From an optimization exercise on the open Yosys and OpenROAD flow, aimed at small area, a short achievable clock period and few clock cycles per item; shortcuts taken in it are not production practice. At most, simulation tests tie the RTL to the original design; equivalence was not proved. The series may have gaps, and a smaller design here may also do less where the tests do not look. For run 2, only the layout was checked, not whether the RTL still works. Power is estimated from default activity; no workload was simulated.

### design/flow/config.mk
export PLATFORM = sky130hd
export DESIGN_NAME = axi_lite_dut
export DESIGN_NICKNAME = axi_lite_dut
export VERILOG_FILES = /design/flow/design.v
export SDC_FILE = /design/flow/constraint.sdc
export NUM_CORES = 8
export LEC_CHECK = 0
export CAP_MARGIN = 20
export CORE_MARGIN = 2
export CORE_UTILIZATION = 40
export SLEW_MARGIN = 20
export SYNTH_MEMORY_MAX_BITS = 8192
### design/flow/constraint.sdc
create_clock -name core_clock -period 4.5 [get_ports {clk}]
set_input_delay 0.9000 -clock core_clock [delete_from_list [all_inputs] [get_ports {clk}]]
set_output_delay 0.9000 -clock core_clock [all_outputs]
set_load 0.01 [all_outputs]
### design/flow/design.v
module axi_lite_dut (
  input logic         clk,
  input logic         reset_n,
  input logic [31:0]  awaddr,
  input logic         awvalid,
  output logic        awready,
  input logic [31:0]  wdata,
  input logic         wvalid,
  output logic        wready,
  output logic        bvalid,
  input logic         bready,
  input logic [31:0]  araddr,
  input logic         arvalid,
  output logic        arready,
  output logic [31:0] rdata,
  output logic        rvalid,
  input logic         rready
);
  logic [31:0] mem [0:255];
  always_ff @(posedge clk or negedge reset_n) begin
    if (!reset_n) begin
      awready <= 0;
      wready  <= 0;
      bvalid  <= 0;
    end else begin
      awready <= !awready && awvalid && wvalid && !(bvalid && !bready);
      wready  <= !wready && awvalid && wvalid && !(bvalid && !bready);
      if (awvalid && awready && wvalid && wready)
        bvalid <= 1;
      if (bvalid && bready)
        bvalid <= 0;
    end
  end
  always_ff @(posedge clk) begin
    if (awvalid && awready && wvalid && wready)
      mem[awaddr[7:0]] <= wdata;
  end
  always_ff @(posedge clk or negedge reset_n) begin
    if (!reset_n) begin
      arready <= 0;
      rvalid  <= 0;
    end else begin
      arready <= !arready && arvalid && !(rvalid && !rready);
      if (arvalid && arready)
        rvalid <= 1;
      if (rvalid && rready)
        rvalid <= 0;
    end
  end
  always_ff @(posedge clk) begin
    if (arvalid && arready)
      rdata <= mem[araddr[7:0]];
  end
endmodule
### design/flow/run.sh
#!/bin/bash
# synth_recipe.tcl (not shown) runs the flow's synth.tcl, then flattens the netlist and writes it again
# the make line also repeats each setting of config.mk as NAME=value (left out here)
make -C /OpenROAD-flow-scripts/flow DESIGN_CONFIG=/design/flow/config.mk WORK_HOME=/design/flow/orfs CLKGATE_MAP_FILE= SYNTH_SCRIPT=/design/flow/synth_recipe.tcl finish
Fig. 1: run 1, placed cells, one colour a class
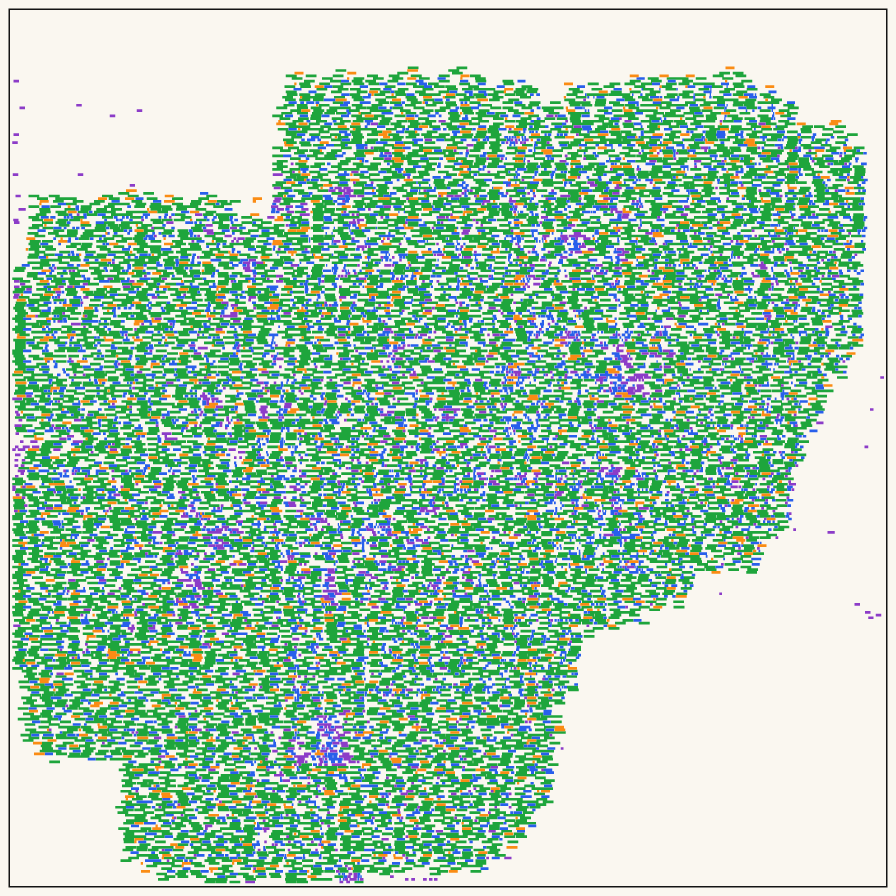
| colour | class | cells | share of their area |
|---|---|---|---|
| orange | clock drivers and dummy loads | 1491 | 7.3% |
| green | flip-flops | 8229 | 69% |
| blue | all other logic | 5580 | 18% |
| purple | other buffers and delay cells | 1583 | 5.0% |
fin area: 370000 µm²
row cnt: 326
Core ar.: 787600 µm²
Core Util, Final: 46.97%

Fig. 2: run 1, I/O pins on the die edge
(0.5 px per µm) Pins as bars across the die edge, other pins in grey.
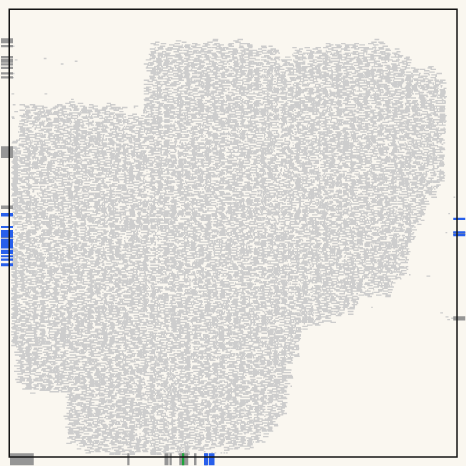
| colour | port | pins | direction | edge |
|---|---|---|---|---|
| blue | `rdata` | 32 | output | 23 west, 6 south, 3 east |
| green | `awready` | 1 | output | south |
I/O Buffers: 91
die height: 892.6 µm
die extent in x: 892.6 µm

==> impl_metrics.tcl, run 1 <==
set metrics [dict create \
    status "finished clean" \
    synth_compound_area_share_pct 3.516 \
    hold_buffers 1 \
    syn_to_final_growth_pct 17.12 \
    synthAdderAreaFrac_pct 0 \
    grt_antenna_before_repair 69 \
    worst-path-buf-inv 6 \
    final_max_slew_viol_count 0 \
    yosys-top-cells-area "edfxtp_1 78%, mux4_2 10%, mux2i_1 3.9%" \
    multi_input_area_um2 65620 \
    cp.required_ps 5540 \
    max_freq_mhz 263.4 \
    crit_chain "buf_16 -> buf_12 -> buf_12 -> buf_12 -> mux2i_1 -> o221ai_1 -> a21oi_1 -> nor4_2 -> buf_4 -> nand4_1 -> buf_4 -> nor4_2" \
    min_from "wdata[22]" \
    dpl.hpwl_mm 585.0 \
    synth_top_area_share_pct 78.18 \
    holdWs_ps 101.2 \
    setup_viol 0 \
    synthArstFlopShare_pct 0.06076 \
    rrSetupSlack_ps 1200 \
    worstSetupPathType "primary input to register" \
    n_fill_cell 64171 \
    synth_top_family_by_area "multiplexers" \
    synthFlopType "edfxtp_1" \
    cap_violations 0 \
    critPathTopFamily "buffers and inverters" \
    cts_sinks 8229 \
    htree_levels 6 \
    hold_class "primary input to register" \
    synth_fp_nets 14806 \
    drc 0 \
    hold_violations 0 \
    fin_tns_setup_ps 0 \
    min_period_ps 3797 \
    slew_headroom_pct 18.32 \
    ys_types 76 \
    crit_top_cell "buf_12" \
    crit_path_max_fanout 35 \
    start_util_pct 40.10 \
    worst_pin_slew_ps 1225 \
    fin_skew_ps 171.3 \
    hold_depth 1 \
    ys_seq_elements 8229 \
    clk_latency_ps 1210 \
    dieArea_um2 796800 \
    seqCellArea_um2 247100 \
    cts_root_buf "clkbuf_16" \
    ys_seq_area_share_pct 78.22 \
    rr_worst_depth 8 \
    syn_area_per_cell_um2 21.48 \
    min_period_over_period_pct 84.38 \
    r2r-start "mem[171][11]" \
    clockBufferDepth 4 \
    grt_pass1_wl_mm 1296 \
    clk_pin_slew_ps 60 \
    syn_area_um2 315900 \
    startpoint_type "primary input" \
    yosys.area_share.simple_pct 2.007 \
    cts_resized 0 \
    worstPathArrival_ps 4840 \
    numCtsBuffers 815 \
    p_leak_uw 0.1174 \
    r2r_end "rdata[11]" \
    synthMuxAreaShare_pct 14.44 \
    vias 163181 \
    final_cell_mix "8224 x edfxtp_1, 1444 x mux4_2, 1216 x mux2i_1, 1042 x buf_4, 820 x clkbuf_16" \
    gp_congestion 0.8743 \
    netlist_instances 14703 \
    drtAntennaViolNets 0 \
    layout-drive-gt1-share_pct 26.89 \
    slowest_stage "nor4_2" \
    mostFrequentLayoutCell "edfxtp_1" \
    yosysTopAreaCell "edfxtp_1" \
    rsz0062_at_grt "false" \
    grt_pass1_vias 157709 \
    wl_per_cell_um 34.45 \
    dr.pass1.iters 9 \
    io_pins 140 \
    nets 16312 \
    cts_tree "yes" \
    synth-edff-count 8224 \
    vdd_drop_max_uv 466.7 \
    cpPeakStageDelay_ps 1010 \
    routed_via_density 5.954 \
    synth-xor-area-share_pct 0 \
    drt_iter0_drc 23933 \
    cts_setup_buffers 0 \
    grt_start_max_net_pins 128 \
    end_kind "register" \
    ys_warn_count 1 \
    overflow 0 \
    holdPathEnd "mem[60][22]" \
    power_density_nw_per_um2 431.9 \
]
Testbench counts for the RTL of run 1, summed over its fixed seeds: cycles 24,645, items 16,000.
Fig. 3: run 1, the routed nets
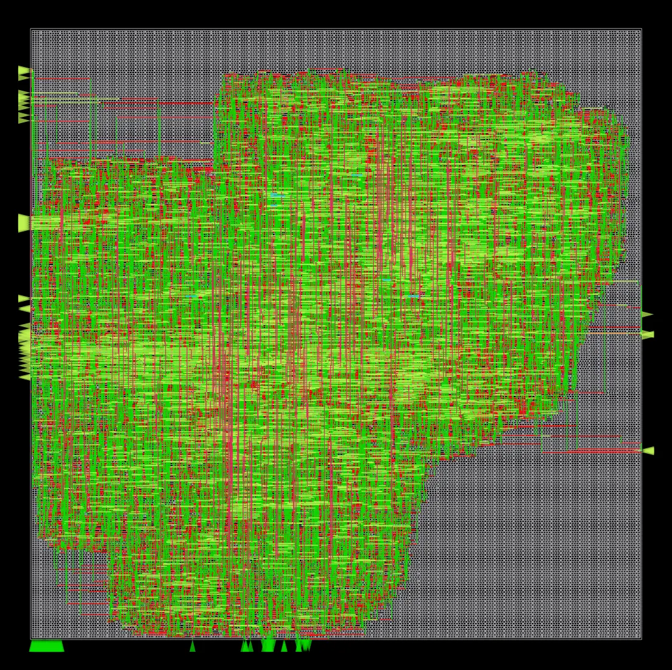
Detailed Route WL: 944.0 mm
WL met2: 437.9 mm
met3 routed WL: 95.87 mm
M1 wire length: 370.7 mm
GRT Util Overall: 23.07%

[run 1: how the worst max path moves through the flow]
stage | from | to | slack [ps] | cells after the start
global placement | araddr[0] | rdata[0] | -800 | 11
finish | araddr[0] | rdata[7] | 700 | 12
CTS | rdata[30] | rdata[30] | 880 | 1
detailed placement | araddr[0] | rdata[7] | -300 | 12
floorplan | wvalid | mem[182][0] | 680 | 6
global route | araddr[0] | rdata[7] | 690 | 12
[run 1: flip-flops by register name, summed over array words and instances (netlist names)]
name,flops
bvalid,1
awready,1
rdata,32
wready,1
arready,1
mem,8192
rvalid,1
[run 1: through the flow]
step | cell area (µm²) | total power, µW | cells | setup slack, ps
6_report | 370000 | 159800 | 27406 | 702.8
5_1_grt | 369900 | 163800 | 27389 | 689.1
4_1_cts | 369800 | 160500 | 27376 | 884.2
3_5_place_dp | 343700 | 94420 | 25884 | -296.0
3_3_place_gp | 343600 | 94320 | 25876 | -795.3
2_1_floorplan | 315900 | 89770 | 14703 | 675.1
[run 1: cell usage after synthesis (161+ instances only)]
| cell | n |
|---|---|
| a22oi_1 | 301 |
| clkbuf_1 | 364 |
| nor3_1 | 192 |
| nor2_1 | 451 |
| mux4_2 | 1444 |
| mux2i_1 | 1216 |
| edfxtp_1 | 8224 |
| nand2_1 | 198 |
| o221ai_1 | 161 |
| a21oi_1 | 186 |
| buf_2 | 201 |
| nor4_1 | 176 |
| o22ai_1 | 329 |
[run 1: worst reg2reg max path, cell delays in order, from the launching register on]
cell and delay, ps:
edfxtp_1 360, mux4_2 480, a22o_1 240, a221oi_1 760, a221oi_1 260, buf_4 230
nor4_2 520, buf_4 210, nor4_2 40
[run 1: power breakdown]
part	leakage [µW]	total, µW	internal [µW]	switching [µW]
clock network	0.0127	67000	37500	29500
registers	0.0740	84400	84300	94.2
logic	0.0308	8400	2910	5490
[run 1: metal layers]
layer	up-vias	GRT usage [%]	part of all wire (%)
met5	-	0	0.0089
met4	14	8.145	4.2
met3	1336	4.590	10
met2	8487	36.11	46
met1	87802	32.48	39
li1	65542	-	-
[run 1: cell type report]
cell class / instances / area share (%)
multi-input cells: 5575 / 17.74
clock inverters: 493 / 1.321
flip-flops and latches: 8229 / 66.79
repair buffers: 1583 / 4.851
diodes: 27 / 0.01826
inverters: 5 / 0.008793
clock buffers: 998 / 5.727
well taps: 10496 / 3.550
--- run 2 (diff from run 1) ---
==> design/flow/design.v (replaced) <==
module axi_lite_dut (
  input logic         clk,
  input logic         reset_n,
  input logic [31:0]  awaddr,
  input logic         awvalid,
  output logic        awready,
  input logic [31:0]  wdata,
  input logic         wvalid,
  output logic        wready,
  output logic        bvalid,
  input logic         bready,
  input logic [31:0]  araddr,
  input logic         arvalid,
  output logic        arready,
  output logic [31:0] rdata,
  output logic        rvalid,
  input logic         rready
);
  logic [7:0]  wb_a;
  logic [31:0] wb_d;
  logic        wb_av, wb_dv;
  logic [3:0]  bcnt;             
  logic        aw_in, w_in, commit, complete, b_take;
  logic        av_n, dv_n;
  logic [3:0]  bcnt_n;
  assign aw_in    = awvalid && awready;
  assign w_in     = wvalid && wready;
  assign commit   = wb_av && wb_dv;
  assign av_n     = aw_in || (wb_av && !commit);
  assign dv_n     = w_in  || (wb_dv && !commit);
  assign complete = av_n && dv_n;
  assign b_take   = bvalid && bready;
  assign bcnt_n   = bcnt + {3'b0, complete} - {3'b0, b_take};
  always_ff @(posedge clk or negedge reset_n) begin
    if (!reset_n) begin
      wb_av   <= 1'b0;
      wb_dv   <= 1'b0;
      bcnt    <= 4'd0;
      bvalid  <= 1'b0;
      awready <= 1'b0;
      wready  <= 1'b0;
    end else begin
      wb_av   <= av_n;
      wb_dv   <= dv_n;
      bcnt    <= bcnt_n;
      bvalid  <= bcnt_n != 4'd0;
      awready <= !(av_n && !dv_n) && bcnt_n < 4'd8;
      wready  <= !(dv_n && !av_n) && bcnt_n < 4'd8;
    end
  end
  always_ff @(posedge clk) begin
    if (aw_in) wb_a <= awaddr[7:0];
    if (w_in)  wb_d <= wdata;
  end
  logic [15:0] wh, wl;           
  logic [15:0] rh, rl;           
  logic [31:0] mem [0:255];
  logic [31:0] rsel [0:255];
  always_comb begin
    for (int i = 0; i < 16; i++) begin
      wh[i] = commit && wb_a[7:4] == i[3:0];
      wl[i] = wb_a[3:0] == i[3:0];
    end
  end
  for (genvar w = 0; w < 256; w++) begin : g_word
    always_ff @(posedge clk)
      if (wh[w/16] && wl[w%16]) mem[w] <= wb_d;
    assign rsel[w] = mem[w] & {32{rh[w/16] && rl[w%16]}};
  end
  logic [7:0]  sk_a;
  logic        sk_v;
  logic        ar_in, r_free, load;
  logic [7:0]  ra;
  logic [31:0] rword;
  assign ar_in  = arvalid && arready;
  assign r_free = !rvalid || rready;
  assign load   = r_free && (sk_v || ar_in);
  assign ra     = sk_v ? sk_a : araddr[7:0];
  always_comb begin
    for (int i = 0; i < 16; i++) begin
      rh[i] = ra[7:4] == i[3:0];
      rl[i] = ra[3:0] == i[3:0];
    end
    rword = '0;
    for (int w = 0; w < 256; w++) rword = rword | rsel[w];
  end
  always_ff @(posedge clk or negedge reset_n) begin
    if (!reset_n) begin
      rvalid  <= 1'b0;
      sk_v    <= 1'b0;
      arready <= 1'b0;
    end else begin
      if (r_free) begin
        rvalid <= sk_v || ar_in;
        sk_v   <= 1'b0;
        arready <= 1'b1;
      end else begin
        if (ar_in) sk_v <= 1'b1;
        arready <= !(sk_v || ar_in);
      end
    end
  end
  always_ff @(posedge clk) begin
    if (!r_free && ar_in) sk_a <= araddr[7:0];
    if (load) rdata <= rword;
  end
endmodule
Fig. 4: run 2, placed cells, one colour a class
(1 px per µm)
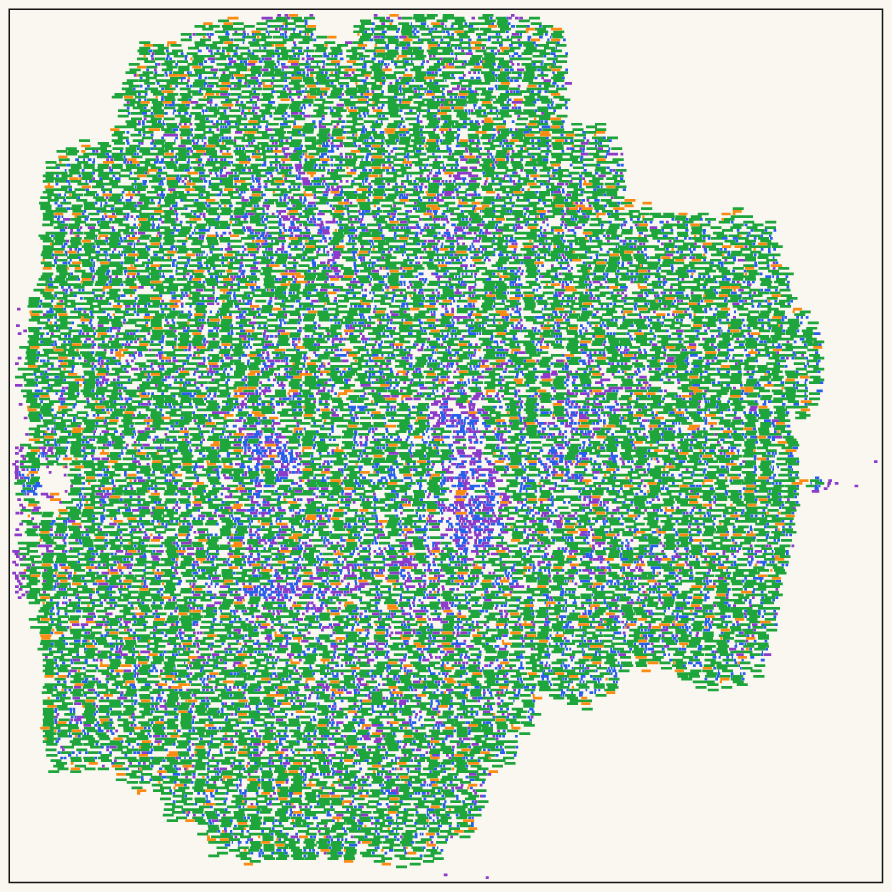
| colour | class | cells | share of their area |
|---|---|---|---|
| green | flip-flops | 8284 | 70% |
| blue | all other logic | 7139 | 15% |
| purple | other buffers and delay cells | 2903 | 8.2% |
| orange | clock drivers and dummy loads | 1451 | 7.1% |
Core Util, Final: 48.95%
fin area: 367100 µm²
row cnt: 318
Core ar.: 750000 µm²
Seq/total area: 67.74%

Fig. 5: run 2, I/O pins on the die edge
(0.5 px per µm) Pins as bars across the die edge, other pins in grey.
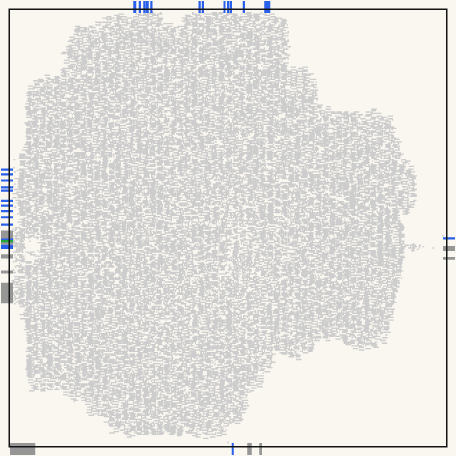
| colour | port | pins | direction | edge |
|---|---|---|---|---|
| blue | `rdata` | 32 | output | 17 north, 13 west, 1 east, 1 south |
| green | `awready` | 1 | output | west |

Fig. 6: run 2, the routed nets
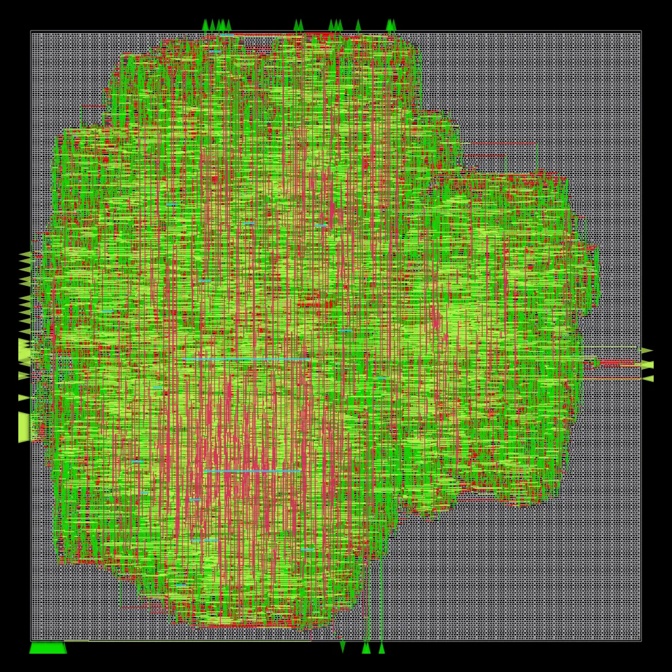
top routing layer in use: met5
GRT Util Overall: 28.29%

==> impl_metrics.tcl, run 2 <==
set metrics [dict create \
    port_buffers 91 \
    io_pins 140 \
    holdPathEnd "wb_d[30]" \
    cts_root_buf "clkbuf_16" \
    critPathTopFamily "simple AND/OR/NAND/NOR gates" \
    slew_headroom_pct 6.002 \
    cpPeakStageDelay_ps 700 \
    r2r-start "sk_v" \
    rrSetupSlack_ps -240 \
    nets 19237 \
    grt_start_max_net_pins 170 \
    met2_usage_pct 41.92 \
    end_kind "register" \
    synthArstFlopShare_pct 0.1449 \
    fin_skew_ps 124.4 \
    vias 188539 \
    drc 0 \
    start_util_pct 40.16 \
    rr_worst_depth 16 \
    ys_warn_count 3 \
    netlist_instances 16543 \
    worstPathArrival_ps 5590 \
    min_from "wdata[30]" \
    max_freq_mhz 210.8 \
    status "failed layout checks" \
    hold_class "primary input to register" \
    min_period_ps 4744 \
    final_cell_mix "8272 x edfxtp_1, 2832 x a22oi_1, 2253 x buf_4, 807 x clkbuf_16, 752 x and3_1" \
    drt_iter0_drc 35173 \
    gp_congestion 0.9728 \
    slowest_stage "nor4_1" \
    grt_antenna_before_repair 128 \
    dieArea_um2 760000 \
    clk_pin_slew_ps 60 \
    synth_compound_area_share_pct 9.649 \
    yosys.area_share.simple_pct 6.256 \
    dpl.hpwl_mm 732.2 \
    overflow 0 \
    pwr-share-clk_pct 40.2 \
    synth_fp_nets 16651 \
    synth-xor-area-share_pct 0.008723 \
    hold_violations 0 \
    clk_latency_ps 1220 \
    drt-total-wl_mm 1113 \
    syn_area_per_cell_um2 18.21 \
    grt-busiest-layer "met2" \
    layout-drive-gt1-share_pct 22.49 \
    p_leak_uw 0.1215 \
    synth_top_area_share_pct 82.47 \
    power_frac_seq_pct 54.0 \
    synthAdderAreaFrac_pct 0.02326 \
    share_comb_of_total_power_pct 5.8 \
    cp.depth 16 \
    internal_power_uw 125600 \
    worst-path-buf-inv 8 \
    routed_via_density 6.331 \
    startpoint_type "register" \
    drtAntennaViolNets 0 \
    vdd_drop_max_uv 463.0 \
    grt_pass1_vias 176853 \
    cp.required_ps 5350 \
    hold_depth 1 \
    crit_chain "buf_12 -> or3_1 -> buf_4 -> buf_4 -> a22oi_2 -> buf_4 -> buf_4 -> and3_1 -> a2111oi_0 -> nand4_1 -> buf_4 -> nor4_1 -> buf_4 -> and4_1 -> buf_12 -> nand4_1" \
    dr.pass1.iters 10 \
    switching_share_pct 23.11 \
    cts_sinks 8284 \
    htree_levels 6 \
    cts_tree "yes" \
    clockBufferDepth 4 \
    largest_reg_flops 8192 \
    use_met1_pct 37.71 \
    netlist_top_cells_count "8272 x edfxtp_1, 2886 x a22oi_1, 903 x clkbuf_1" \
    setup_viol 11 \
    grtUsageMet3_pct 8.241 \
    worst_pin_slew_ps 1410 \
    power_density_nw_per_um2 445.0 \
    die_w_um 871.8 \
    synthFlopType "edfxtp_1" \
    yosysTopAreaCell "edfxtp_1" \
    synthMuxAreaShare_pct 0 \
    final_max_slew_viol_count 0 \
    synth_top_family_by_area "compound AO/OA/AOI/OAI gates" \
    place_area_um2 340800 \
    post-place-ws_ps -1844 \
    switching_power_uw 37750 \
    crit_path_max_fanout 33 \
    cap_violations 0 \
    synth_most_common_cell "edfxtp_1" \
    ys_seq_area_share_pct 82.57 \
    worstSetupPathType "register to register" \
    grt_pass1_wl_mm 1496 \
    ys_seq_elements 8284 \
    fin_ws_ps -243.6 \
    synth-edff-count 8272 \
    crit_top_cell "buf_4" \
    wl_per_cell_um 37.38 \
    mostFrequentLayoutCell "edfxtp_1" \
    ys_types 57 \
    violatedChecks "negative setup slack" \
    syn_to_final_growth_pct 21.89 \
    fin_tns_setup_ps -999.4 \
    n_fill_cell 61334 \
    min_period_over_period_pct 105.4 \
    yosys-top-cells-area "edfxtp_1 82%, a22oi_1 7.2%, and3_1 1.6%" \
    syn_area_um2 301200 \
    numCtsBuffers 801 \
    rsz0062_at_grt "true" \
    r2r_end "rdata[7]" \
    die_h_um 871.8 \
]
-- run 2: logic make-up (layout without fill, tap and decap cells) --
kind of cell	Yosys count	in the layout
AOI/OAI and AO/OA	3716	3716
adders and majority gates	5	5
buffers and inverters	1131	4365
and+or+nand+nor	3404	3404
xor gates and xnor gates	3	3
DFF	8284	8284
other	0	84
-- run 2: worst max path at each step --
stage                          from   endpoint  slack (ps)
after floorplan             wb_d[0]  mem[0][0]         450
after global placement    araddr[4]   rdata[9]       -2030
after detailed placement  araddr[4]   rdata[0]       -1840
after CTS                      sk_v   rdata[9]         -70
after global routing           sk_v   rdata[7]        -170
final                          sk_v   rdata[7]        -240
-- run 2: power groups by stage --
| stage | sequential (µW) | combinational [µW] | clock, µW |
|---|---|---|---|
| floorplan | 91600 | 1200 | 0 |
| global placement | 89800 | 8840 | 0 |
| detailed placement | 89800 | 9100 | 0 |
| CTS | 88200 | 9150 | 65800 |
| global route | 88200 | 9570 | 68600 |
| finish | 88200 | 9530 | 65600 |
-- run 2: what timing repair did --
item / CTS / global route
pin swaps: 15 / 17
gates resized for setup: 78 / 89
gates cloned: 0 / 0
buffers inserted: 6 / 16
endpoints found under the setup margin: 27 / 26
endpoints found under the hold margin: 12 / 0
hold buffers: 1 / 0
-- run 2: metrics by stage --
stage | utilization (%) | std cells | hold WS (ps) | power (µW)
CTS | 48.86 | 29681 | 181.3 | 163100
detailed placement | 45.44 | 28224 | 499.3 | 98900
global route | 48.94 | 29738 | 231.0 | 166300
finish | 48.95 | 29781 | 230.3 | 163400
global placement | 45.42 | 28218 | 481.9 | 98670
floorplan | - | 16543 | 472.1 | 92800
-- run 2: metal layers --
metal | routed length, µm | part of all wire [%]
met5 | 550 | 0.049
met2 | 483400 | 43
met4 | 74950 | 6.7
met1 | 398600 | 36
met3 | 155900 | 14
-- run 2: final cells by class --
cell class	count	area [µm²]	share of cell area, %
Inverter	11	41.29	0.01125
Clock buffer	972	20810	5.669
Multi-Input combinational cell	7128	51560	14.04
Sequential cell	8284	248700	67.74
Antenna cell	84	210.2	0.05726
Timing Repair Buffer	2903	28940	7.882
Tap cell	9920	12410	3.381
Clock inverter	479	4451	1.212
--- run 3 (diff from run 2) ---
--- a/design/flow/design.v
+++ b/design/flow/design.v
@@ -52,56 +52,86 @@
     if (aw_in) wb_a <= awaddr[7:0];
     if (w_in)  wb_d <= wdata;
   end
-  logic [15:0] wh, wl;           
-  logic [15:0] rh, rl;           
-  logic [31:0] mem [0:255];
-  logic [31:0] rsel [0:255];
+  logic r_free;
+  assign r_free  = !rvalid || rready;
+  assign arready = r_free;
+  always_ff @(posedge clk or negedge reset_n) begin
+    if (!reset_n)
+      rvalid <= 1'b0;
+    else if (r_free)
+      rvalid <= arvalid;
+  end
+  logic [15:0]  wh, wl;          
+  logic [15:0]  rh, rl;          
+  logic [255:0] we, nwe, rs;     
   always_comb begin
     for (int i = 0; i < 16; i++) begin
       wh[i] = commit && wb_a[7:4] == i[3:0];
       wl[i] = wb_a[3:0] == i[3:0];
+      rh[i] = araddr[7:4] == i[3:0];
+      rl[i] = araddr[3:0] == i[3:0];
     end
   end
-  for (genvar w = 0; w < 256; w++) begin : g_word
-    always_ff @(posedge clk)
-      if (wh[w/16] && wl[w%16]) mem[w] <= wb_d;
-    assign rsel[w] = mem[w] & {32{rh[w/16] && rl[w%16]}};
+  logic [31:0][31:0] hit8;       
+  logic [255:0][31:0] mem;       
+  logic [255:0][31:0] mem_n;     
+  for (genvar g = 0; g < 32; g++) begin : g_grp
+    for (genvar k = 0; k < 8; k++) begin : g_w
+      localparam int W = 8 * g + k;
+      dut_and2  u_we  (.a(wh[W / 16]), .b(wl[W % 16]), .y(we[W]));
+      dut_nand2 u_nwe (.a(wh[W / 16]), .b(wl[W % 16]), .y(nwe[W]));
+      dut_and2  u_rs  (.a(rh[W / 16]), .b(rl[W % 16]), .y(rs[W]));
+      dut_ao22  u_n   (.a({32{we[W]}}), .b(wb_d), .c({32{nwe[W]}}), .d(mem[W]), .y(mem_n[W]));
+    end
+    dut_or8 u_rd (.s(rs[8*g +: 8]), .q(mem[8*g +: 8]), .y(hit8[g]));
   end
-  logic [7:0]  sk_a;
-  logic        sk_v;
-  logic        ar_in, r_free, load;
-  logic [7:0]  ra;
-  logic [31:0] rword;
-  assign ar_in  = arvalid && arready;
-  assign r_free = !rvalid || rready;
-  assign load   = r_free && (sk_v || ar_in);
-  assign ra     = sk_v ? sk_a : araddr[7:0];
-  always_comb begin
-    for (int i = 0; i < 16; i++) begin
-      rh[i] = ra[7:4] == i[3:0];
-      rl[i] = ra[3:0] == i[3:0];
-    end
-    rword = '0;
-    for (int w = 0; w < 256; w++) rword = rword | rsel[w];
+  always_ff @(posedge clk)
+    mem <= mem_n;
+  logic [15:0][31:0] l3;         
+  logic [7:0][31:0]  l4;         
+  logic [3:0][31:0]  l5;         
+  logic [1:0][31:0]  l6;         
+  logic [31:0]       rword_n;    
+  logic [31:0]       rnext;
+  for (genvar i = 0; i < 16; i++) begin : g_l3
+    dut_nor2w u (.a(hit8[2*i]), .b(hit8[2*i+1]), .y(l3[i]));
   end
-  always_ff @(posedge clk or negedge reset_n) begin
-    if (!reset_n) begin
-      rvalid  <= 1'b0;
-      sk_v    <= 1'b0;
-      arready <= 1'b0;
-    end else begin
-      if (r_free) begin
-        rvalid <= sk_v || ar_in;
-        sk_v   <= 1'b0;
-        arready <= 1'b1;
-      end else begin
-        if (ar_in) sk_v <= 1'b1;
-        arready <= !(sk_v || ar_in);
-      end
-    end
+  for (genvar i = 0; i < 8; i++) begin : g_l4
+    dut_nand2w u (.a(l3[2*i]), .b(l3[2*i+1]), .y(l4[i]));
   end
-  always_ff @(posedge clk) begin
-    if (!r_free && ar_in) sk_a <= araddr[7:0];
-    if (load) rdata <= rword;
+  for (genvar i = 0; i < 4; i++) begin : g_l5
+    dut_nor2w u (.a(l4[2*i]), .b(l4[2*i+1]), .y(l5[i]));
   end
+  for (genvar i = 0; i < 2; i++) begin : g_l6
+    dut_nand2w u (.a(l5[2*i]), .b(l5[2*i+1]), .y(l6[i]));
+  end
+  dut_nor2w u_l7 (.a(l6[0]), .b(l6[1]), .y(rword_n));
+  dut_load u_ld (.s({32{r_free}}), .wn(rword_n), .q(rdata), .y(rnext));
+  always_ff @(posedge clk)
+    rdata <= rnext;
 endmodule
+module dut_and2 (input logic a, b, output logic y);
+  assign y = a & b;
+endmodule
+module dut_nand2 (input logic a, b, output logic y);
+  assign y = ~(a & b);
+endmodule
+module dut_nor2w (input logic [31:0] a, b, output logic [31:0] y);
+  assign y = ~(a | b);
+endmodule
+module dut_nand2w (input logic [31:0] a, b, output logic [31:0] y);
+  assign y = ~(a & b);
+endmodule
+module dut_ao22 (input logic [31:0] a, b, c, d, output logic [31:0] y);
+  assign y = (a & b) | (c & d);
+endmodule
+module dut_or8 (input logic [7:0] s, input logic [7:0][31:0] q, output logic [31:0] y);
+  logic [3:0][31:0] p;
+  for (genvar i = 0; i < 4; i++) begin : g_p
+    assign p[i] = ~(({32{s[2*i]}} & q[2*i]) | ({32{s[2*i+1]}} & q[2*i+1]));
+  end
+  assign y = ~(p[0] & p[1] & p[2] & p[3]);
+endmodule
+module dut_load (input logic [31:0] s, wn, q, output logic [31:0] y);
+  assign y = (s & ~wn) | (~s & q);
+endmodule
--- a/design/flow/config.mk
+++ b/design/flow/config.mk
@@ -7,6 +7,11 @@
 export LEC_CHECK = 0
 export CAP_MARGIN = 20
 export CORE_MARGIN = 2
-export CORE_UTILIZATION = 40
+export CORE_UTILIZATION = 60
+export CTS_CLUSTER_DIAMETER = 80
+export CTS_CLUSTER_SIZE = 25
+export PLACE_DENSITY = 0.7
+export SETUP_SLACK_MARGIN = 1.8
 export SLEW_MARGIN = 20
+export SYNTH_HIERARCHICAL = 1
 export SYNTH_MEMORY_MAX_BITS = 8192
Fig. 7: run 3, the routed nets
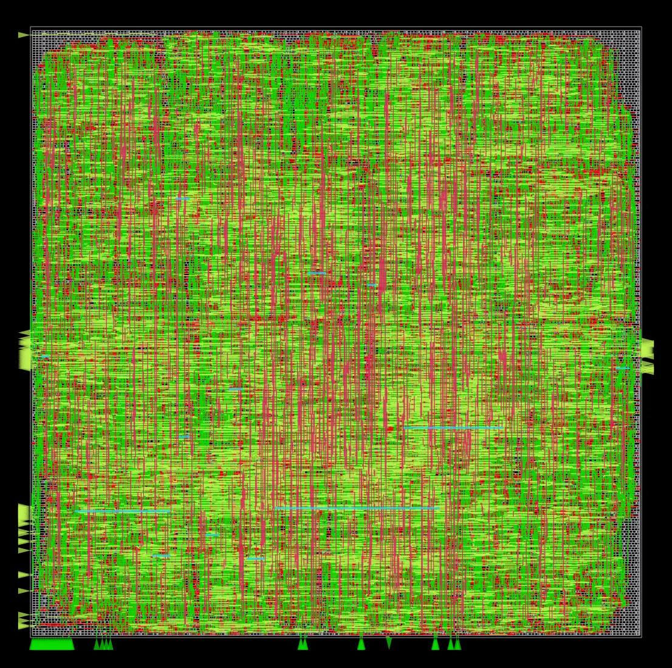
M1 wire length: 434.0 mm
drt wl/cell: 34.75 µm
vias: 250656
Detailed Route WL: 1144 mm
WL met2: 467.6 mm

Fig. 8: run 3, I/O pins on the die edge
(0.5 px per µm) Pins as bars across the die edge, other pins in grey.
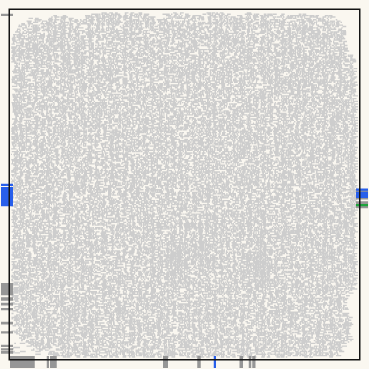
| colour | port | pins | direction | edge |
|---|---|---|---|---|
| blue | `rdata` | 32 | output | 23 west, 8 east, 1 south |
| green | `awready` | 1 | output | east |

Fig. 9: run 3, placed cells, one colour a class
(1 px per µm)
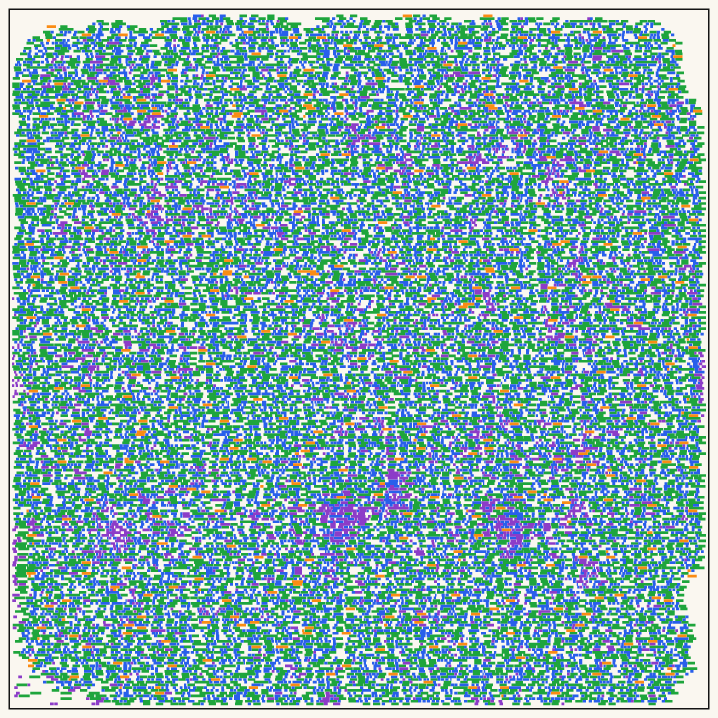
| colour | class | cells | share of their area |
|---|---|---|---|
| green | flip-flops | 8274 | 51% |
| blue | all other logic | 15261 | 38% |
| purple | other buffers and delay cells | 2455 | 8.6% |
| orange | clock drivers and dummy loads | 466 | 3.2% |
Core ar.: 479300 µm²
Seq/total area: 49.33%

==> impl_metrics.tcl, run 3 <==
set metrics [dict create \
    vdd_drop_max_uv 429.5 \
    fin_skew_ps 38.10 \
    synth-xor-area-share_pct 0.006061 \
    io_pins 140 \
    clockBufferDepth 4 \
    crit_chain "buf_6 -> buf_12 -> nand2b_4 -> buf_8 -> nor2_4 -> buf_12 -> and2_4 -> buf_12 -> buf_8 -> a22oi_2 -> nand4_1 -> nor2_4 -> buf_6 -> nand2_4 -> buf_6 -> nor2_4 -> nand2_2 -> buf_12 -> nor2_4 -> mux2i_1" \
    worstPathArrival_ps 3910 \
    die_h_um 698.1 \
    synthMuxAreaShare_pct 0.1108 \
    gp_congestion 0.9415 \
    min_period_over_period_pct 66.08 \
    drtAntennaViolNets 0 \
    layout-drive-gt1-share_pct 15.48 \
    netlist_top_cells_count "8224 x dfxtp_1, 8192 x a22o_1, 4096 x a22oi_1" \
    cpPeakStageDelay_ps 310 \
    p_leak_uw 0.1291 \
    grt_pass1_wl_mm 1635 \
    final_max_slew_viol_count 0 \
    cts_tree "yes" \
    synthAdderAreaFrac_pct 0.02424 \
    yosysTopAreaCell "dfxtp_1" \
    grt_antenna_before_repair 58 \
    htree_levels 5 \
    worstSetupPathType "primary input to register" \
    ys_seq_elements 8274 \
    drc 0 \
    clk_latency_ps 1080 \
    synth_top_family_by_area "compound AO/OA/AOI/OAI gates" \
    min_period_ps 2974 \
    grt_start_max_net_pins 136 \
    status "finished clean" \
    synth_compound_area_share_pct 35.48 \
    syn_area_um2 289000 \
    rrSetupSlack_ps 1700 \
    mostFrequentLayoutCell "dfxtp_1" \
    power_density_nw_per_um2 392.3 \
    worst_pin_slew_ps 1295 \
    worst-path-buf-inv 9 \
    hold_buffers 0 \
    p_total_uw 132200 \
    critPathTopFamily "simple AND/OR/NAND/NOR gates" \
    rsz0062_at_grt "true" \
    setup_viol 0 \
    fp-row-count 254 \
    nets 26479 \
    grt_pass1_vias 235675 \
    startpoint_type "primary input" \
    drt_iter0_drc 36605 \
    ys_warn_count 7 \
    cap_violations 0 \
    dr.pass1.iters 7 \
    holdWs_ps 150.5 \
    r2r_end "mem[6440]" \
    dr.max_layer_used "met5" \
    fin_area_um2 336900 \
    start_util_pct 60.31 \
    cts_root_buf "clkbuf_16" \
    hold_class "primary input to async pin" \
    synth-edff-count 40 \
    numCtsBuffers 379 \
    synth_most_common_cell "dfxtp_1" \
    cts_sinks 8274 \
    yosys.area_share.simple_pct 5.119 \
    syn_to_final_growth_pct 16.57 \
    slowest_stage "nor2_4" \
    place_area_um2 315400 \
    synth_fp_nets 24409 \
    overflow 0 \
    grtUsageTotal_pct 44.20 \
    route.met3.wl_mm 164.3 \
    slew_headroom_pct 13.67 \
    clk_pin_slew_ps 100 \
    synthFlopType "dfxtp_1" \
    netlist_instances 24301 \
    synth_top_area_share_pct 56.96 \
    yosys-top-cells-area "dfxtp_1 57%, a22o_1 25%, a22oi_1 11%" \
    cp.required_ps 5440 \
    rr_worst_depth 7 \
    syn_area_per_cell_um2 11.89 \
]
Testbench counts for the RTL of run 3, summed over its fixed seeds: cycles 14,228, items 16,000.
-- run 3: metal layers --
layer	vias to the layer above	global-route usage [%]
met5	-	0.4216
met4	26	26.84
met3	3267	14.56
met2	18308	62.05
met1	125142	58.89
li1	103913	-
-- run 3: power breakdown --
part | leakage (µW) | switching [µW] | total [µW] | internal [µW]
sequential | 0.0669 | 2950 | 80800 | 77900
clock | 0.00520 | 23700 | 40100 | 16400
combinational | 0.0570 | 7070 | 11300 | 4210
total | 0.129 | 33700 | 132000 | 98500
-- run 3: worst reg2reg max path: cells and delay by family, from the launching register on --
kind	cells	cell delay (ps)
AND/OR/NAND/NOR	4	1280
buffers and inverters	2	630
flip-flops	1	630
AO/OA/AOI/OAI	1	210
-- run 3: metrics by stage --
stage	worst slack (ps)	cells	util (%)
6_report	1526	32926	70.30
5_1_grt	1554	32878	70.28
4_1_cts	1673	32777	69.61
3_5_place_dp	-820.2	32107	65.80
3_3_place_gp	-783.3	32096	65.75
2_1_floorplan	-174.5	24301	-
-- run 3: modules after synthesis, one instance, submodules excluded --
module / cells / times used / area [µm²]
dut_and2: 1 / 512 / 6.256
dut_nand2w: 32 / 10 / 120.1
dut_load: 64 / 1 / 440.4
dut_nor2w: 32 / 21 / 120.1
dut_or8: 184 / 32 / 1319
dut_nand2: 1 / 256 / 3.754
axi_lite_dut: 8397 / 1 / 166800
dut_ao22: 32 / 256 / 280.3
-- run 3: repair_timing --
item	in CTS	in global routing
resized for setup	1574	562
setup endpoints to repair	7110	3451
hold endpoints to repair	0	0
setup buffers	155	60
pin swaps	526	434
gates cloned	49	17
-- run 3: layout make-up --
| cell class | count | area (µm²) |
|---|---|---|
| flip-flops and latches | 8274 | 166200 |
| fillers | 35259 | 142300 |
| multi-input cells | 15221 | 123600 |
| repair buffers | 2455 | 28140 |
| clock buffers | 419 | 10040 |
| well taps | 6400 | 8008 |
| clock inverters | 47 | 541.8 |
| diodes | 70 | 175.2 |
| inverters | 40 | 150.1 |
-- run 3: how the worst max path moves through the flow --
stage                     cells after the start   endpoint  slack [ps]       from
after floorplan                               1     mem[0]        -170    wb_d[0]
after global placement                       19   rdata[4]        -780  araddr[0]
after detailed placement                     19   rdata[4]        -820  araddr[0]
after CTS                                    18  rdata[19]        1670  araddr[3]
after global routing                         20   rdata[4]        1550  araddr[0]
final                                        20   rdata[4]        1530  araddr[0]
--- run 4 (diff from run 3) ---
--- a/design/flow/design.v
+++ b/design/flow/design.v
@@ -48,9 +48,16 @@
       wready  <= !(dv_n && !av_n) && bcnt_n < 4'd8;
     end
   end
+  logic [7:0]  a_n;
+  logic [15:0] wh, wl;           
+  assign a_n = aw_in ? awaddr[7:0] : wb_a;
   always_ff @(posedge clk) begin
     if (aw_in) wb_a <= awaddr[7:0];
     if (w_in)  wb_d <= wdata;
+    for (int i = 0; i < 16; i++) begin
+      wh[i] <= complete && a_n[7:4] == i[3:0];
+      wl[i] <= a_n[3:0] == i[3:0];
+    end
   end
   logic r_free;
   assign r_free  = !rvalid || rready;
@@ -61,51 +68,46 @@
     else if (r_free)
       rvalid <= arvalid;
   end
-  logic [15:0]  wh, wl;          
-  logic [15:0]  rh, rl;          
-  logic [255:0] we, nwe, rs;     
+  logic [15:0]  rh_n;            
+  logic [255:0] we, nwe;         
   always_comb begin
-    for (int i = 0; i < 16; i++) begin
-      wh[i] = commit && wb_a[7:4] == i[3:0];
-      wl[i] = wb_a[3:0] == i[3:0];
-      rh[i] = araddr[7:4] == i[3:0];
-      rl[i] = araddr[3:0] == i[3:0];
-    end
+    for (int i = 0; i < 16; i++)
+      rh_n[i] = araddr[7:4] != i[3:0];
   end
-  logic [31:0][31:0] hit8;       
   logic [255:0][31:0] mem;       
   logic [255:0][31:0] mem_n;     
-  for (genvar g = 0; g < 32; g++) begin : g_grp
-    for (genvar k = 0; k < 8; k++) begin : g_w
-      localparam int W = 8 * g + k;
-      dut_and2  u_we  (.a(wh[W / 16]), .b(wl[W % 16]), .y(we[W]));
-      dut_nand2 u_nwe (.a(wh[W / 16]), .b(wl[W % 16]), .y(nwe[W]));
-      dut_and2  u_rs  (.a(rh[W / 16]), .b(rl[W % 16]), .y(rs[W]));
+  logic [15:0][31:0]  cand_n;    
+  for (genvar h = 0; h < 16; h++) begin : g_grp
+    for (genvar l = 0; l < 16; l++) begin : g_w
+      localparam int W = 16 * h + l;
+      dut_and2  u_we  (.a(wh[h]), .b(wl[l]), .y(we[W]));
+      dut_nand2 u_nwe (.a(wh[h]), .b(wl[l]), .y(nwe[W]));
       dut_ao22  u_n   (.a({32{we[W]}}), .b(wb_d), .c({32{nwe[W]}}), .d(mem[W]), .y(mem_n[W]));
     end
-    dut_or8 u_rd (.s(rs[8*g +: 8]), .q(mem[8*g +: 8]), .y(hit8[g]));
+    logic [1:0][31:0] o8;        
+    logic [15:0]      rl;        
+    dut_dec4  u_rl (.a(araddr[3:0]), .y(rl));
+    dut_or8   u_r0 (.s(rl[7:0]),  .q(mem[16*h +: 8]),     .y(o8[0]));
+    dut_or8   u_r1 (.s(rl[15:8]), .q(mem[16*h + 8 +: 8]), .y(o8[1]));
+    dut_nor2w u_r2 (.a(o8[0]), .b(o8[1]), .y(cand_n[h]));
   end
   always_ff @(posedge clk)
     mem <= mem_n;
-  logic [15:0][31:0] l3;         
-  logic [7:0][31:0]  l4;         
-  logic [3:0][31:0]  l5;         
-  logic [1:0][31:0]  l6;         
-  logic [31:0]       rword_n;    
-  logic [31:0]       rnext;
-  for (genvar i = 0; i < 16; i++) begin : g_l3
-    dut_nor2w u (.a(hit8[2*i]), .b(hit8[2*i+1]), .y(l3[i]));
+  logic [7:0][31:0] m1;          
+  logic [3:0][31:0] m2;          
+  logic [1:0][31:0] m3;          
+  logic [31:0]      rword_n;     
+  logic [31:0]      rnext;
+  for (genvar i = 0; i < 8; i++) begin : g_m1
+    dut_oai22 u (.a({32{rh_n[2*i]}}), .b(cand_n[2*i]), .c({32{rh_n[2*i+1]}}), .d(cand_n[2*i+1]), .y(m1[i]));
   end
-  for (genvar i = 0; i < 8; i++) begin : g_l4
-    dut_nand2w u (.a(l3[2*i]), .b(l3[2*i+1]), .y(l4[i]));
+  for (genvar i = 0; i < 4; i++) begin : g_m2
+    dut_nor2w u (.a(m1[2*i]), .b(m1[2*i+1]), .y(m2[i]));
   end
-  for (genvar i = 0; i < 4; i++) begin : g_l5
-    dut_nor2w u (.a(l4[2*i]), .b(l4[2*i+1]), .y(l5[i]));
+  for (genvar i = 0; i < 2; i++) begin : g_m3
+    dut_nand2w u (.a(m2[2*i]), .b(m2[2*i+1]), .y(m3[i]));
   end
-  for (genvar i = 0; i < 2; i++) begin : g_l6
-    dut_nand2w u (.a(l5[2*i]), .b(l5[2*i+1]), .y(l6[i]));
-  end
-  dut_nor2w u_l7 (.a(l6[0]), .b(l6[1]), .y(rword_n));
+  dut_nor2w u_m4 (.a(m3[0]), .b(m3[1]), .y(rword_n));
   dut_load u_ld (.s({32{r_free}}), .wn(rword_n), .q(rdata), .y(rnext));
   always_ff @(posedge clk)
     rdata <= rnext;
@@ -125,6 +127,13 @@
 module dut_ao22 (input logic [31:0] a, b, c, d, output logic [31:0] y);
   assign y = (a & b) | (c & d);
 endmodule
+module dut_oai22 (input logic [31:0] a, b, c, d, output logic [31:0] y);
+  assign y = ~((a | b) & (c | d));
+endmodule
+module dut_dec4 (input logic [3:0] a, output logic [15:0] y);
+  always_comb
+    for (int i = 0; i < 16; i++) y[i] = a == i[3:0];
+endmodule
 module dut_or8 (input logic [7:0] s, input logic [7:0][31:0] q, output logic [31:0] y);
   logic [3:0][31:0] p;
   for (genvar i = 0; i < 4; i++) begin : g_p
--- a/design/flow/config.mk
+++ b/design/flow/config.mk
@@ -7,11 +7,11 @@
 export LEC_CHECK = 0
 export CAP_MARGIN = 20
 export CORE_MARGIN = 2
-export CORE_UTILIZATION = 60
+export CORE_UTILIZATION = 78
 export CTS_CLUSTER_DIAMETER = 80
 export CTS_CLUSTER_SIZE = 25
-export PLACE_DENSITY = 0.7
-export SETUP_SLACK_MARGIN = 1.8
+export PLACE_DENSITY = 0.86
+export SETUP_SLACK_MARGIN = 1.85
 export SLEW_MARGIN = 20
 export SYNTH_HIERARCHICAL = 1
 export SYNTH_MEMORY_MAX_BITS = 8192
Fig. 10: run 4, the routed nets
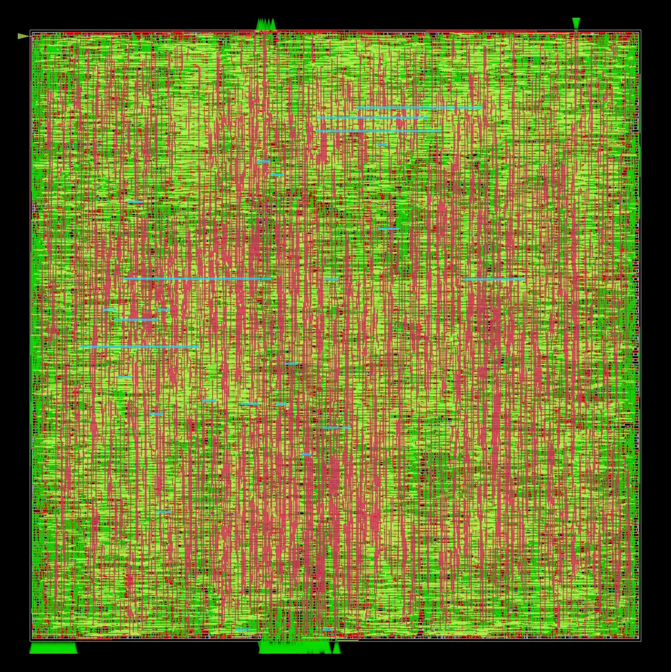
met3 routed WL: 197.1 mm
vias: 263342
WL met2: 446.6 mm
Detailed Route WL: 1136 mm
drt wl/cell: 36.98 µm

Fig. 11: run 4, I/O pins on the die edge
Pins as bars across the die edge, other pins in grey.
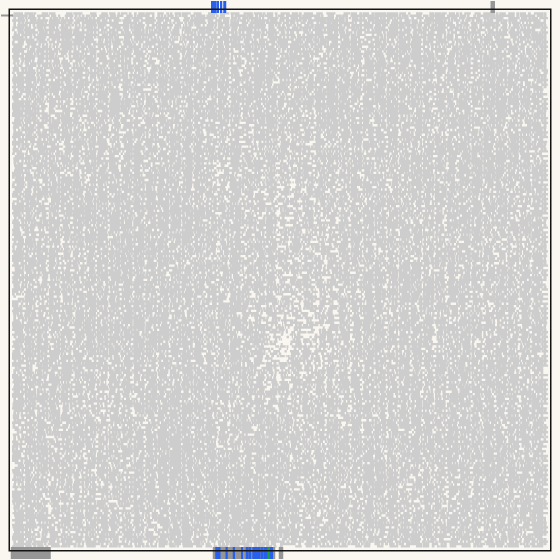
| colour | port | pins | direction | edge |
|---|---|---|---|---|
| green | `awready` | 1 | output | south |
| blue | `rdata` | 32 | output | 25 south, 7 north |
all pins by edge: 128 south, 11 north, 1 west

Fig. 12: run 4, placed cells, one colour a class
(1 px per µm)
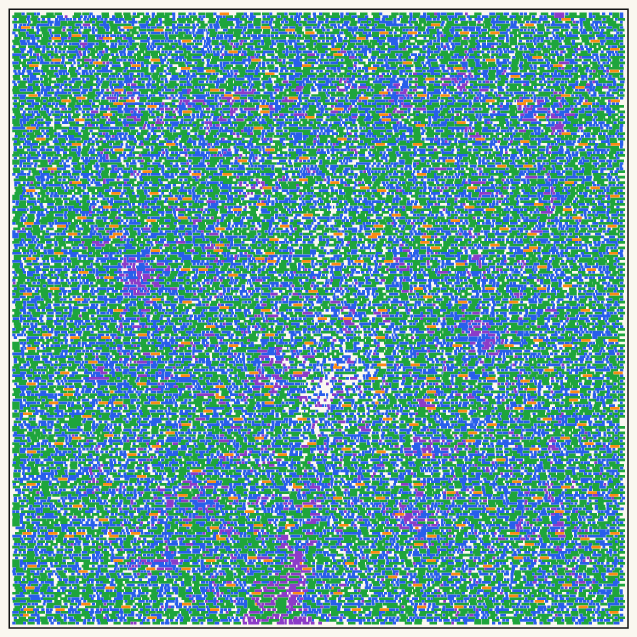
| colour | class | cells | share of their area |
|---|---|---|---|
| blue | all other logic | 15303 | 39% |
| orange | clock drivers and dummy loads | 402 | 3.1% |
| purple | other buffers and delay cells | 1553 | 5.0% |
| green | flip-flops | 8306 | 53% |

==> impl_metrics.tcl, run 4 <==
set metrics [dict create \
    fin_skew_ps 32.82 \
    critPathTopFamily "simple AND/OR/NAND/NOR gates" \
    p_total_uw 139700 \
    die_w_um 617.3 \
    switching_share_pct 27.42 \
    gp_congestion 0.9773 \
    rsz0062_at_grt "true" \
    final_max_slew_viol_count 37 \
    power_frac_seq_pct 60.7 \
    synthFlopType "dfxtp_1" \
    die_h_um 617.3 \
    netlist_instances 24433 \
    io_pins 140 \
    max_freq_mhz 293.8 \
    overflow 0 \
    end_kind "register" \
    crit_top_cell "buf_16" \
    setup_viol 0 \
    cap_violations 0 \
    crit_chain "buf_16 -> buf_12 -> buf_16 -> buf_16 -> buf_12 -> and4bb_4 -> buf_4 -> a22oi_1 -> nand4_1 -> nor2_4 -> o22ai_4 -> nor2_4 -> nand2_1 -> nor2_1 -> mux2i_1" \
    power_density_nw_per_um2 430.7 \
    ys_warn_count 8 \
    post-place-ws_ps -440.6 \
    ys_seq_elements 8306 \
    slew_headroom_pct -2.880 \
    dpl.hpwl_mm 619.7 \
    cpPeakStageDelay_ps 700 \
    worst-path-buf-inv 6 \
    grt_antenna_before_repair 78 \
    drt_iter0_drc 50416 \
    htree_levels 5 \
    routed_via_density 8.572 \
    cts_root_buf "clkbuf_16" \
    min_period_over_period_pct 75.63 \
    dr.pass1.iters 13 \
    synth_fp_nets 24541 \
    min_period_ps 3403 \
    start_util_pct 78.23 \
    layout-drive-gt1-share_pct 10.92 \
    synth-edff-count 32 \
    worstPathArrival_ps 4320 \
    synth_most_common_cell "dfxtp_1" \
    startpoint_type "primary input" \
    cts_sinks 8306 \
    seq-power_uw 84800 \
    largest_reg_flops 8192 \
    pg_comb_uw 16600 \
    ys_seq_area_share_pct 56.81 \
    fin_util_pct 86.50 \
    dieArea_um2 381000 \
    syn_area_per_cell_um2 12.01 \
    mostFrequentLayoutCell "dfxtp_1" \
    grt_start_max_net_pins 160 \
    worstSetupPathType "primary input to register" \
    holdWs_ps 151.9 \
    hold_violations 0 \
    crit_path_max_fanout 9 \
    fin_ws_ps 1097 \
    cp.required_ps 5410 \
    maxPowerGroup "sequential cells" \
    pwr-share-clk_pct 27.5 \
    cts_tree "yes" \
    violatedChecks "max-slew violations" \
    yosysTopAreaCell "dfxtp_1" \
    p_leak_uw 0.1207 \
    ys_types 42 \
    vdd_drop_max_uv 438.4 \
    status "failed layout checks" \
    netlist_top_cells_count "8264 x dfxtp_1, 8192 x a22o_1, 4097 x a22oi_1" \
    port_buffers 91 \
    hold_class "primary input to async pin" \
    drtAntennaViolNets 0 \
    syn_to_final_growth_pct 10.58 \
    fin_tns_setup_ps 0 \
    switching_power_uw 38320 \
    grtUsageTotal_pct 55.43 \
    fin_area_um2 324400 \
    clk_latency_ps 1070 \
    fp-row-count 225 \
    core_um2 375000 \
    numCtsBuffers 370 \
    drc 0 \
    nets 25642 \
    worst_pin_slew_ps 1543 \
    yosys-top-cells-area "dfxtp_1 56%, a22o_1 24%, a22oi_1 10%" \
    p_clk_uw 38400 \
    syn_area_um2 293300 \
    share_comb_of_total_power_pct 11.9 \
    clk_pin_slew_ps 100 \
    grt_pass1_vias 246845 \
    synthArstFlopShare_pct 0.1204 \
    placedCellCount 29915 \
    final_cell_mix "8217 x dfxtp_1, 8192 x a22o_1, 4009 x a22oi_1, 1091 x buf_4, 1025 x nand4_1" \
    place_area_um2 306200 \
    slowest_stage "nand4_1" \
    grt_pass1_wl_mm 1614 \
    synth_top_area_share_pct 56.40 \
    stdcell_count 30720 \
    clockBufferDepth 4 \
    internal_power_uw 101400 \
]
Testbench counts for the RTL of run 4, summed over its fixed seeds: cycles 14,228, items 16,000.
==> run 4: cell count changes in the layout (fill, tap and decap cells not counted), sizes merged, moves of 20 or more <==
cell and change:
nor3 -22, and4b +69, and2 -254, and4bb +111, diode +92, clkbuf -28
a211oi +20, nor4b +64, and4 +20, nand2 -242, o22ai +256, buf -901
dfxtp +40
==> run 4: final timing paths <==
kind                            from  cells past startpoint  slack, ps   endpoint
max reg2reg                   wl[11]                      4       1740  mem[3961]
max in group asynchronous    reset_n                      1       3990    awready
max                        araddr[0]                     15       1100   rdata[5]
min reg2reg                 mem[244]                      1        470   mem[244]
min in group core_clock      arvalid                      2        390     rvalid
min                          reset_n                      1        150     rvalid
==> run 4: cell families after synthesis <==
| kind of cell | count (synthesis) | synth area share, % |
|---|---|---|
| flip-flops | 8306 | 56.81 |
| XOR/XNOR | 2 | 0.005972 |
| multiplexers | 32 | 0.1092 |
| adder cells (fa/ha/maj) | 7 | 0.03071 |
| buffers and inverters | 884 | 2.035 |
| AO/OA/AOI/OAI | 12592 | 35.60 |
| AND/OR/NAND/NOR | 2610 | 5.407 |
==> run 4: cell type report <==
| class | instances | area, µm² |
|---|---|---|
| clock buffer | 390 | 9590 |
| multi-input combinational | 15259 | 125000 |
| fill | 19020 | 50610 |
| tap | 4994 | 6248 |
| clock inverter | 12 | 133.9 |
| inverter | 44 | 165.2 |
| antenna | 162 | 405.4 |
| sequential | 8306 | 166800 |
| timing repair buffer | 1553 | 16020 |
==> run 4: layer usage <==
metal	GRT usage (%)	vias to the layer above	routed length, µm
met4	50.59	56	124500
met1	66.85	126326	366900
li1	-	103525	-
met5	0.3157	-	945
met2	75.18	26680	446600
met3	22.63	6755	197100
==> run 4: repair_timing <==
| item | 4_1_cts | 5_1_grt |
|---|---|---|
| endpoints found under the setup margin | 141 | 461 |
| gates cloned | 33 | 26 |
| hold buffers | 0 | 0 |
| resized for setup | 923 | 479 |
| pin swaps | 189 | 297 |
| setup buffers | 98 | 80 |
==> run 4: Yosys stat by module, one instance, submodules excluded, excerpt <==
module | copies in the design | cells
dut_nand2 | 256 | 1
axi_lite_dut | 1 | 8465
dut_nor2w | 21 | 32
dut_ao22 | 256 | 32
dut_and2 | 256 | 1
dut_or8 | 32 | 184
dut_load | 1 | 64
dut_nand2w | 2 | 32
--- run 5 (diff from run 4) ---
--- a/design/flow/design.v
+++ b/design/flow/design.v
@@ -31,7 +31,7 @@
   assign complete = av_n && dv_n;
   assign b_take   = bvalid && bready;
   assign bcnt_n   = bcnt + {3'b0, complete} - {3'b0, b_take};
-  always_ff @(posedge clk or negedge reset_n) begin
+  always_ff @(posedge clk) begin
     if (!reset_n) begin
       wb_av   <= 1'b0;
       wb_dv   <= 1'b0;
@@ -62,7 +62,7 @@
   logic r_free;
   assign r_free  = !rvalid || rready;
   assign arready = r_free;
-  always_ff @(posedge clk or negedge reset_n) begin
+  always_ff @(posedge clk) begin
     if (!reset_n)
       rvalid <= 1'b0;
     else if (r_free)
--- a/design/flow/config.mk
+++ b/design/flow/config.mk
@@ -7,11 +7,11 @@
 export LEC_CHECK = 0
 export CAP_MARGIN = 20
 export CORE_MARGIN = 2
-export CORE_UTILIZATION = 78
+export CORE_UTILIZATION = 64
 export CTS_CLUSTER_DIAMETER = 80
 export CTS_CLUSTER_SIZE = 25
-export PLACE_DENSITY = 0.86
-export SETUP_SLACK_MARGIN = 1.85
+export PLACE_DENSITY = 0.74
+export SETUP_SLACK_MARGIN = 2.0
 export SLEW_MARGIN = 20
 export SYNTH_HIERARCHICAL = 1
 export SYNTH_MEMORY_MAX_BITS = 8192
Fig. 13: run 5, I/O pins on the die edge
Pins as bars across the die edge, other pins in grey.
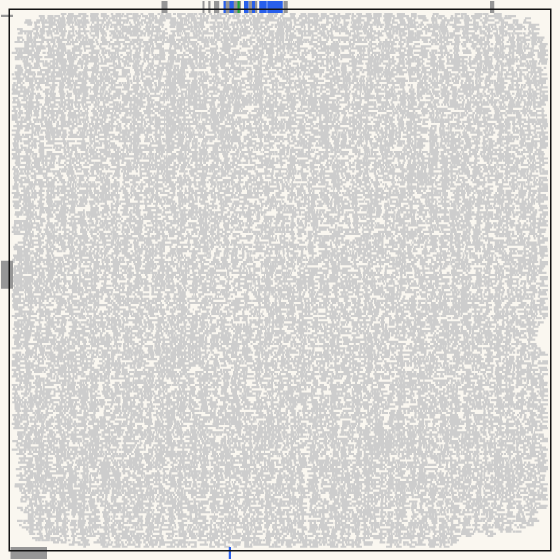
| colour | port | pins | direction | edge |
|---|---|---|---|---|
| green | `awready` | 1 | output | north |
| blue | `rdata` | 32 | output | 31 north, 1 south |

Fig. 14: run 5, placed cells, one colour a class
(1 px per µm)
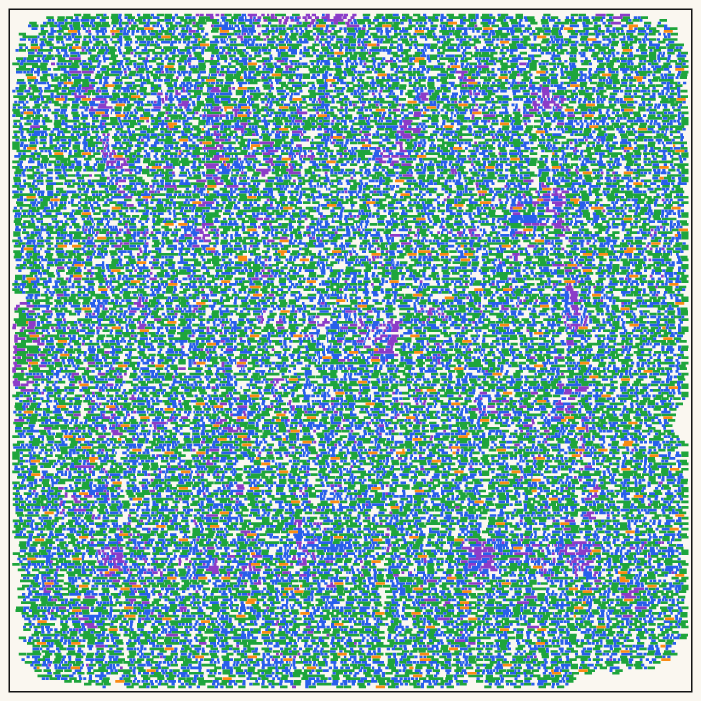
| colour | class | cells | share of their area |
|---|---|---|---|
| green | flip-flops | 8306 | 52% |
| purple | other buffers and delay cells | 1561 | 5.6% |
| orange | clock drivers and dummy loads | 454 | 3.2% |
| blue | all other logic | 15300 | 39% |
Seq/total area: 50.96%
Core ar.: 456100 µm²
fin area: 327300 µm²
row cnt: 248

==> impl_metrics.tcl, run 5 <==
set metrics [dict create \
    status "finished clean" \
    drc 0 \
    grt_pass1_wl_mm 1635 \
    max_freq_mhz 329.3 \
    drtAntennaViolNets 0 \
    p_total_uw 127800 \
    min_period_ps 3037 \
    dieArea_um2 463700 \
    worst-path-buf-inv 6 \
    cts_sinks 8306 \
    die_h_um 680.9 \
    gp_congestion 1.089 \
    layout-drive-gt1-share_pct 11.20 \
    grt_antenna_before_repair 50 \
    wl_per_cell_um 36.23 \
    worstPathArrival_ps 3980 \
    drt-total-wl_mm 1148 \
    vdd_drop_max_uv 425.8 \
    io_pins 140 \
    startpoint_type "primary input" \
    cts_tree "yes" \
    routed_via_density 7.920 \
    port_buffers 91 \
    slew_headroom_pct 6.100 \
    fin_skew_ps 38.64 \
    synthFlopType "dfxtp_1" \
    placedCellCount 30952 \
    dr.pass1.iters 9 \
    stdcell_count 31676 \
    cp.required_ps 5440 \
    syn_to_final_growth_pct 11.60 \
    grtUsageMet3_pct 16.10 \
    power_frac_seq_pct 60.8 \
    hold_violations 0 \
    grt_start_max_net_pins 137 \
    die_w_um 680.9 \
    synthMuxAreaShare_pct 0.1092 \
    grt_pass1_vias 234404 \
    final_cell_mix "8216 x dfxtp_1, 8192 x a22o_1, 3980 x a22oi_1, 1027 x buf_4, 1025 x nand4_1" \
    share_comb_of_total_power_pct 8.2 \
    place_area_um2 308800 \
    switching_power_uw 32860 \
    slowest_stage "nand4_1" \
    cts_root_buf "clkbuf_16" \
    synth_top_area_share_pct 56.48 \
    netlist_top_cells_count "8274 x dfxtp_1, 8192 x a22o_1, 4096 x a22oi_1" \
    critPathTopFamily "simple AND/OR/NAND/NOR gates" \
    clk_pin_slew_ps 100 \
    crit_chain "buf_16 -> buf_16 -> buf_16 -> buf_12 -> buf_16 -> and4bb_4 -> clkbuf_16 -> a22oi_1 -> nand4_1 -> nor2_4 -> o22ai_2 -> nor2_2 -> nand2_1 -> nor2_1 -> mux2i_1" \
    syn_area_per_cell_um2 12.00 \
    htree_levels 5 \
    synth_compound_area_share_pct 35.57 \
    start_util_pct 64.29 \
    syn_area_um2 293300 \
    p_leak_uw 0.1212 \
    synth_most_common_cell "dfxtp_1" \
    synth_fp_nets 24547 \
    mostFrequentLayoutCell "dfxtp_1" \
    synthAdderAreaFrac_pct 0.02730 \
    drt_iter0_drc 38289 \
    use_met1_pct 60.88 \
    grt-busiest-layer "met2" \
    rsz0062_at_grt "true" \
]
Testbench counts for the RTL of run 5, summed over its fixed seeds: cycles 14,228, items 16,000.
Fig. 15: run 5, the routed nets
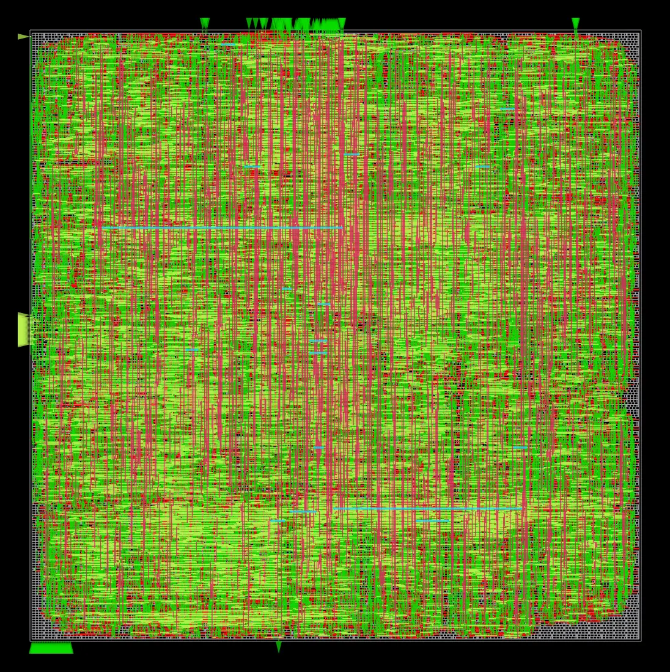
vias: 250867
met3 routed WL: 168.3 mm
M1 wire length: 421.7 mm

==> run 5: cell families after synthesis <==
logic type,Yosys count
adder cells (fa/ha/maj),6
AO/OA/AOI/OAI,12572
XOR/XNOR,3
flip-flops,8306
buffers and inverters,881
multiplexers,32
AND/OR/NAND/NOR,2639
==> run 5: power groups by stage <==
stage               sequential (µW)  clock (µW)  combinational (µW)
floorplan                     79700           0                3240
global placement              79300           0                8380
detailed placement            79400           0                8600
CTS                           77600       39400                9410
global route                  77800       41900               10400
finish                        77600       39700               10500
==> run 5: final cells by class <==
| type | instances | area share [%] |
|---|---|---|
| clock inverters | 37 | 0.1311 |
| clock buffers | 417 | 3.037 |
| well taps | 6000 | 2.294 |
| diodes | 55 | 0.04205 |
| multi-input cells | 15256 | 38.06 |
| flip-flops and latches | 8306 | 50.96 |
| repair buffers | 1561 | 5.424 |
| inverters | 44 | 0.05046 |
==> run 5: Yosys stat by module, one instance, submodules excluded <==
module,cell area [µm²],cells,copies in the design,flops+latches
axi_lite_dut,167500,8471,1,8306
dut_or8,1319,184,32,0
dut_load,440.4,64,1,0
dut_ao22,280.3,32,256,0
dut_dec4,276.5,20,16,0
dut_oai22,200.2,32,8,0
dut_nand2w,120.1,32,2,0
dut_nor2w,120.1,32,21,0
dut_and2,6.256,1,256,0
dut_nand2,3.754,1,256,0
==> run 5: stage by stage <==
step / setup WS (ps) / hold WS, ps / setup TNS (ps)
floorplan: -174.5 / 439.9 / -1429310
global placement: -244.5 / 452.0 / -1234
detailed placement: -263.3 / 453.1 / -1314
CTS: 1750 / 347.9 / 0
global route: 1557 / 369.9 / 0
finish: 1463 / 347.7 / 0
==> run 5: final timing paths <==
kind | start | end | slack, ps | cells after the start
max | araddr[2] | rdata[9] | 1460 | 15
min reg2reg | mem[5618] | mem[5618] | 480 | 1
max reg2reg | wl[15] | mem[1512] | 1820 | 3
min | wdata[29] | wb_d[29] | 350 | 1
==> run 5: what timing repair did <==
item | 4_1_cts | 5_1_grt
setup endpoints to repair | 794 | 781
setup buffers | 98 | 47
gates cloned | 61 | 9
gates resized for setup | 1161 | 182
pin swaps | 341 | 238
==> run 5: layer usage <==
metal	vias up	routed length [µm]
met5	-	711
met4	34	97050
met1	124568	421700
met2	19371	459800
li1	103364	-
met3	3530	168300
--- run 6 (diff from run 5) ---
--- a/design/flow/design.v
+++ b/design/flow/design.v
@@ -31,7 +31,7 @@
   assign complete = av_n && dv_n;
   assign b_take   = bvalid && bready;
   assign bcnt_n   = bcnt + {3'b0, complete} - {3'b0, b_take};
-  always_ff @(posedge clk) begin
+  always_ff @(posedge clk or negedge reset_n) begin
     if (!reset_n) begin
       wb_av   <= 1'b0;
       wb_dv   <= 1'b0;
@@ -62,7 +62,7 @@
   logic r_free;
   assign r_free  = !rvalid || rready;
   assign arready = r_free;
-  always_ff @(posedge clk) begin
+  always_ff @(posedge clk or negedge reset_n) begin
     if (!reset_n)
       rvalid <= 1'b0;
     else if (r_free)
--- a/design/flow/config.mk
+++ b/design/flow/config.mk
@@ -5,7 +5,7 @@
 export SDC_FILE = /design/flow/constraint.sdc
 export NUM_CORES = 8
 export LEC_CHECK = 0
-export CAP_MARGIN = 20
+export CAP_MARGIN = 55
 export CORE_MARGIN = 2
 export CORE_UTILIZATION = 64
 export CTS_CLUSTER_DIAMETER = 80
@@ -15,3 +15,4 @@
 export SLEW_MARGIN = 20
 export SYNTH_HIERARCHICAL = 1
 export SYNTH_MEMORY_MAX_BITS = 8192
+export TNS_END_PERCENT = 10
Fig. 16: run 6, I/O pins on the die edge
Pins as bars across the die edge, other pins in grey.
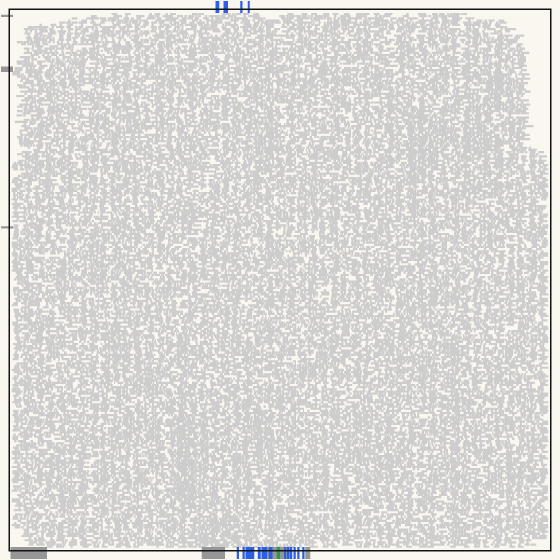
| colour | port | pins | direction | edge |
|---|---|---|---|---|
| green | `awready` | 1 | output | south |
| blue | `rdata` | 32 | output | 25 south, 7 north |
all pins by edge: 127 south, 7 north, 6 west

Fig. 17: run 6, placed cells, one colour a class
(1 px per µm)
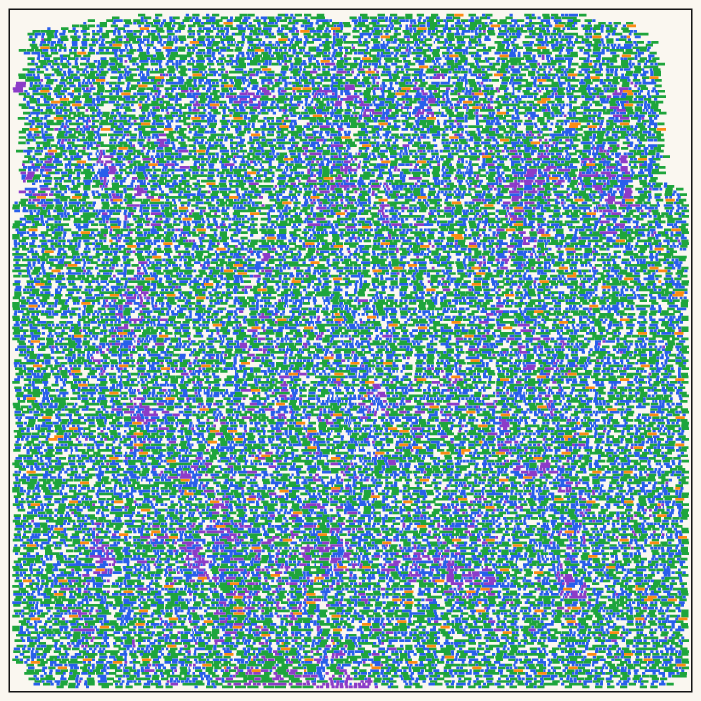
| colour | class | cells | share of their area |
|---|---|---|---|
| orange | clock drivers and dummy loads | 428 | 3.1% |
| green | flip-flops | 8306 | 52% |
| blue | all other logic | 15287 | 38% |
| purple | other buffers and delay cells | 1814 | 6.6% |

==> impl_metrics.tcl, run 6 <==
set metrics [dict create \
    status "failed layout checks" \
    violatedChecks "max-slew violations" \
    place_area_um2 314200 \
    ys_types 42 \
    clockBufferDepth 4 \
    dr.pass1.iters 7 \
    worstPathArrival_ps 3970 \
    pwr-share-clk_pct 28.0 \
    layout-drive-gt1-share_pct 11.12 \
    slew_headroom_pct -0.9253 \
    seq_share_pct 50.62 \
    internal_power_uw 102000 \
    core_um2 456400 \
    r2r-start "awready" \
    nets 25891 \
    dieArea_um2 463800 \
    ys_warn_count 8 \
    n_antenna_cell 65 \
    grt_antenna_before_repair 48 \
    wl_per_cell_um 34.65 \
    maxPowerGroup "sequential cells" \
    worstSetupPathType "primary input to register" \
    rr_worst_depth 10 \
    power_density_nw_per_um2 424.2 \
    grt_pass1_vias 233171 \
    ys_seq_area_share_pct 56.81 \
    cts_sinks 8306 \
    clk_pin_slew_ps 100 \
    yosys-top-cells-area "dfxtp_1 56%, a22o_1 24%, a22oi_1 10%" \
    synthArstFlopShare_pct 0.1204 \
    hold_class "primary input to async pin" \
    grt_pass1_wl_mm 1598 \
    fin_util_pct 72.19 \
    fin_skew_ps 43.23 \
    min_period_over_period_pct 66.99 \
    synth_top_area_share_pct 56.40 \
    syn_area_um2 293300 \
    rsz0062_at_grt "true" \
    placedCellCount 31372 \
    pg_comb_uw 16600 \
    die_h_um 681.0 \
    cp.required_ps 5460 \
    crit_path_end "rdata[22]" \
    hold_violations 0 \
    numCtsBuffers 374 \
    synth_fp_nets 24541 \
    synth_most_common_cell "dfxtp_1" \
    setup_viol 0 \
    p_clk_uw 39100 \
    min_period_ps 3015 \
    comb.multi_input.count 15243 \
    seqCellArea_um2 166800 \
    drt_iter0_drc 37212 \
    max_freq_mhz 331.7 \
    clock_area_share_pct 3.035 \
    die_w_um 681.0 \
    port_buffers 91 \
    hold_buffers 0 \
    r2r_end "bvalid" \
    n_all_inverters 44 \
    cap_violations 0 \
    crit_start "araddr[2]" \
    cts_resized 613 \
    fp-row-count 248 \
    largest_cell_class "sequential cells" \
    fin_area_um2 329500 \
    final-nonclk-buf-share_pct 6.399 \
    cts_setup_buffers 82 \
    share_comb_of_total_power_pct 11.9 \
    netlist_instances 24433 \
    final_max_slew_viol_count 24 \
    seq-power_uw 84000 \
    cts_tree "yes" \
    dpl.hpwl_mm 664.3 \
    start_util_pct 64.27 \
    holdWs_ps 138.9 \
    seq_cell_count 8306 \
    htree_levels 5 \
    power_frac_seq_pct 60.1 \
    syn_area_per_cell_um2 12.01 \
    drc 0 \
    clk_latency_ps 1090 \
    switching_share_pct 27.02 \
    stdcell_count 32025 \
    ys_seq_elements 8306 \
    tapCellCount 6125 \
    multi_input_area_share_pct 37.52 \
    syn_to_final_growth_pct 12.33 \
    p_leak_uw 0.1229 \
    netlist_top_cells_count "8264 x dfxtp_1, 8192 x a22o_1, 4097 x a22oi_1" \
    yosysTopAreaCell "dfxtp_1" \
    buffers 1814 \
    n_fill_cell 32352 \
    largest_reg_flops 8192 \
    synth-edff-count 32 \
    gp_congestion 0.9836 \
    cts_root_buf "clkbuf_16" \
    final_cell_mix "8218 x dfxtp_1, 8192 x a22o_1, 4010 x a22oi_1, 1142 x buf_4, 1025 x nand4_1" \
    grt_start_max_net_pins 154 \
    multi_input_area_um2 123600 \
    clkbuf_count 402 \
    synthFlopType "dfxtp_1" \
    end_kind "register" \
    mostFrequentLayoutCell "dfxtp_1" \
    startpoint_type "primary input" \
    fin_tns_setup_ps 0 \
    io_pins 140 \
    vdd_drop_max_uv 524.7 \
    switching_power_uw 37770 \
    worst_pin_slew_ps 1514 \
    grtUsageTotal_pct 45.27 \
    routed_via_density 7.784 \
    overflow 0 \
    rrSetupSlack_ps 1780 \
    crit_path_max_fanout 9 \
    drtAntennaViolNets 0 \
]
Testbench counts for the RTL of run 6, summed over its fixed seeds: cycles 14,228, items 16,000.
Fig. 18: run 6, the routed nets
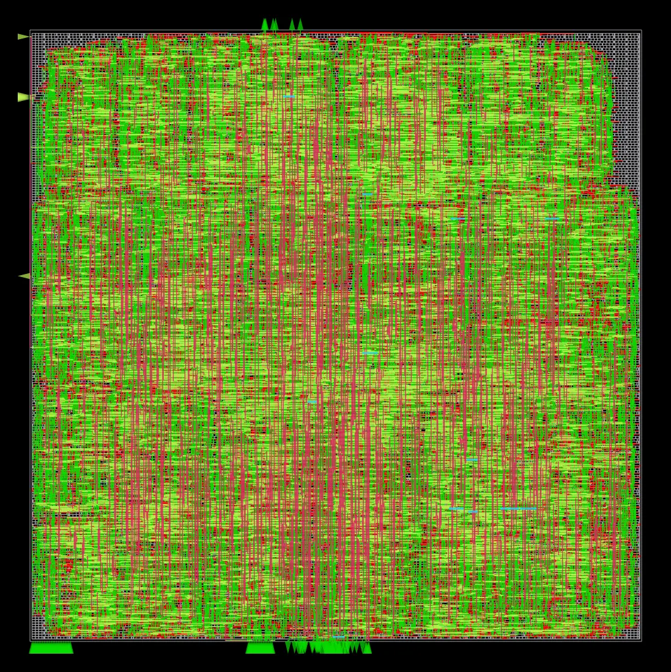
met3 routed WL: 148.8 mm
Detailed Route WL: 1110 mm
vias: 249268
M1 wire length: 414.4 mm
WL met2: 453.9 mm

[run 6: cell count changes in the layout (fill, tap and decap cells not counted), sizes merged, moves of 8 or more]
cell / previous run / this run
dlygate4sd2: 0 / 28
dfxtp: 8274 / 8264
bufbuf: 28 / 13
inv: 63 / 55
a211oi: 0 / 20
nor2: 713 / 694
diode: 55 / 65
dfrtp: 0 / 10
buf: 1476 / 1702
[run 6: through the flow]
stage	setup WS (ps)	total power (µW)
after floorplan	-174.5	92900
after global placement	-656.5	99610
after detailed placement	-344.1	100700
after CTS	1724	138400
after global routing	1630	143000
final	1485	139800
[run 6: worst min-delay path by stage]
stage | startpoint | to | slack (ps) | cells after the start
after floorplan | mem[1054] | mem[1054] | 440 | 1
after global placement | mem[489] | mem[489] | 450 | 1
after detailed placement | mem[6051] | mem[6051] | 450 | 1
after CTS | reset_n | rvalid | 130 | 1
after global routing | reset_n | rvalid | 170 | 1
final | reset_n | rvalid | 140 | 1
[run 6: cell families (layout without fill, tap and decap cells)]
| group | after synthesis | count (layout) | synth area share (%) |
|---|---|---|---|
| other cells | 0 | 65 | 0 |
| compound gates | 12592 | 12592 | 35.60 |
| mux | 32 | 32 | 0.1092 |
| xor+xnor | 2 | 2 | 0.005972 |
| buf+inv | 884 | 2286 | 2.035 |
| simple gates | 2610 | 2610 | 5.407 |
| flops | 8306 | 8306 | 56.81 |
| fa+ha+maj | 7 | 7 | 0.03071 |
[run 6: metal layers]
layer  part of all wire (%)  global-route usage [%]  vias to the layer above
met3                     13                   12.85                     3109
li1                       -                       -                   103822
met2                     41                   63.28                    18320
met4                    8.3                   32.97                       24
met5                  0.013                       0                        -
met1                     37                   59.74                   123993
[run 6: per-module statistics from Yosys (local to each module, per instance), a selection]
module,cells inside,area (µm²),flip-flops and latches
axi_lite_dut,8465,167600,8306
dut_and2,1,6.256,0
dut_ao22,32,280.3,0
dut_dec4,20,276.5,0
dut_nand2,1,3.754,0
dut_nand2w,32,120.1,0
dut_nor2w,32,120.1,0
dut_oai22,32,200.2,0
dut_or8,184,1319,0
[run 6: critical path, stage by stage]
cell       delay [ps]
buf_16            140
clkbuf_16         270
clkbuf_16         190
and4b_4           240
buf_12            170
a22oi_1           220
nand4_1           340
nor2_2            310
buf_4             160
o22ai_2           170
nor2_2            340
buf_6             210
nand2_1            60
nor2_1             80
mux2i_1            70
--- run 7 (diff from run 6) ---
--- a/design/flow/config.mk
+++ b/design/flow/config.mk
@@ -12,7 +12,7 @@
 export CTS_CLUSTER_SIZE = 25
 export PLACE_DENSITY = 0.74
 export SETUP_SLACK_MARGIN = 2.0
-export SLEW_MARGIN = 20
+export SLEW_MARGIN = 50
 export SYNTH_HIERARCHICAL = 1
 export SYNTH_MEMORY_MAX_BITS = 8192
 export TNS_END_PERCENT = 10
==> impl_metrics.tcl, run 7 <==
set metrics [dict create \
    vias 248745 \
    seqCellArea_um2 166800 \
    largest_reg_flops 8192 \
    r2r-start "awready" \
    syn_area_um2 293300 \
    grt_pass1_vias 231988 \
    overflow 0 \
    max_freq_mhz 330.9 \
    htree_levels 5 \
    grt_pass1_wl_mm 1589 \
    netlist_top_cells_count "8264 x dfxtp_1, 8192 x a22o_1, 4097 x a22oi_1" \
    cts_sinks 8306 \
    worstSetupPathType "primary input to register" \
    fp-row-count 248 \
    min_period_over_period_pct 67.15 \
    dpl.hpwl_mm 655.8 \
    multi_input_area_um2 124500 \
    synth_top_area_share_pct 56.40 \
    vdd_drop_max_uv 473.4 \
    p_leak_uw 0.1222 \
    status "finished clean" \
    drt_iter0_drc 38059 \
    cap_violations 0 \
    ys_types 42 \
    ys_seq_elements 8306 \
    syn_area_per_cell_um2 12.01 \
    cts_tree "yes" \
    cts_root_buf "clkbuf_16" \
    io_pins 140 \
    fin_tns_setup_ps 0 \
    port_buffers 91 \
    crit_start "araddr[1]" \
    rr_worst_depth 10 \
    synthFlopType "dfxtp_1" \
    gp_congestion 0.9836 \
    clockBufferDepth 4 \
    start_util_pct 64.27 \
    grt_start_max_net_pins 113 \
    routed_via_density 7.796 \
    startpoint_type "primary input" \
    synth_fp_nets 24541 \
    synth-edff-count 32 \
    rsz0062_at_grt "true" \
    n_fill_cell 32562 \
    fin_skew_ps 47.78 \
    power_density_nw_per_um2 426.0 \
    slew_headroom_pct 46.33 \
    min_period_ps 3022 \
    drtAntennaViolNets 0 \
    hold_class "primary input to async pin" \
    synth_most_common_cell "dfxtp_1" \
    crit_path_max_fanout 8 \
    end_kind "register" \
    yosys-top-cells-area "dfxtp_1 56%, a22o_1 24%, a22oi_1 10%" \
    wl_per_cell_um 34.65 \
    hold_buffers 0 \
    setup_viol 0 \
    synthArstFlopShare_pct 0.1204 \
    clk_pin_slew_ps 100 \
    final_max_slew_viol_count 0 \
    final_cell_mix "8210 x dfxtp_1, 8192 x a22o_1, 3979 x a22oi_1, 1144 x buf_4, 1025 x nand4_1" \
    drc 0 \
    grt_antenna_before_repair 47 \
    drt-total-wl_mm 1106 \
    crit_path_end "rdata[16]" \
    hold_violations 0 \
    r2r_end "bvalid" \
    netlist_instances 24433 \
    dieArea_um2 463800 \
    syn_to_final_growth_pct 11.74 \
    clk_latency_ps 1080 \
    nets 25799 \
    mostFrequentLayoutCell "dfxtp_1" \
    worstPathArrival_ps 3970 \
    rrSetupSlack_ps 1760 \
    yosysTopAreaCell "dfxtp_1" \
    layout-drive-gt1-share_pct 11.29 \
    dr.pass1.iters 7 \
    ys_warn_count 8 \
    ys_seq_area_share_pct 56.81 \
    worst_pin_slew_ps 805.1 \
    numCtsBuffers 373 \
    cp.required_ps 5450 \
]
[run 7: cells by family after synthesis]
kind of cell | share of synthesized area (%)
xor gates and xnor gates | 0.005972
adders and majority gates | 0.03071
muxes | 0.1092
buffers and inverters | 2.035
and+or+nand+nor | 5.407
DFF | 56.81
AOI/OAI and AO/OA | 35.60
[run 7: through the flow]
stage                     cell area, µm²  instances  setup WS, ps  total power (µW)  hold slack (ps)
after floorplan                   293300      24433        -174.5             92900            439.9
after global placement            309200      31102        -656.5             99610            452.0
after detailed placement          311400      31254        -380.4            100800            452.9
after CTS                         324300      31764          1664            138100            139.9
after global routing              327700      31876          1624            142900            194.0
final                             327800      31906          1478            139600            139.7
[run 7: report_power, final]
| part | internal (µW) | total, µW | switching [µW] |
|---|---|---|---|
| sequential | 79900 | 84100 | 4130 |
| clock | 15500 | 38800 | 23300 |
| combinational | 6510 | 16800 | 10300 |
| total | 102000 | 140000 | 37700 |
[run 7: critical path, cell delays in order]
cell and delay [ps]:
buf_16 160, buf_16 230, buf_16 180, buf_12 160, and4bb_4 250, bufbuf_16 290, a22oi_1 160, nand4_1 350
nor2_4 320, o22ai_2 200, nor2_1 160, buf_4 190, nand2_1 100, nor2_1 100, mux2i_1 80
[run 7: metal layers]
layer | track usage [%] | vias up | part of all wire [%]
li1 | - | 103601 | -
met1 | 59.78 | 123885 | 37
met2 | 63.01 | 18214 | 41
met3 | 12.01 | 3007 | 13
met4 | 32.86 | 38 | 8.1
met5 | 0.1041 | - | 0.034
[run 7: what timing repair did]
item,4_1_cts,5_1_grt
pin swaps,108,262
setup endpoints to repair,82,93
buffers inserted,70,45
hold endpoints to repair,0,0
gates resized for setup,558,467
gates cloned,15,15
[run 7: area by class of cell]
cell class | count | area share (%)
flip-flops and latches | 8306 | 50.90
multi-input cells | 15246 | 37.99
repair buffers | 1720 | 5.671
clock buffers | 403 | 2.955
well taps | 6125 | 2.338
clock inverters | 22 | 0.06375
inverters | 44 | 0.05039
diodes | 40 | 0.03054
[run 7: modules after synthesis (local to each module, per instance)]
module        copies in the design  area [µm²]
dut_nand2                      256       3.754
dut_nand2w                       2       120.1
axi_lite_dut                     1      167600
dut_load                         1       440.4
dut_dec4                        16       276.5
dut_or8                         32        1319
dut_ao22                       256       280.3
dut_and2                       256       6.256
dut_oai22                        8       200.2
dut_nor2w                       21       120.1
Fig. 19: run 7, the routed nets
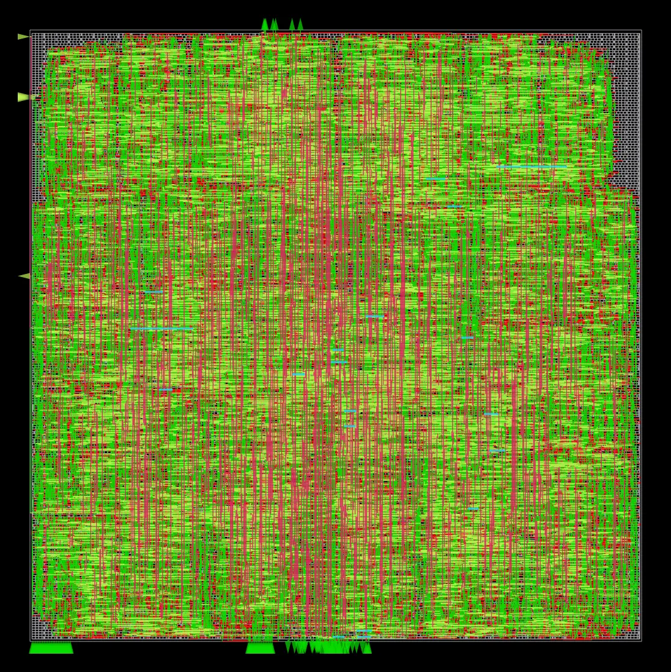
M1 wire length: 412.7 mm
GRT Util Overall: 45.01%

Fig. 20: run 7, I/O pins on the die edge
Pins as bars across the die edge, other pins in grey.
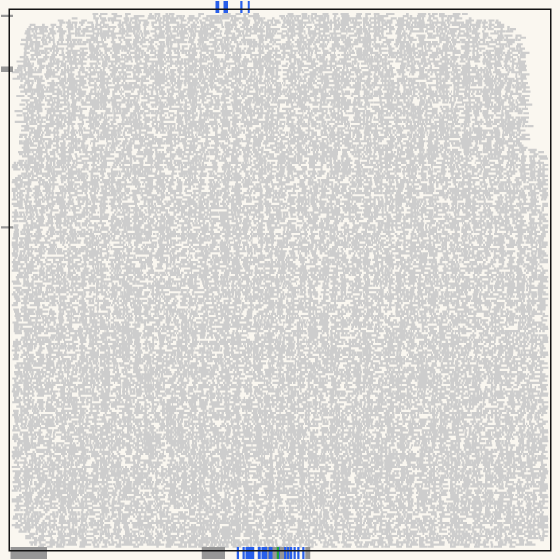
| colour | port | pins | direction | edge |
|---|---|---|---|---|
| blue | `rdata` | 32 | output | 25 south, 7 north |
| green | `awready` | 1 | output | south |
all pins by edge: 127 south, 7 north, 6 west
die extent in x: 681.0 µm
die height: 681.0 µm

Fig. 21: run 7, placed cells, one colour a class
(1 px per µm)
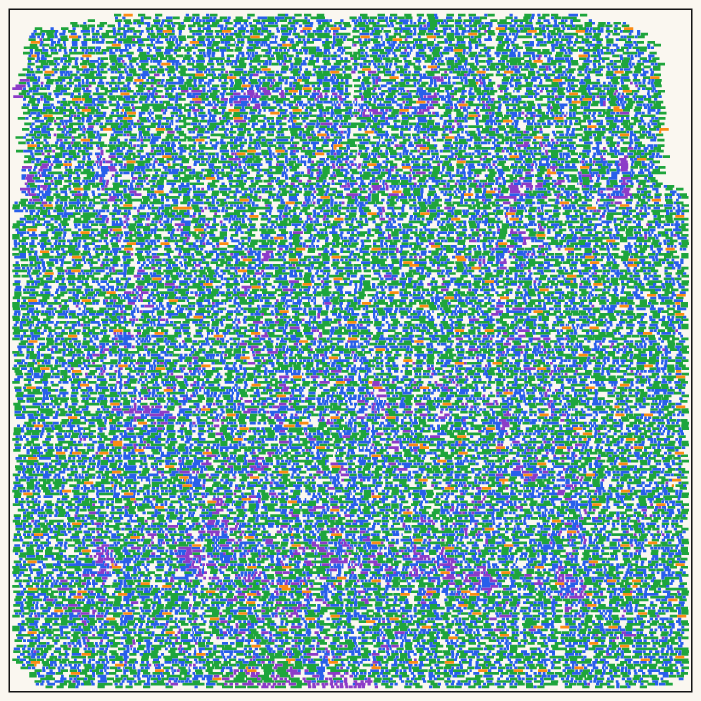
| colour | class | cells | share of their area |
|---|---|---|---|
| purple | other buffers and delay cells | 1720 | 5.8% |
| blue | all other logic | 15290 | 39% |
| green | flip-flops | 8306 | 52% |
| orange | clock drivers and dummy loads | 425 | 3.1% |
fin area: 327800 µm²
Core ar.: 456400 µm²
Core Util, Final: 71.81%
Seq/total area: 50.90%

--- run 8 (diff from run 7) ---
--- a/design/flow/config.mk
+++ b/design/flow/config.mk
@@ -7,10 +7,10 @@
 export LEC_CHECK = 0
 export CAP_MARGIN = 55
 export CORE_MARGIN = 2
-export CORE_UTILIZATION = 64
+export CORE_UTILIZATION = 62
 export CTS_CLUSTER_DIAMETER = 80
 export CTS_CLUSTER_SIZE = 25
-export PLACE_DENSITY = 0.74
+export PLACE_DENSITY = 0.72
 export SETUP_SLACK_MARGIN = 2.0
 export SLEW_MARGIN = 50
 export SYNTH_HIERARCHICAL = 1
Fig. 22: run 8, I/O pins on the die edge
Pins as bars across the die edge, other pins in grey.
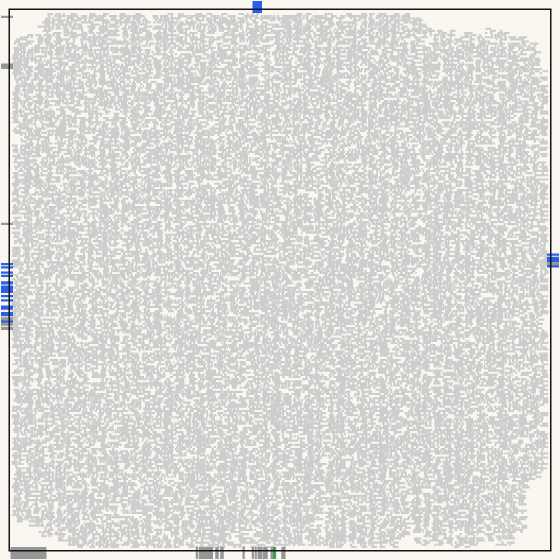
| colour | port | pins | direction | edge |
|---|---|---|---|---|
| blue | `rdata` | 32 | output | 18 west, 8 north, 6 east |
| green | `awready` | 1 | output | south |
all pins by edge: 90 south, 32 west, 10 east, 8 north
die extent in x: 691.9 µm
die height: 691.9 µm

Fig. 23: run 8, the routed nets
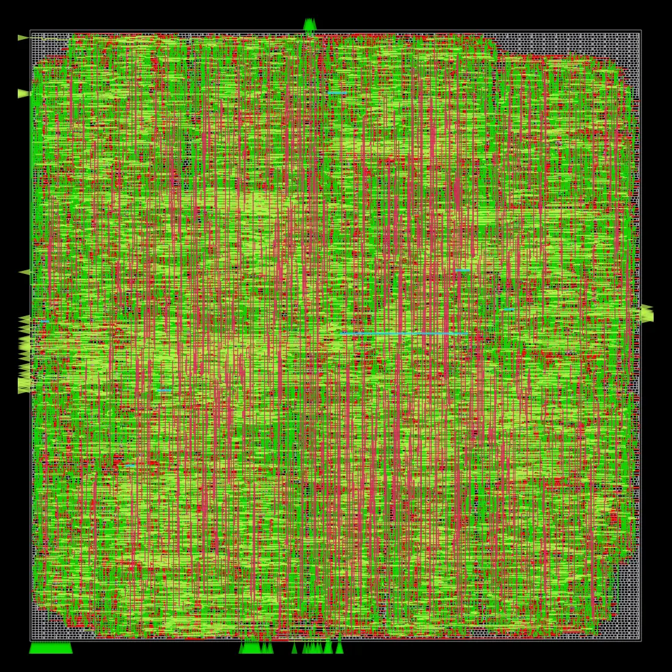
drt wl/cell: 34.65 µm
M1 wire length: 423.8 mm

Fig. 24: run 8, placed cells, one colour a class
(1 px per µm)
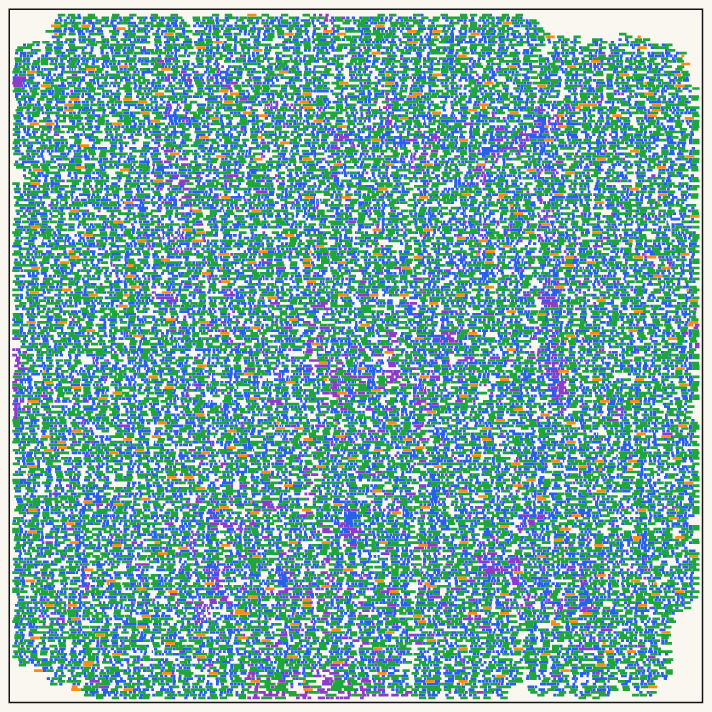
| colour | class | cells | share of their area |
|---|---|---|---|
| orange | clock drivers and dummy loads | 465 | 3.3% |
| blue | all other logic | 15287 | 39% |
| purple | other buffers and delay cells | 1678 | 5.5% |
| green | flip-flops | 8306 | 52% |
Core ar.: 471100 µm²
Seq/total area: 51.07%

==> impl_metrics.tcl, run 8 <==
set metrics [dict create \
    status "finished clean" \
    clkbuf_count 421 \
    ys_types 42 \
    drt_iter0_drc 38515 \
    min_period_over_period_pct 69.74 \
    buffers 1678 \
    rsz0062_at_grt "true" \
    grt_start_max_net_pins 115 \
    cts_setup_buffers 26 \
    htree_levels 5 \
    ys_seq_elements 8306 \
    yosysTopAreaCell "dfxtp_1" \
    drc 0 \
    vias 248266 \
    drt-total-wl_mm 1108 \
    dieArea_um2 478700 \
    power_density_nw_per_um2 430.0 \
    post-place-ws_ps -507.5 \
    n_antenna_cell 26 \
    syn_to_final_growth_pct 11.36 \
    setup_viol 0 \
    min_period_ps 3138 \
    cts_root_buf "clkbuf_16" \
    final_cell_mix "8210 x dfxtp_1, 8192 x a22o_1, 4045 x a22oi_1, 1167 x buf_4, 1025 x nand4_1" \
    synthFlopType "dfxtp_1" \
    rr_worst_depth 10 \
    p_leak_uw 0.1227 \
    syn_area_per_cell_um2 12.01 \
    clock_area_share_pct 3.223 \
    fin_tns_setup_ps 0 \
    switching_power_uw 37830 \
    cp.required_ps 5440 \
    cts_resized 446 \
    synthArstFlopShare_pct 0.1204 \
    drtAntennaViolNets 0 \
    max_freq_mhz 318.7 \
    r2r-start "awready" \
    final-nonclk-buf-share_pct 5.404 \
    n_all_inverters 44 \
    dpl.hpwl_mm 661.6 \
    fin_ws_ps 1362 \
    internal_power_uw 102600 \
    clockBufferDepth 4 \
    crit_path_max_fanout 17 \
    r2r_end "bvalid" \
    routed_via_density 7.762 \
    multi_input_area_share_pct 37.85 \
    io_pins 140 \
    mostFrequentLayoutCell "dfxtp_1" \
    fin_skew_ps 48.15 \
    seq_cell_count 8306 \
    n_fill_cell 34729 \
    clk_latency_ps 1090 \
    ys_warn_count 8 \
    grt_antenna_before_repair 29 \
    overflow 0 \
    fin_util_pct 69.35 \
    tapCellCount 6223 \
    synth-edff-count 32 \
    startpoint_type "primary input" \
    hold_buffers 0 \
    seqCellArea_um2 166800 \
    layout-drive-gt1-share_pct 10.96 \
    worstPathArrival_ps 4080 \
    met2_length_mm 456.4 \
    hold_class "primary input to async pin" \
    grt_pass1_vias 233547 \
    rrSetupSlack_ps 1660 \
    share_comb_of_total_power_pct 11.7 \
    cts_sinks 8306 \
    hold_violations 0 \
    dr.max_layer_used "met5" \
    cts_tree "yes" \
    cap_violations 0 \
    end_kind "register" \
    synth_most_common_cell "dfxtp_1" \
    switching_share_pct 26.93 \
    route.met3.wl_mm 142.4 \
    numCtsBuffers 380 \
    synth_top_area_share_pct 56.40 \
    fin_area_um2 326700 \
    comb.multi_input.count 15243 \
    nets 25761 \
    grt_pass1_wl_mm 1599 \
    start_util_pct 62.27 \
    fp-row-count 252 \
    place_area_um2 311300 \
    worstSetupPathType "primary input to register" \
    multi_input_area_um2 123600 \
    netlist_top_cells_count "8264 x dfxtp_1, 8192 x a22o_1, 4097 x a22oi_1" \
    worst_pin_slew_ps 966.7 \
    vdd_drop_max_uv 341.8 \
    power_frac_seq_pct 59.9 \
    ys_seq_area_share_pct 56.81 \
    synth_fp_nets 24541 \
    largest_cell_class "sequential cells" \
    pwr-share-clk_pct 28.4 \
    port_buffers 91 \
]
run 8: cell counts after synthesis:
No cell type changed its count.
run 8: worst max path at each step:
| stage | startpoint | endpoint | slack (ps) | depth (start not counted) |
|---|---|---|---|---|
| 2_1_floorplan | wb_d[0] | mem[0] | -170 | 1 |
| 3_3_place_gp | araddr[3] | rdata[21] | -450 | 14 |
| 3_5_place_dp | araddr[3] | rdata[21] | -510 | 17 |
| 4_1_cts | rdata[19] | rdata[19] | 1500 | 1 |
| 5_1_grt | araddr[2] | rdata[13] | 1560 | 16 |
| 6_report | araddr[1] | rdata[10] | 1360 | 13 |
run 8: cell families (layout without fill, tap and decap cells):
family / count (synthesis) / count (layout) / synth area share [%]
adder cells (fa/ha/maj): 7 / 7 / 0.03071
other: 0 / 26 / 0
flip-flops: 8306 / 8306 / 56.81
AO/OA/AOI/OAI: 12592 / 12592 / 35.60
AND/OR/NAND/NOR: 2610 / 2610 / 5.407
multiplexers: 32 / 32 / 0.1092
buffers and inverters: 884 / 2187 / 2.035
XOR/XNOR: 2 / 2 / 0.005972
run 8: power by group through the flow:
stage | registers, µW | logic [µW] | clock network [µW]
6_report | 84100 | 16400 | 39900
5_1_grt | 84700 | 16900 | 42300
4_1_cts | 83800 | 15500 | 39800
3_5_place_dp | 85400 | 15200 | 0
3_3_place_gp | 85800 | 13800 | 0
2_1_floorplan | 85900 | 6950 | 0
run 8: per-module statistics from Yosys, one instance, submodules excluded:
module	area (µm²)	cells inside
axi_lite_dut	167600	8465
dut_or8	1319	184
dut_load	440.4	64
dut_ao22	280.3	32
dut_dec4	276.5	20
dut_oai22	200.2	32
dut_nand2w	120.1	32
dut_nor2w	120.1	32
dut_and2	6.256	1
dut_nand2	3.754	1
run 8: worst max-delay path: stages:
cell       delay [ps]
clkbuf_16         270
buf_6             240
and4bb_2          370
buf_8             210
a22oi_1           180
nand4_1           190
nor2_1            440
o22ai_1           390
nor2_1            310
nand2_1           150
buf_12            170
nor2_1            110
mux2i_1            80
run 8: metal layers:
layer / GRT usage (%) / up-vias
met1: 58.31 / 124075
met2: 61.51 / 17649
met4: 29.78 / 14
li1: - / 103549
met3: 11.54 / 2979
met5: 0 / -
run 8: metrics by stage:
step | std cells | hold WS [ps]
after floorplan | 24433 | 439.9
after global placement | 31223 | 451.9
after detailed placement | 31364 | 452.8
after CTS | 31868 | 129.1
after global routing | 31961 | 201.4
final | 31985 | 141.6
--- run 9 (diff from run 8) ---
--- a/design/flow/design.v
+++ b/design/flow/design.v
@@ -31,7 +31,7 @@
   assign complete = av_n && dv_n;
   assign b_take   = bvalid && bready;
   assign bcnt_n   = bcnt + {3'b0, complete} - {3'b0, b_take};
-  always_ff @(posedge clk or negedge reset_n) begin
+  always_ff @(posedge clk) begin
     if (!reset_n) begin
       wb_av   <= 1'b0;
       wb_dv   <= 1'b0;
@@ -62,7 +62,7 @@
   logic r_free;
   assign r_free  = !rvalid || rready;
   assign arready = r_free;
-  always_ff @(posedge clk or negedge reset_n) begin
+  always_ff @(posedge clk) begin
     if (!reset_n)
       rvalid <= 1'b0;
     else if (r_free)
--- a/design/flow/config.mk
+++ b/design/flow/config.mk
@@ -7,12 +7,12 @@
 export LEC_CHECK = 0
 export CAP_MARGIN = 55
 export CORE_MARGIN = 2
-export CORE_UTILIZATION = 62
+export CORE_UTILIZATION = 60
 export CTS_CLUSTER_DIAMETER = 80
 export CTS_CLUSTER_SIZE = 25
-export PLACE_DENSITY = 0.72
+export PLACE_DENSITY = 0.7
 export SETUP_SLACK_MARGIN = 2.0
-export SLEW_MARGIN = 50
+export SLEW_MARGIN = 20
 export SYNTH_HIERARCHICAL = 1
 export SYNTH_MEMORY_MAX_BITS = 8192
 export TNS_END_PERCENT = 10
Fig. 25: run 9, the routed nets
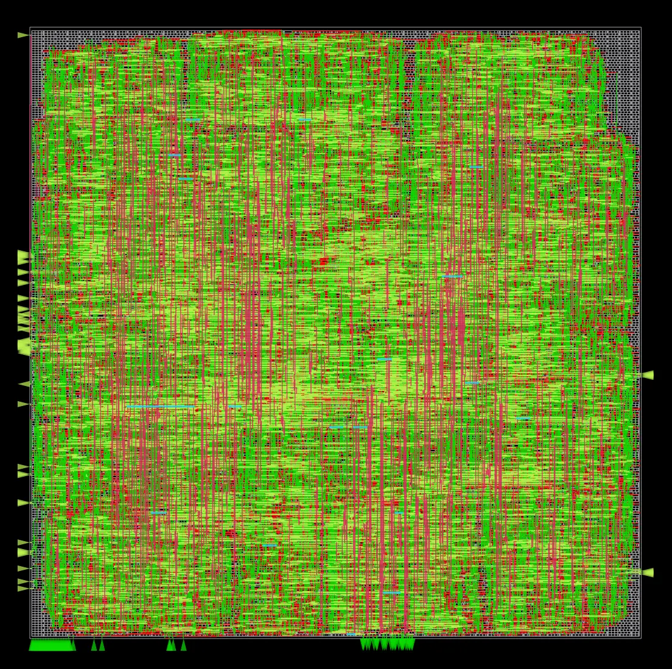
WL met2: 454.8 mm
Detailed Route WL: 1119 mm
M1 wire length: 437.1 mm
drt wl/cell: 34.57 µm

Fig. 26: run 9, I/O pins on the die edge
(0.5 px per µm) Pins as bars across the die edge, other pins in grey.
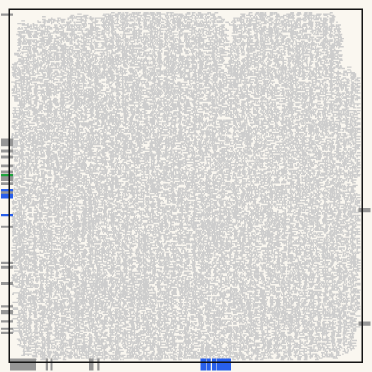
| colour | port | pins | direction | edge |
|---|---|---|---|---|
| blue | `rdata` | 32 | output | 26 south, 6 west |
| green | `awready` | 1 | output | west |
all pins by edge: 82 south, 50 west, 8 east

==> impl_metrics.tcl, run 9 <==
set metrics [dict create \
    cts_setup_buffers 61 \
    hold_violations 0 \
    n_all_inverters 44 \
    crit_path_max_fanout 11 \
    dieArea_um2 494400 \
    layout-drive-gt1-share_pct 11.35 \
    placedCellCount 31713 \
    n_antenna_cell 44 \
    rr_worst_depth 10 \
    post-place-ws_ps -121.1 \
    p_leak_uw 0.1228 \
    worst_pin_slew_ps 1305 \
    routed_via_density 7.676 \
    clock_area_share_pct 3.293 \
    tapCellCount 6450 \
    hold_buffers 0 \
    cpPeakStageDelay_ps 410 \
    seqCellArea_um2 166800 \
    buffers 1786 \
    largest_cell_class "sequential cells" \
    drt_iter0_drc 36961 \
    htree_levels 5 \
    seq_cell_count 8306 \
    clockBufferDepth 4 \
    cap_violations 0 \
    gp_congestion 0.9459 \
    clk_latency_ps 1070 \
    largest_reg_flops 8192 \
    min_period_over_period_pct 67.14 \
    worstPathArrival_ps 3960 \
    synth_most_common_cell "dfxtp_1" \
    setup_viol 0 \
    critPathTopFamily "buffers and inverters" \
    rsz0062_at_grt "true" \
    r2r-start "wready" \
    syn_area_um2 293300 \
    nets 25883 \
    ys_seq_elements 8306 \
    hold_depth 1 \
    syn_area_per_cell_um2 12.00 \
    holdWs_ps 373.6 \
    switching_share_pct 25.68 \
    pwr-share-clk_pct 31.6 \
    die_h_um 703.1 \
    n_fill_cell 36773 \
    multi_input_area_share_pct 37.44 \
    share_comb_of_total_power_pct 8.1 \
    overflow 0 \
    switching_power_uw 32990 \
    cts_resized 767 \
    r2r_end "bvalid" \
    port_buffers 91 \
    grtUsageTotal_pct 42.90 \
    multi_input_area_um2 123500 \
    dpl.hpwl_mm 680.0 \
    vdd_drop_max_uv 473.5 \
    slew_headroom_pct 12.99 \
    cts_root_buf "clkbuf_16" \
    crit_chain "buf_16 -> buf_16 -> buf_16 -> buf_16 -> nor4_4 -> buf_6 -> buf_4 -> a22oi_1 -> nand4_1 -> nor2_1 -> o22ai_1 -> nor2_1 -> buf_4 -> nand2_1 -> nor2_1 -> mux2i_1" \
    mostFrequentLayoutCell "dfxtp_1" \
    rrSetupSlack_ps 1900 \
    hold_class "primary input to register" \
    dr.pass1.iters 7 \
    grt_start_max_net_pins 129 \
    final-nonclk-buf-share_pct 6.158 \
    worstSetupPathType "primary input to register" \
    start_util_pct 60.28 \
    status "finished clean" \
    numCtsBuffers 385 \
    synth_fp_nets 24547 \
    place_area_um2 313700 \
    worst-path-buf-inv 7 \
    final_max_slew_viol_count 0 \
    cp.required_ps 5440 \
    ys_types 45 \
    netlist_top_cells_count "8274 x dfxtp_1, 8192 x a22o_1, 4096 x a22oi_1" \
]
Testbench counts for the RTL of run 9, summed over its fixed seeds: cycles 14,228, items 16,000.
Fig. 27: run 9, placed cells, one colour a class
(1 px per µm)
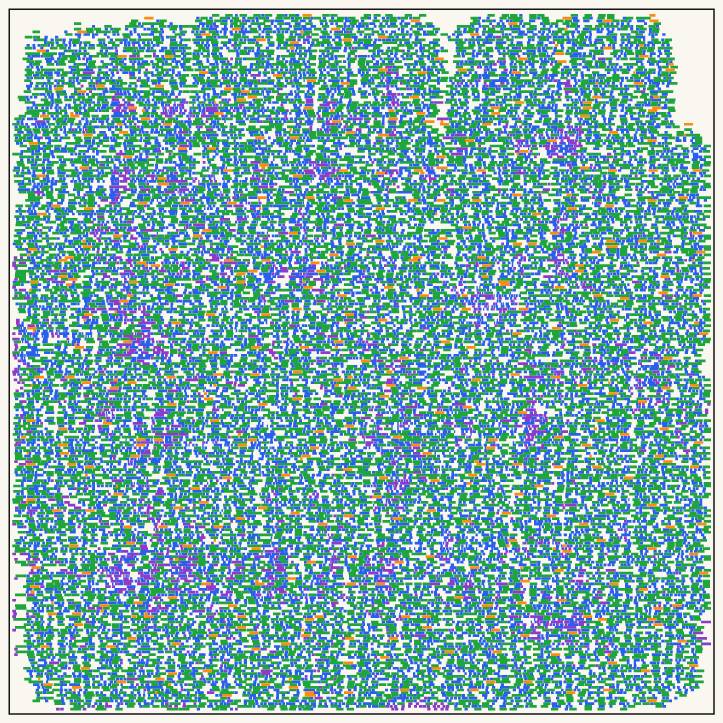
| colour | class | cells | share of their area |
|---|---|---|---|
| blue | all other logic | 15296 | 38% |
| purple | other buffers and delay cells | 1786 | 6.3% |
| orange | clock drivers and dummy loads | 494 | 3.4% |
| green | flip-flops | 8306 | 52% |
Core Util, Final: 67.78%
Seq/total area: 50.58%
row cnt: 256

-- run 9: metrics by stage --
| stage | total power [µW] | setup TNS [ps] |
|---|---|---|
| global placement | 87860 | -939.2 |
| finish | 128500 | 0 |
| floorplan | 82980 | -1429310 |
| CTS | 127600 | 0 |
| detailed placement | 88450 | -235.4 |
| global route | 131000 | 0 |
-- run 9: how the worst max path moves through the flow --
stage                         start        end  slack (ps)  cells past startpoint
after floorplan             wb_d[0]     mem[0]        -170                      1
after global placement    araddr[3]  rdata[11]        -180                     11
after detailed placement  araddr[1]  rdata[14]        -120                     14
after CTS                 araddr[0]  rdata[22]        1750                     15
after global routing      araddr[2]   rdata[8]        1590                     16
final                     araddr[1]   rdata[7]        1480                     16
-- run 9: worst register-to-register path, cell delays in order, from the launching register on --
cell     delay [ps]
dfxtp_1         340
nand2_1         140
nor2_1          380
nor2_1          120
ha_1            290
inv_1            50
ha_1            160
inv_1            60
fa_1            510
inv_1            50
o41a_1          400
-- run 9: power groups by stage --
stage	Combinational, µW	Clock (µW)	Sequential, µW
finish	10400	40600	77400
global route	10500	42900	77600
detailed placement	9480	0	79000
floorplan	3240	0	79700
CTS	9800	40500	77300
global placement	8400	0	79500
-- run 9: cells by family (layout without fill, tap and decap cells) --
| family | Yosys count | after routing | share of synthesized area (%) |
|---|---|---|---|
| xor+xnor | 3 | 3 | 0.008961 |
| flops | 8306 | 8306 | 56.81 |
| other cells | 0 | 44 | 0 |
| buf+inv | 881 | 2324 | 2.035 |
| compound gates | 12572 | 12572 | 35.57 |
| fa+ha+maj | 6 | 6 | 0.02731 |
| mux | 32 | 32 | 0.1092 |
| simple gates | 2639 | 2639 | 5.441 |
-- run 9: per-layer routing --
layer	wire (µm)	GRT usage (%)
met2	454800	59.91
met1	437100	58.87
met4	75210	24.86
met3	152000	12.60
met5	307	0.1068
-- run 9: per-module statistics from Yosys, one instance, submodules excluded, excerpt --
module / copies in the design / area, µm² / flip-flops and latches / cells
axi_lite_dut: 1 / 167500 / 8306 / 8471
dut_and2: 256 / 6.256 / 0 / 1
dut_ao22: 256 / 280.3 / 0 / 32
dut_dec4: 16 / 276.5 / 0 / 20
dut_load: 1 / 440.4 / 0 / 64
dut_nand2: 256 / 3.754 / 0 / 1
dut_nand2w: 2 / 120.1 / 0 / 32
dut_oai22: 8 / 200.2 / 0 / 32
--- run 10 (diff from run 9) ---
--- a/design/flow/design.v
+++ b/design/flow/design.v
@@ -31,7 +31,7 @@
   assign complete = av_n && dv_n;
   assign b_take   = bvalid && bready;
   assign bcnt_n   = bcnt + {3'b0, complete} - {3'b0, b_take};
-  always_ff @(posedge clk) begin
+  always_ff @(posedge clk or negedge reset_n) begin
     if (!reset_n) begin
       wb_av   <= 1'b0;
       wb_dv   <= 1'b0;
@@ -62,17 +62,20 @@
   logic r_free;
   assign r_free  = !rvalid || rready;
   assign arready = r_free;
-  always_ff @(posedge clk) begin
+  always_ff @(posedge clk or negedge reset_n) begin
     if (!reset_n)
       rvalid <= 1'b0;
     else if (r_free)
       rvalid <= arvalid;
   end
   logic [15:0]  rh_n;            
+  logic [15:0]  rl;              
   logic [255:0] we, nwe;         
   always_comb begin
-    for (int i = 0; i < 16; i++)
+    for (int i = 0; i < 16; i++) begin
       rh_n[i] = araddr[7:4] != i[3:0];
+      rl[i]   = araddr[3:0] == i[3:0];
+    end
   end
   logic [255:0][31:0] mem;       
   logic [255:0][31:0] mem_n;     
@@ -85,8 +88,6 @@
       dut_ao22  u_n   (.a({32{we[W]}}), .b(wb_d), .c({32{nwe[W]}}), .d(mem[W]), .y(mem_n[W]));
     end
     logic [1:0][31:0] o8;        
-    logic [15:0]      rl;        
-    dut_dec4  u_rl (.a(araddr[3:0]), .y(rl));
     dut_or8   u_r0 (.s(rl[7:0]),  .q(mem[16*h +: 8]),     .y(o8[0]));
     dut_or8   u_r1 (.s(rl[15:8]), .q(mem[16*h + 8 +: 8]), .y(o8[1]));
     dut_nor2w u_r2 (.a(o8[0]), .b(o8[1]), .y(cand_n[h]));
@@ -130,10 +131,6 @@
 module dut_oai22 (input logic [31:0] a, b, c, d, output logic [31:0] y);
   assign y = ~((a | b) & (c | d));
 endmodule
-module dut_dec4 (input logic [3:0] a, output logic [15:0] y);
-  always_comb
-    for (int i = 0; i < 16; i++) y[i] = a == i[3:0];
-endmodule
 module dut_or8 (input logic [7:0] s, input logic [7:0][31:0] q, output logic [31:0] y);
   logic [3:0][31:0] p;
   for (genvar i = 0; i < 4; i++) begin : g_p
--- a/design/flow/config.mk
+++ b/design/flow/config.mk
@@ -7,12 +7,12 @@
 export LEC_CHECK = 0
 export CAP_MARGIN = 55
 export CORE_MARGIN = 2
-export CORE_UTILIZATION = 60
+export CORE_UTILIZATION = 64
 export CTS_CLUSTER_DIAMETER = 80
 export CTS_CLUSTER_SIZE = 25
-export PLACE_DENSITY = 0.7
+export PLACE_DENSITY = 0.74
 export SETUP_SLACK_MARGIN = 2.0
-export SLEW_MARGIN = 20
+export SLEW_MARGIN = 50
 export SYNTH_HIERARCHICAL = 1
 export SYNTH_MEMORY_MAX_BITS = 8192
 export TNS_END_PERCENT = 10
Fig. 28: run 10, placed cells, one colour a class
(1 px per µm)
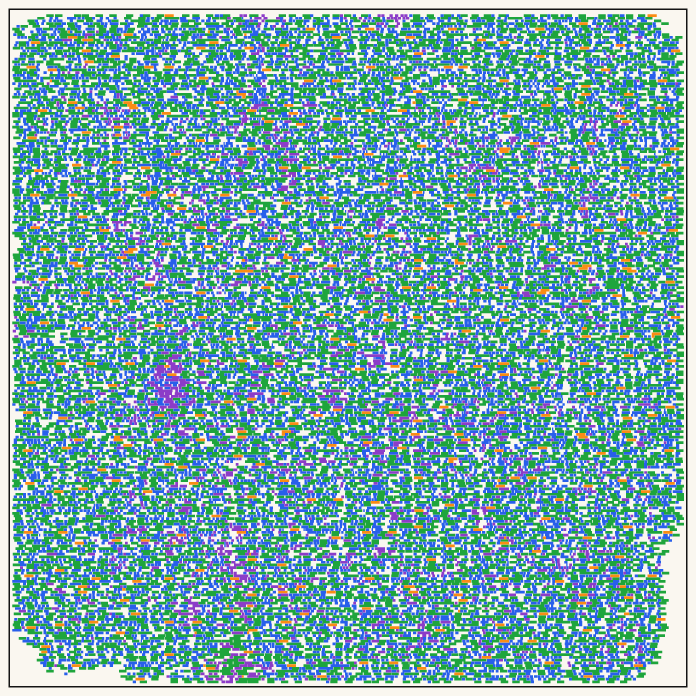
| colour | class | cells | share of their area |
|---|---|---|---|
| blue | all other logic | 15053 | 38% |
| orange | clock drivers and dummy loads | 436 | 3.2% |
| green | flip-flops | 8306 | 52% |
| purple | other buffers and delay cells | 2173 | 7.1% |
Seq/total area: 50.71%
Core Util, Final: 73.20%
fin area: 328900 µm²

Fig. 29: run 10, the routed nets
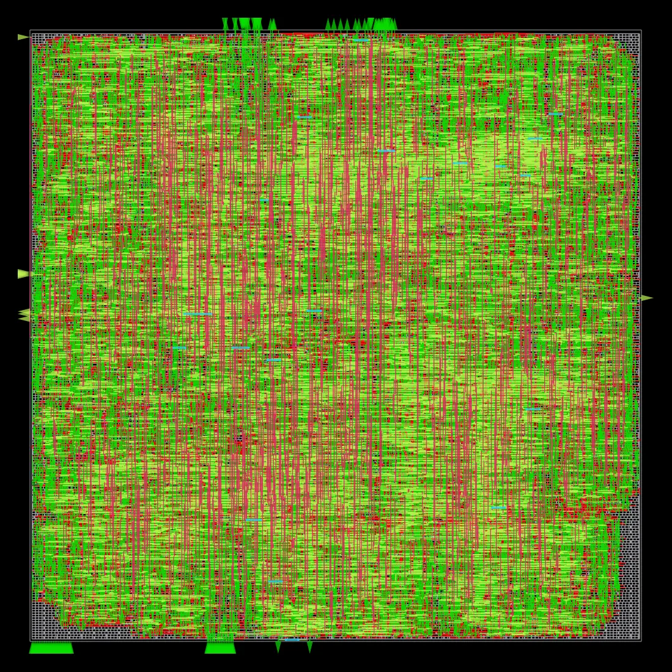
met3 routed WL: 157.7 mm
drt wl/cell: 34.89 µm
Detailed Route WL: 1115 mm
WL met2: 453.9 mm

==> impl_metrics.tcl, run 10 <==
set metrics [dict create \
    synth_most_common_cell "dfxtp_1" \
    fin_skew_ps 40.51 \
    end_kind "register" \
    routed_via_density 7.809 \
    hold_buffers 0 \
    synthArstFlopShare_pct 0.1204 \
    worst-path-buf-inv 11 \
    min_period_over_period_pct 69.88 \
    core_um2 449400 \
    holdWs_ps 160.2 \
    crit_top_cell "buf_6" \
    start_util_pct 64.32 \
    largest_reg_flops 8192 \
    startpoint_type "primary input" \
    dr.pass1.iters 8 \
    netlist_instances 24135 \
    dpl.hpwl_mm 680.0 \
    ys_warn_count 7 \
    grt_start_max_net_pins 113 \
    cts_root_buf "clkbuf_16" \
    grt_pass1_vias 233118 \
    use_met1_pct 61.52 \
    worstPathArrival_ps 4060 \
    fin_tns_setup_ps 0 \
    power_density_nw_per_um2 426.0 \
    critPathTopFamily "buffers and inverters" \
    fp-row-count 246 \
    dieArea_um2 457000 \
    vdd_drop_max_uv 382.2 \
    worstSetupPathType "primary input to register" \
    final_max_slew_viol_count 0 \
    max_freq_mhz 318.0 \
    grtUsageTotal_pct 46.21 \
    fin_ws_ps 1355 \
    synth_top_area_share_pct 57.24 \
    cts_sinks 8306 \
    port_buffers 91 \
    status "finished clean" \
    die_w_um 676.0 \
    setup_viol 0 \
    slew_headroom_pct 31.95 \
    synth-edff-count 32 \
    netlist_top_cells_count "8264 x dfxtp_1, 8192 x a22o_1, 4097 x a22oi_1" \
    numCtsBuffers 374 \
    met2_usage_pct 64.47 \
    hold_class "primary input to async pin" \
    gp_congestion 0.9975 \
    post-place-ws_ps -905.8 \
    yosysTopAreaCell "dfxtp_1" \
    nets 26016 \
    die_h_um 676.0 \
    ys_types 40 \
    htree_levels 5 \
    rsz0062_at_grt "true" \
    n_fill_cell 31669 \
    vias 249657 \
    ys_seq_area_share_pct 57.66 \
    p_leak_uw 0.1232 \
    synthFlopType "dfxtp_1" \
    syn_to_final_growth_pct 13.81 \
    mostFrequentLayoutCell "dfxtp_1" \
    synth_fp_nets 24243 \
    crit_chain "buf_6 -> buf_8 -> buf_12 -> nand2_4 -> buf_12 -> nor2_4 -> buf_12 -> buf_16 -> buf_12 -> buf_6 -> a22oi_2 -> nand4_1 -> nor2_4 -> buf_6 -> o22ai_4 -> nor2_4 -> buf_6 -> nand2_8 -> buf_6 -> nor2_4 -> mux2i_1" \
    clockBufferDepth 4 \
    grt_pass1_wl_mm 1600 \
]
Testbench counts for the RTL of run 10, summed over its fixed seeds: cycles 14,228, items 16,000.
Fig. 30: run 10, I/O pins on the die edge
Pins as bars across the die edge, other pins in grey.
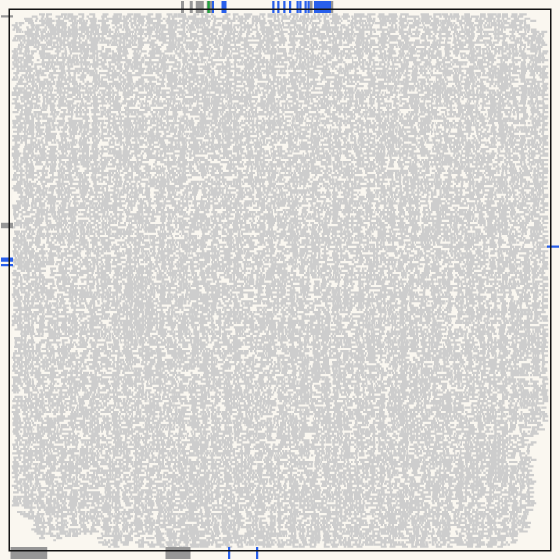
| colour | port | pins | direction | edge |
|---|---|---|---|---|
| blue | `rdata` | 32 | output | 26 north, 3 west, 2 south, 1 east |
| green | `awready` | 1 | output | north |

==> run 10: logic make-up after synthesis <==
kind of cell             share of synthesized area (%)
AO/OA/AOI/OAI                                    36.13
adder cells (fa/ha/maj)                        0.03117
AND/OR/NAND/NOR                                  4.242
buffers and inverters                            1.816
XOR/XNOR                                      0.006062
flip-flops                                       57.66
multiplexers                                    0.1108
==> run 10: metrics by stage <==
stage          instance area (µm²)  std cells
2_1_floorplan               290300      24135
3_3_place_gp                311300      31243
3_5_place_dp                313000      31333
4_1_cts                     327000      31862
5_1_grt                     328800      31929
6_report                    328900      31969
==> run 10: final cells by class <==
cell class | instances | area (µm²) | area share [%]
Antenna cell | 49 | 122.6 | 0.03728
Clock buffer | 407 | 9788 | 2.976
Clock inverter | 29 | 385.4 | 0.1172
Inverter | 44 | 165.2 | 0.05021
Multi-Input combinational cell | 15009 | 121400 | 36.89
Sequential cell | 8306 | 166800 | 50.71
Tap cell | 5952 | 7447 | 2.264
Timing Repair Buffer | 2173 | 22860 | 6.948
==> run 10: path summary, 6_finish.rpt <==
check                      startpoint         to  slack, ps  cells after the start
hold reg to reg             mem[2804]  mem[2804]        480                      1
setup reg to reg               wl[11]  mem[4471]       1690                      5
hold / removal                reset_n     wready        160                      1
setup / recovery            araddr[3]  rdata[15]       1360                     21
max in group asynchronous     reset_n    awready       4010                      1
min in group core_clock     wdata[28]   wb_d[28]        390                      1
==> run 10: what timing repair did <==
action                                  in CTS  in global routing
resized for setup                          768                220
endpoints found under the setup margin     178                184
buffers inserted                            78                 22
gates cloned                                15                  6
pin swaps                                  255                173
==> run 10: report_power, final <==
part	switching (µW)	internal, µW	total, µW
sequential	4130	79900	84100
combinational	10200	6480	16700
clock	23500	15900	39400
==> run 10: per-layer routing <==
layer / vias up / part of all wire [%]
met5: - / 0.025
met4: 40 / 8.0
met1: 124079 / 37
met3: 3513 / 14
li1: 103305 / -
met2: 18720 / 41
==> run 10: Yosys stat by module, one instance, submodules excluded <==
module        copies in the design  flip-flops and latches  cells inside
dut_oai22                        8                       0            32
dut_ao22                       256                       0            32
dut_load                         1                       0            64
dut_nand2w                       2                       0            32
dut_nand2                      256                       0             1
dut_or8                         32                       0           184
dut_nor2w                       21                       0            32
dut_and2                       256                       0             1
axi_lite_dut                     1                    8306          8487

[separate check: timing with driven ports]
How much do the figures lean on ideal ports? The routed layouts below were timed once more, with nothing changed but the port constraints.
Step 1 (the two cells are an assumption about what drives the block):
set clk [get_ports {clk}]
set_driving_cell -lib_cell sky130_fd_sc_hd__clkbuf_16 $clk
set_driving_cell -lib_cell sky130_fd_sc_hd__buf_2 [delete_from_list [all_inputs] $clk]
Step 2 times the ports against the registers' clock, not the clock port: input delays grow and output delays shrink by t, the midpoint of the rising clock arrivals with the driver on.
Slacks: ideal ports / drivers / drivers and shift; pairs: ideal ports / drivers.
| run | t, ns | setup slack, ns | worst register clock-pin slew, ns |
|---|---|---|---|
| run 1 | 1.275 | 0.703 / 0.765 / -0.509 | 0.07 / 0.07 |
| run 2 | 1.321 | -0.244 / -0.244 / -1.395 | 0.07 / 0.07 |
| run 3 | 1.198 | 1.526 / 1.543 / 0.345 | 0.11 / 0.11 |
| run 4 | 1.181 | 1.097 / 0.877 / -0.305 | 0.11 / 0.11 |
| run 5 | 1.185 | 1.463 / 1.205 / 0.020 | 0.11 / 0.11 |
| run 6 | 1.194 | 1.485 / 1.170 / -0.024 | 0.10 / 0.10 |
| run 7 | 1.190 | 1.478 / 1.249 / 0.060 | 0.11 / 0.11 |
| run 8 | 1.215 | 1.362 / 0.927 / -0.287 | 0.11 / 0.11 |
| run 9 | 1.178 | 1.479 / 1.162 / -0.016 | 0.11 / 0.11 |
| run 10 | 1.172 | 1.355 / 1.426 / 0.253 | 0.11 / 0.11 |
The setup slack of run 8, which loses most, moves by -0.435 ns with the drivers and by -1.649 ns with both steps.
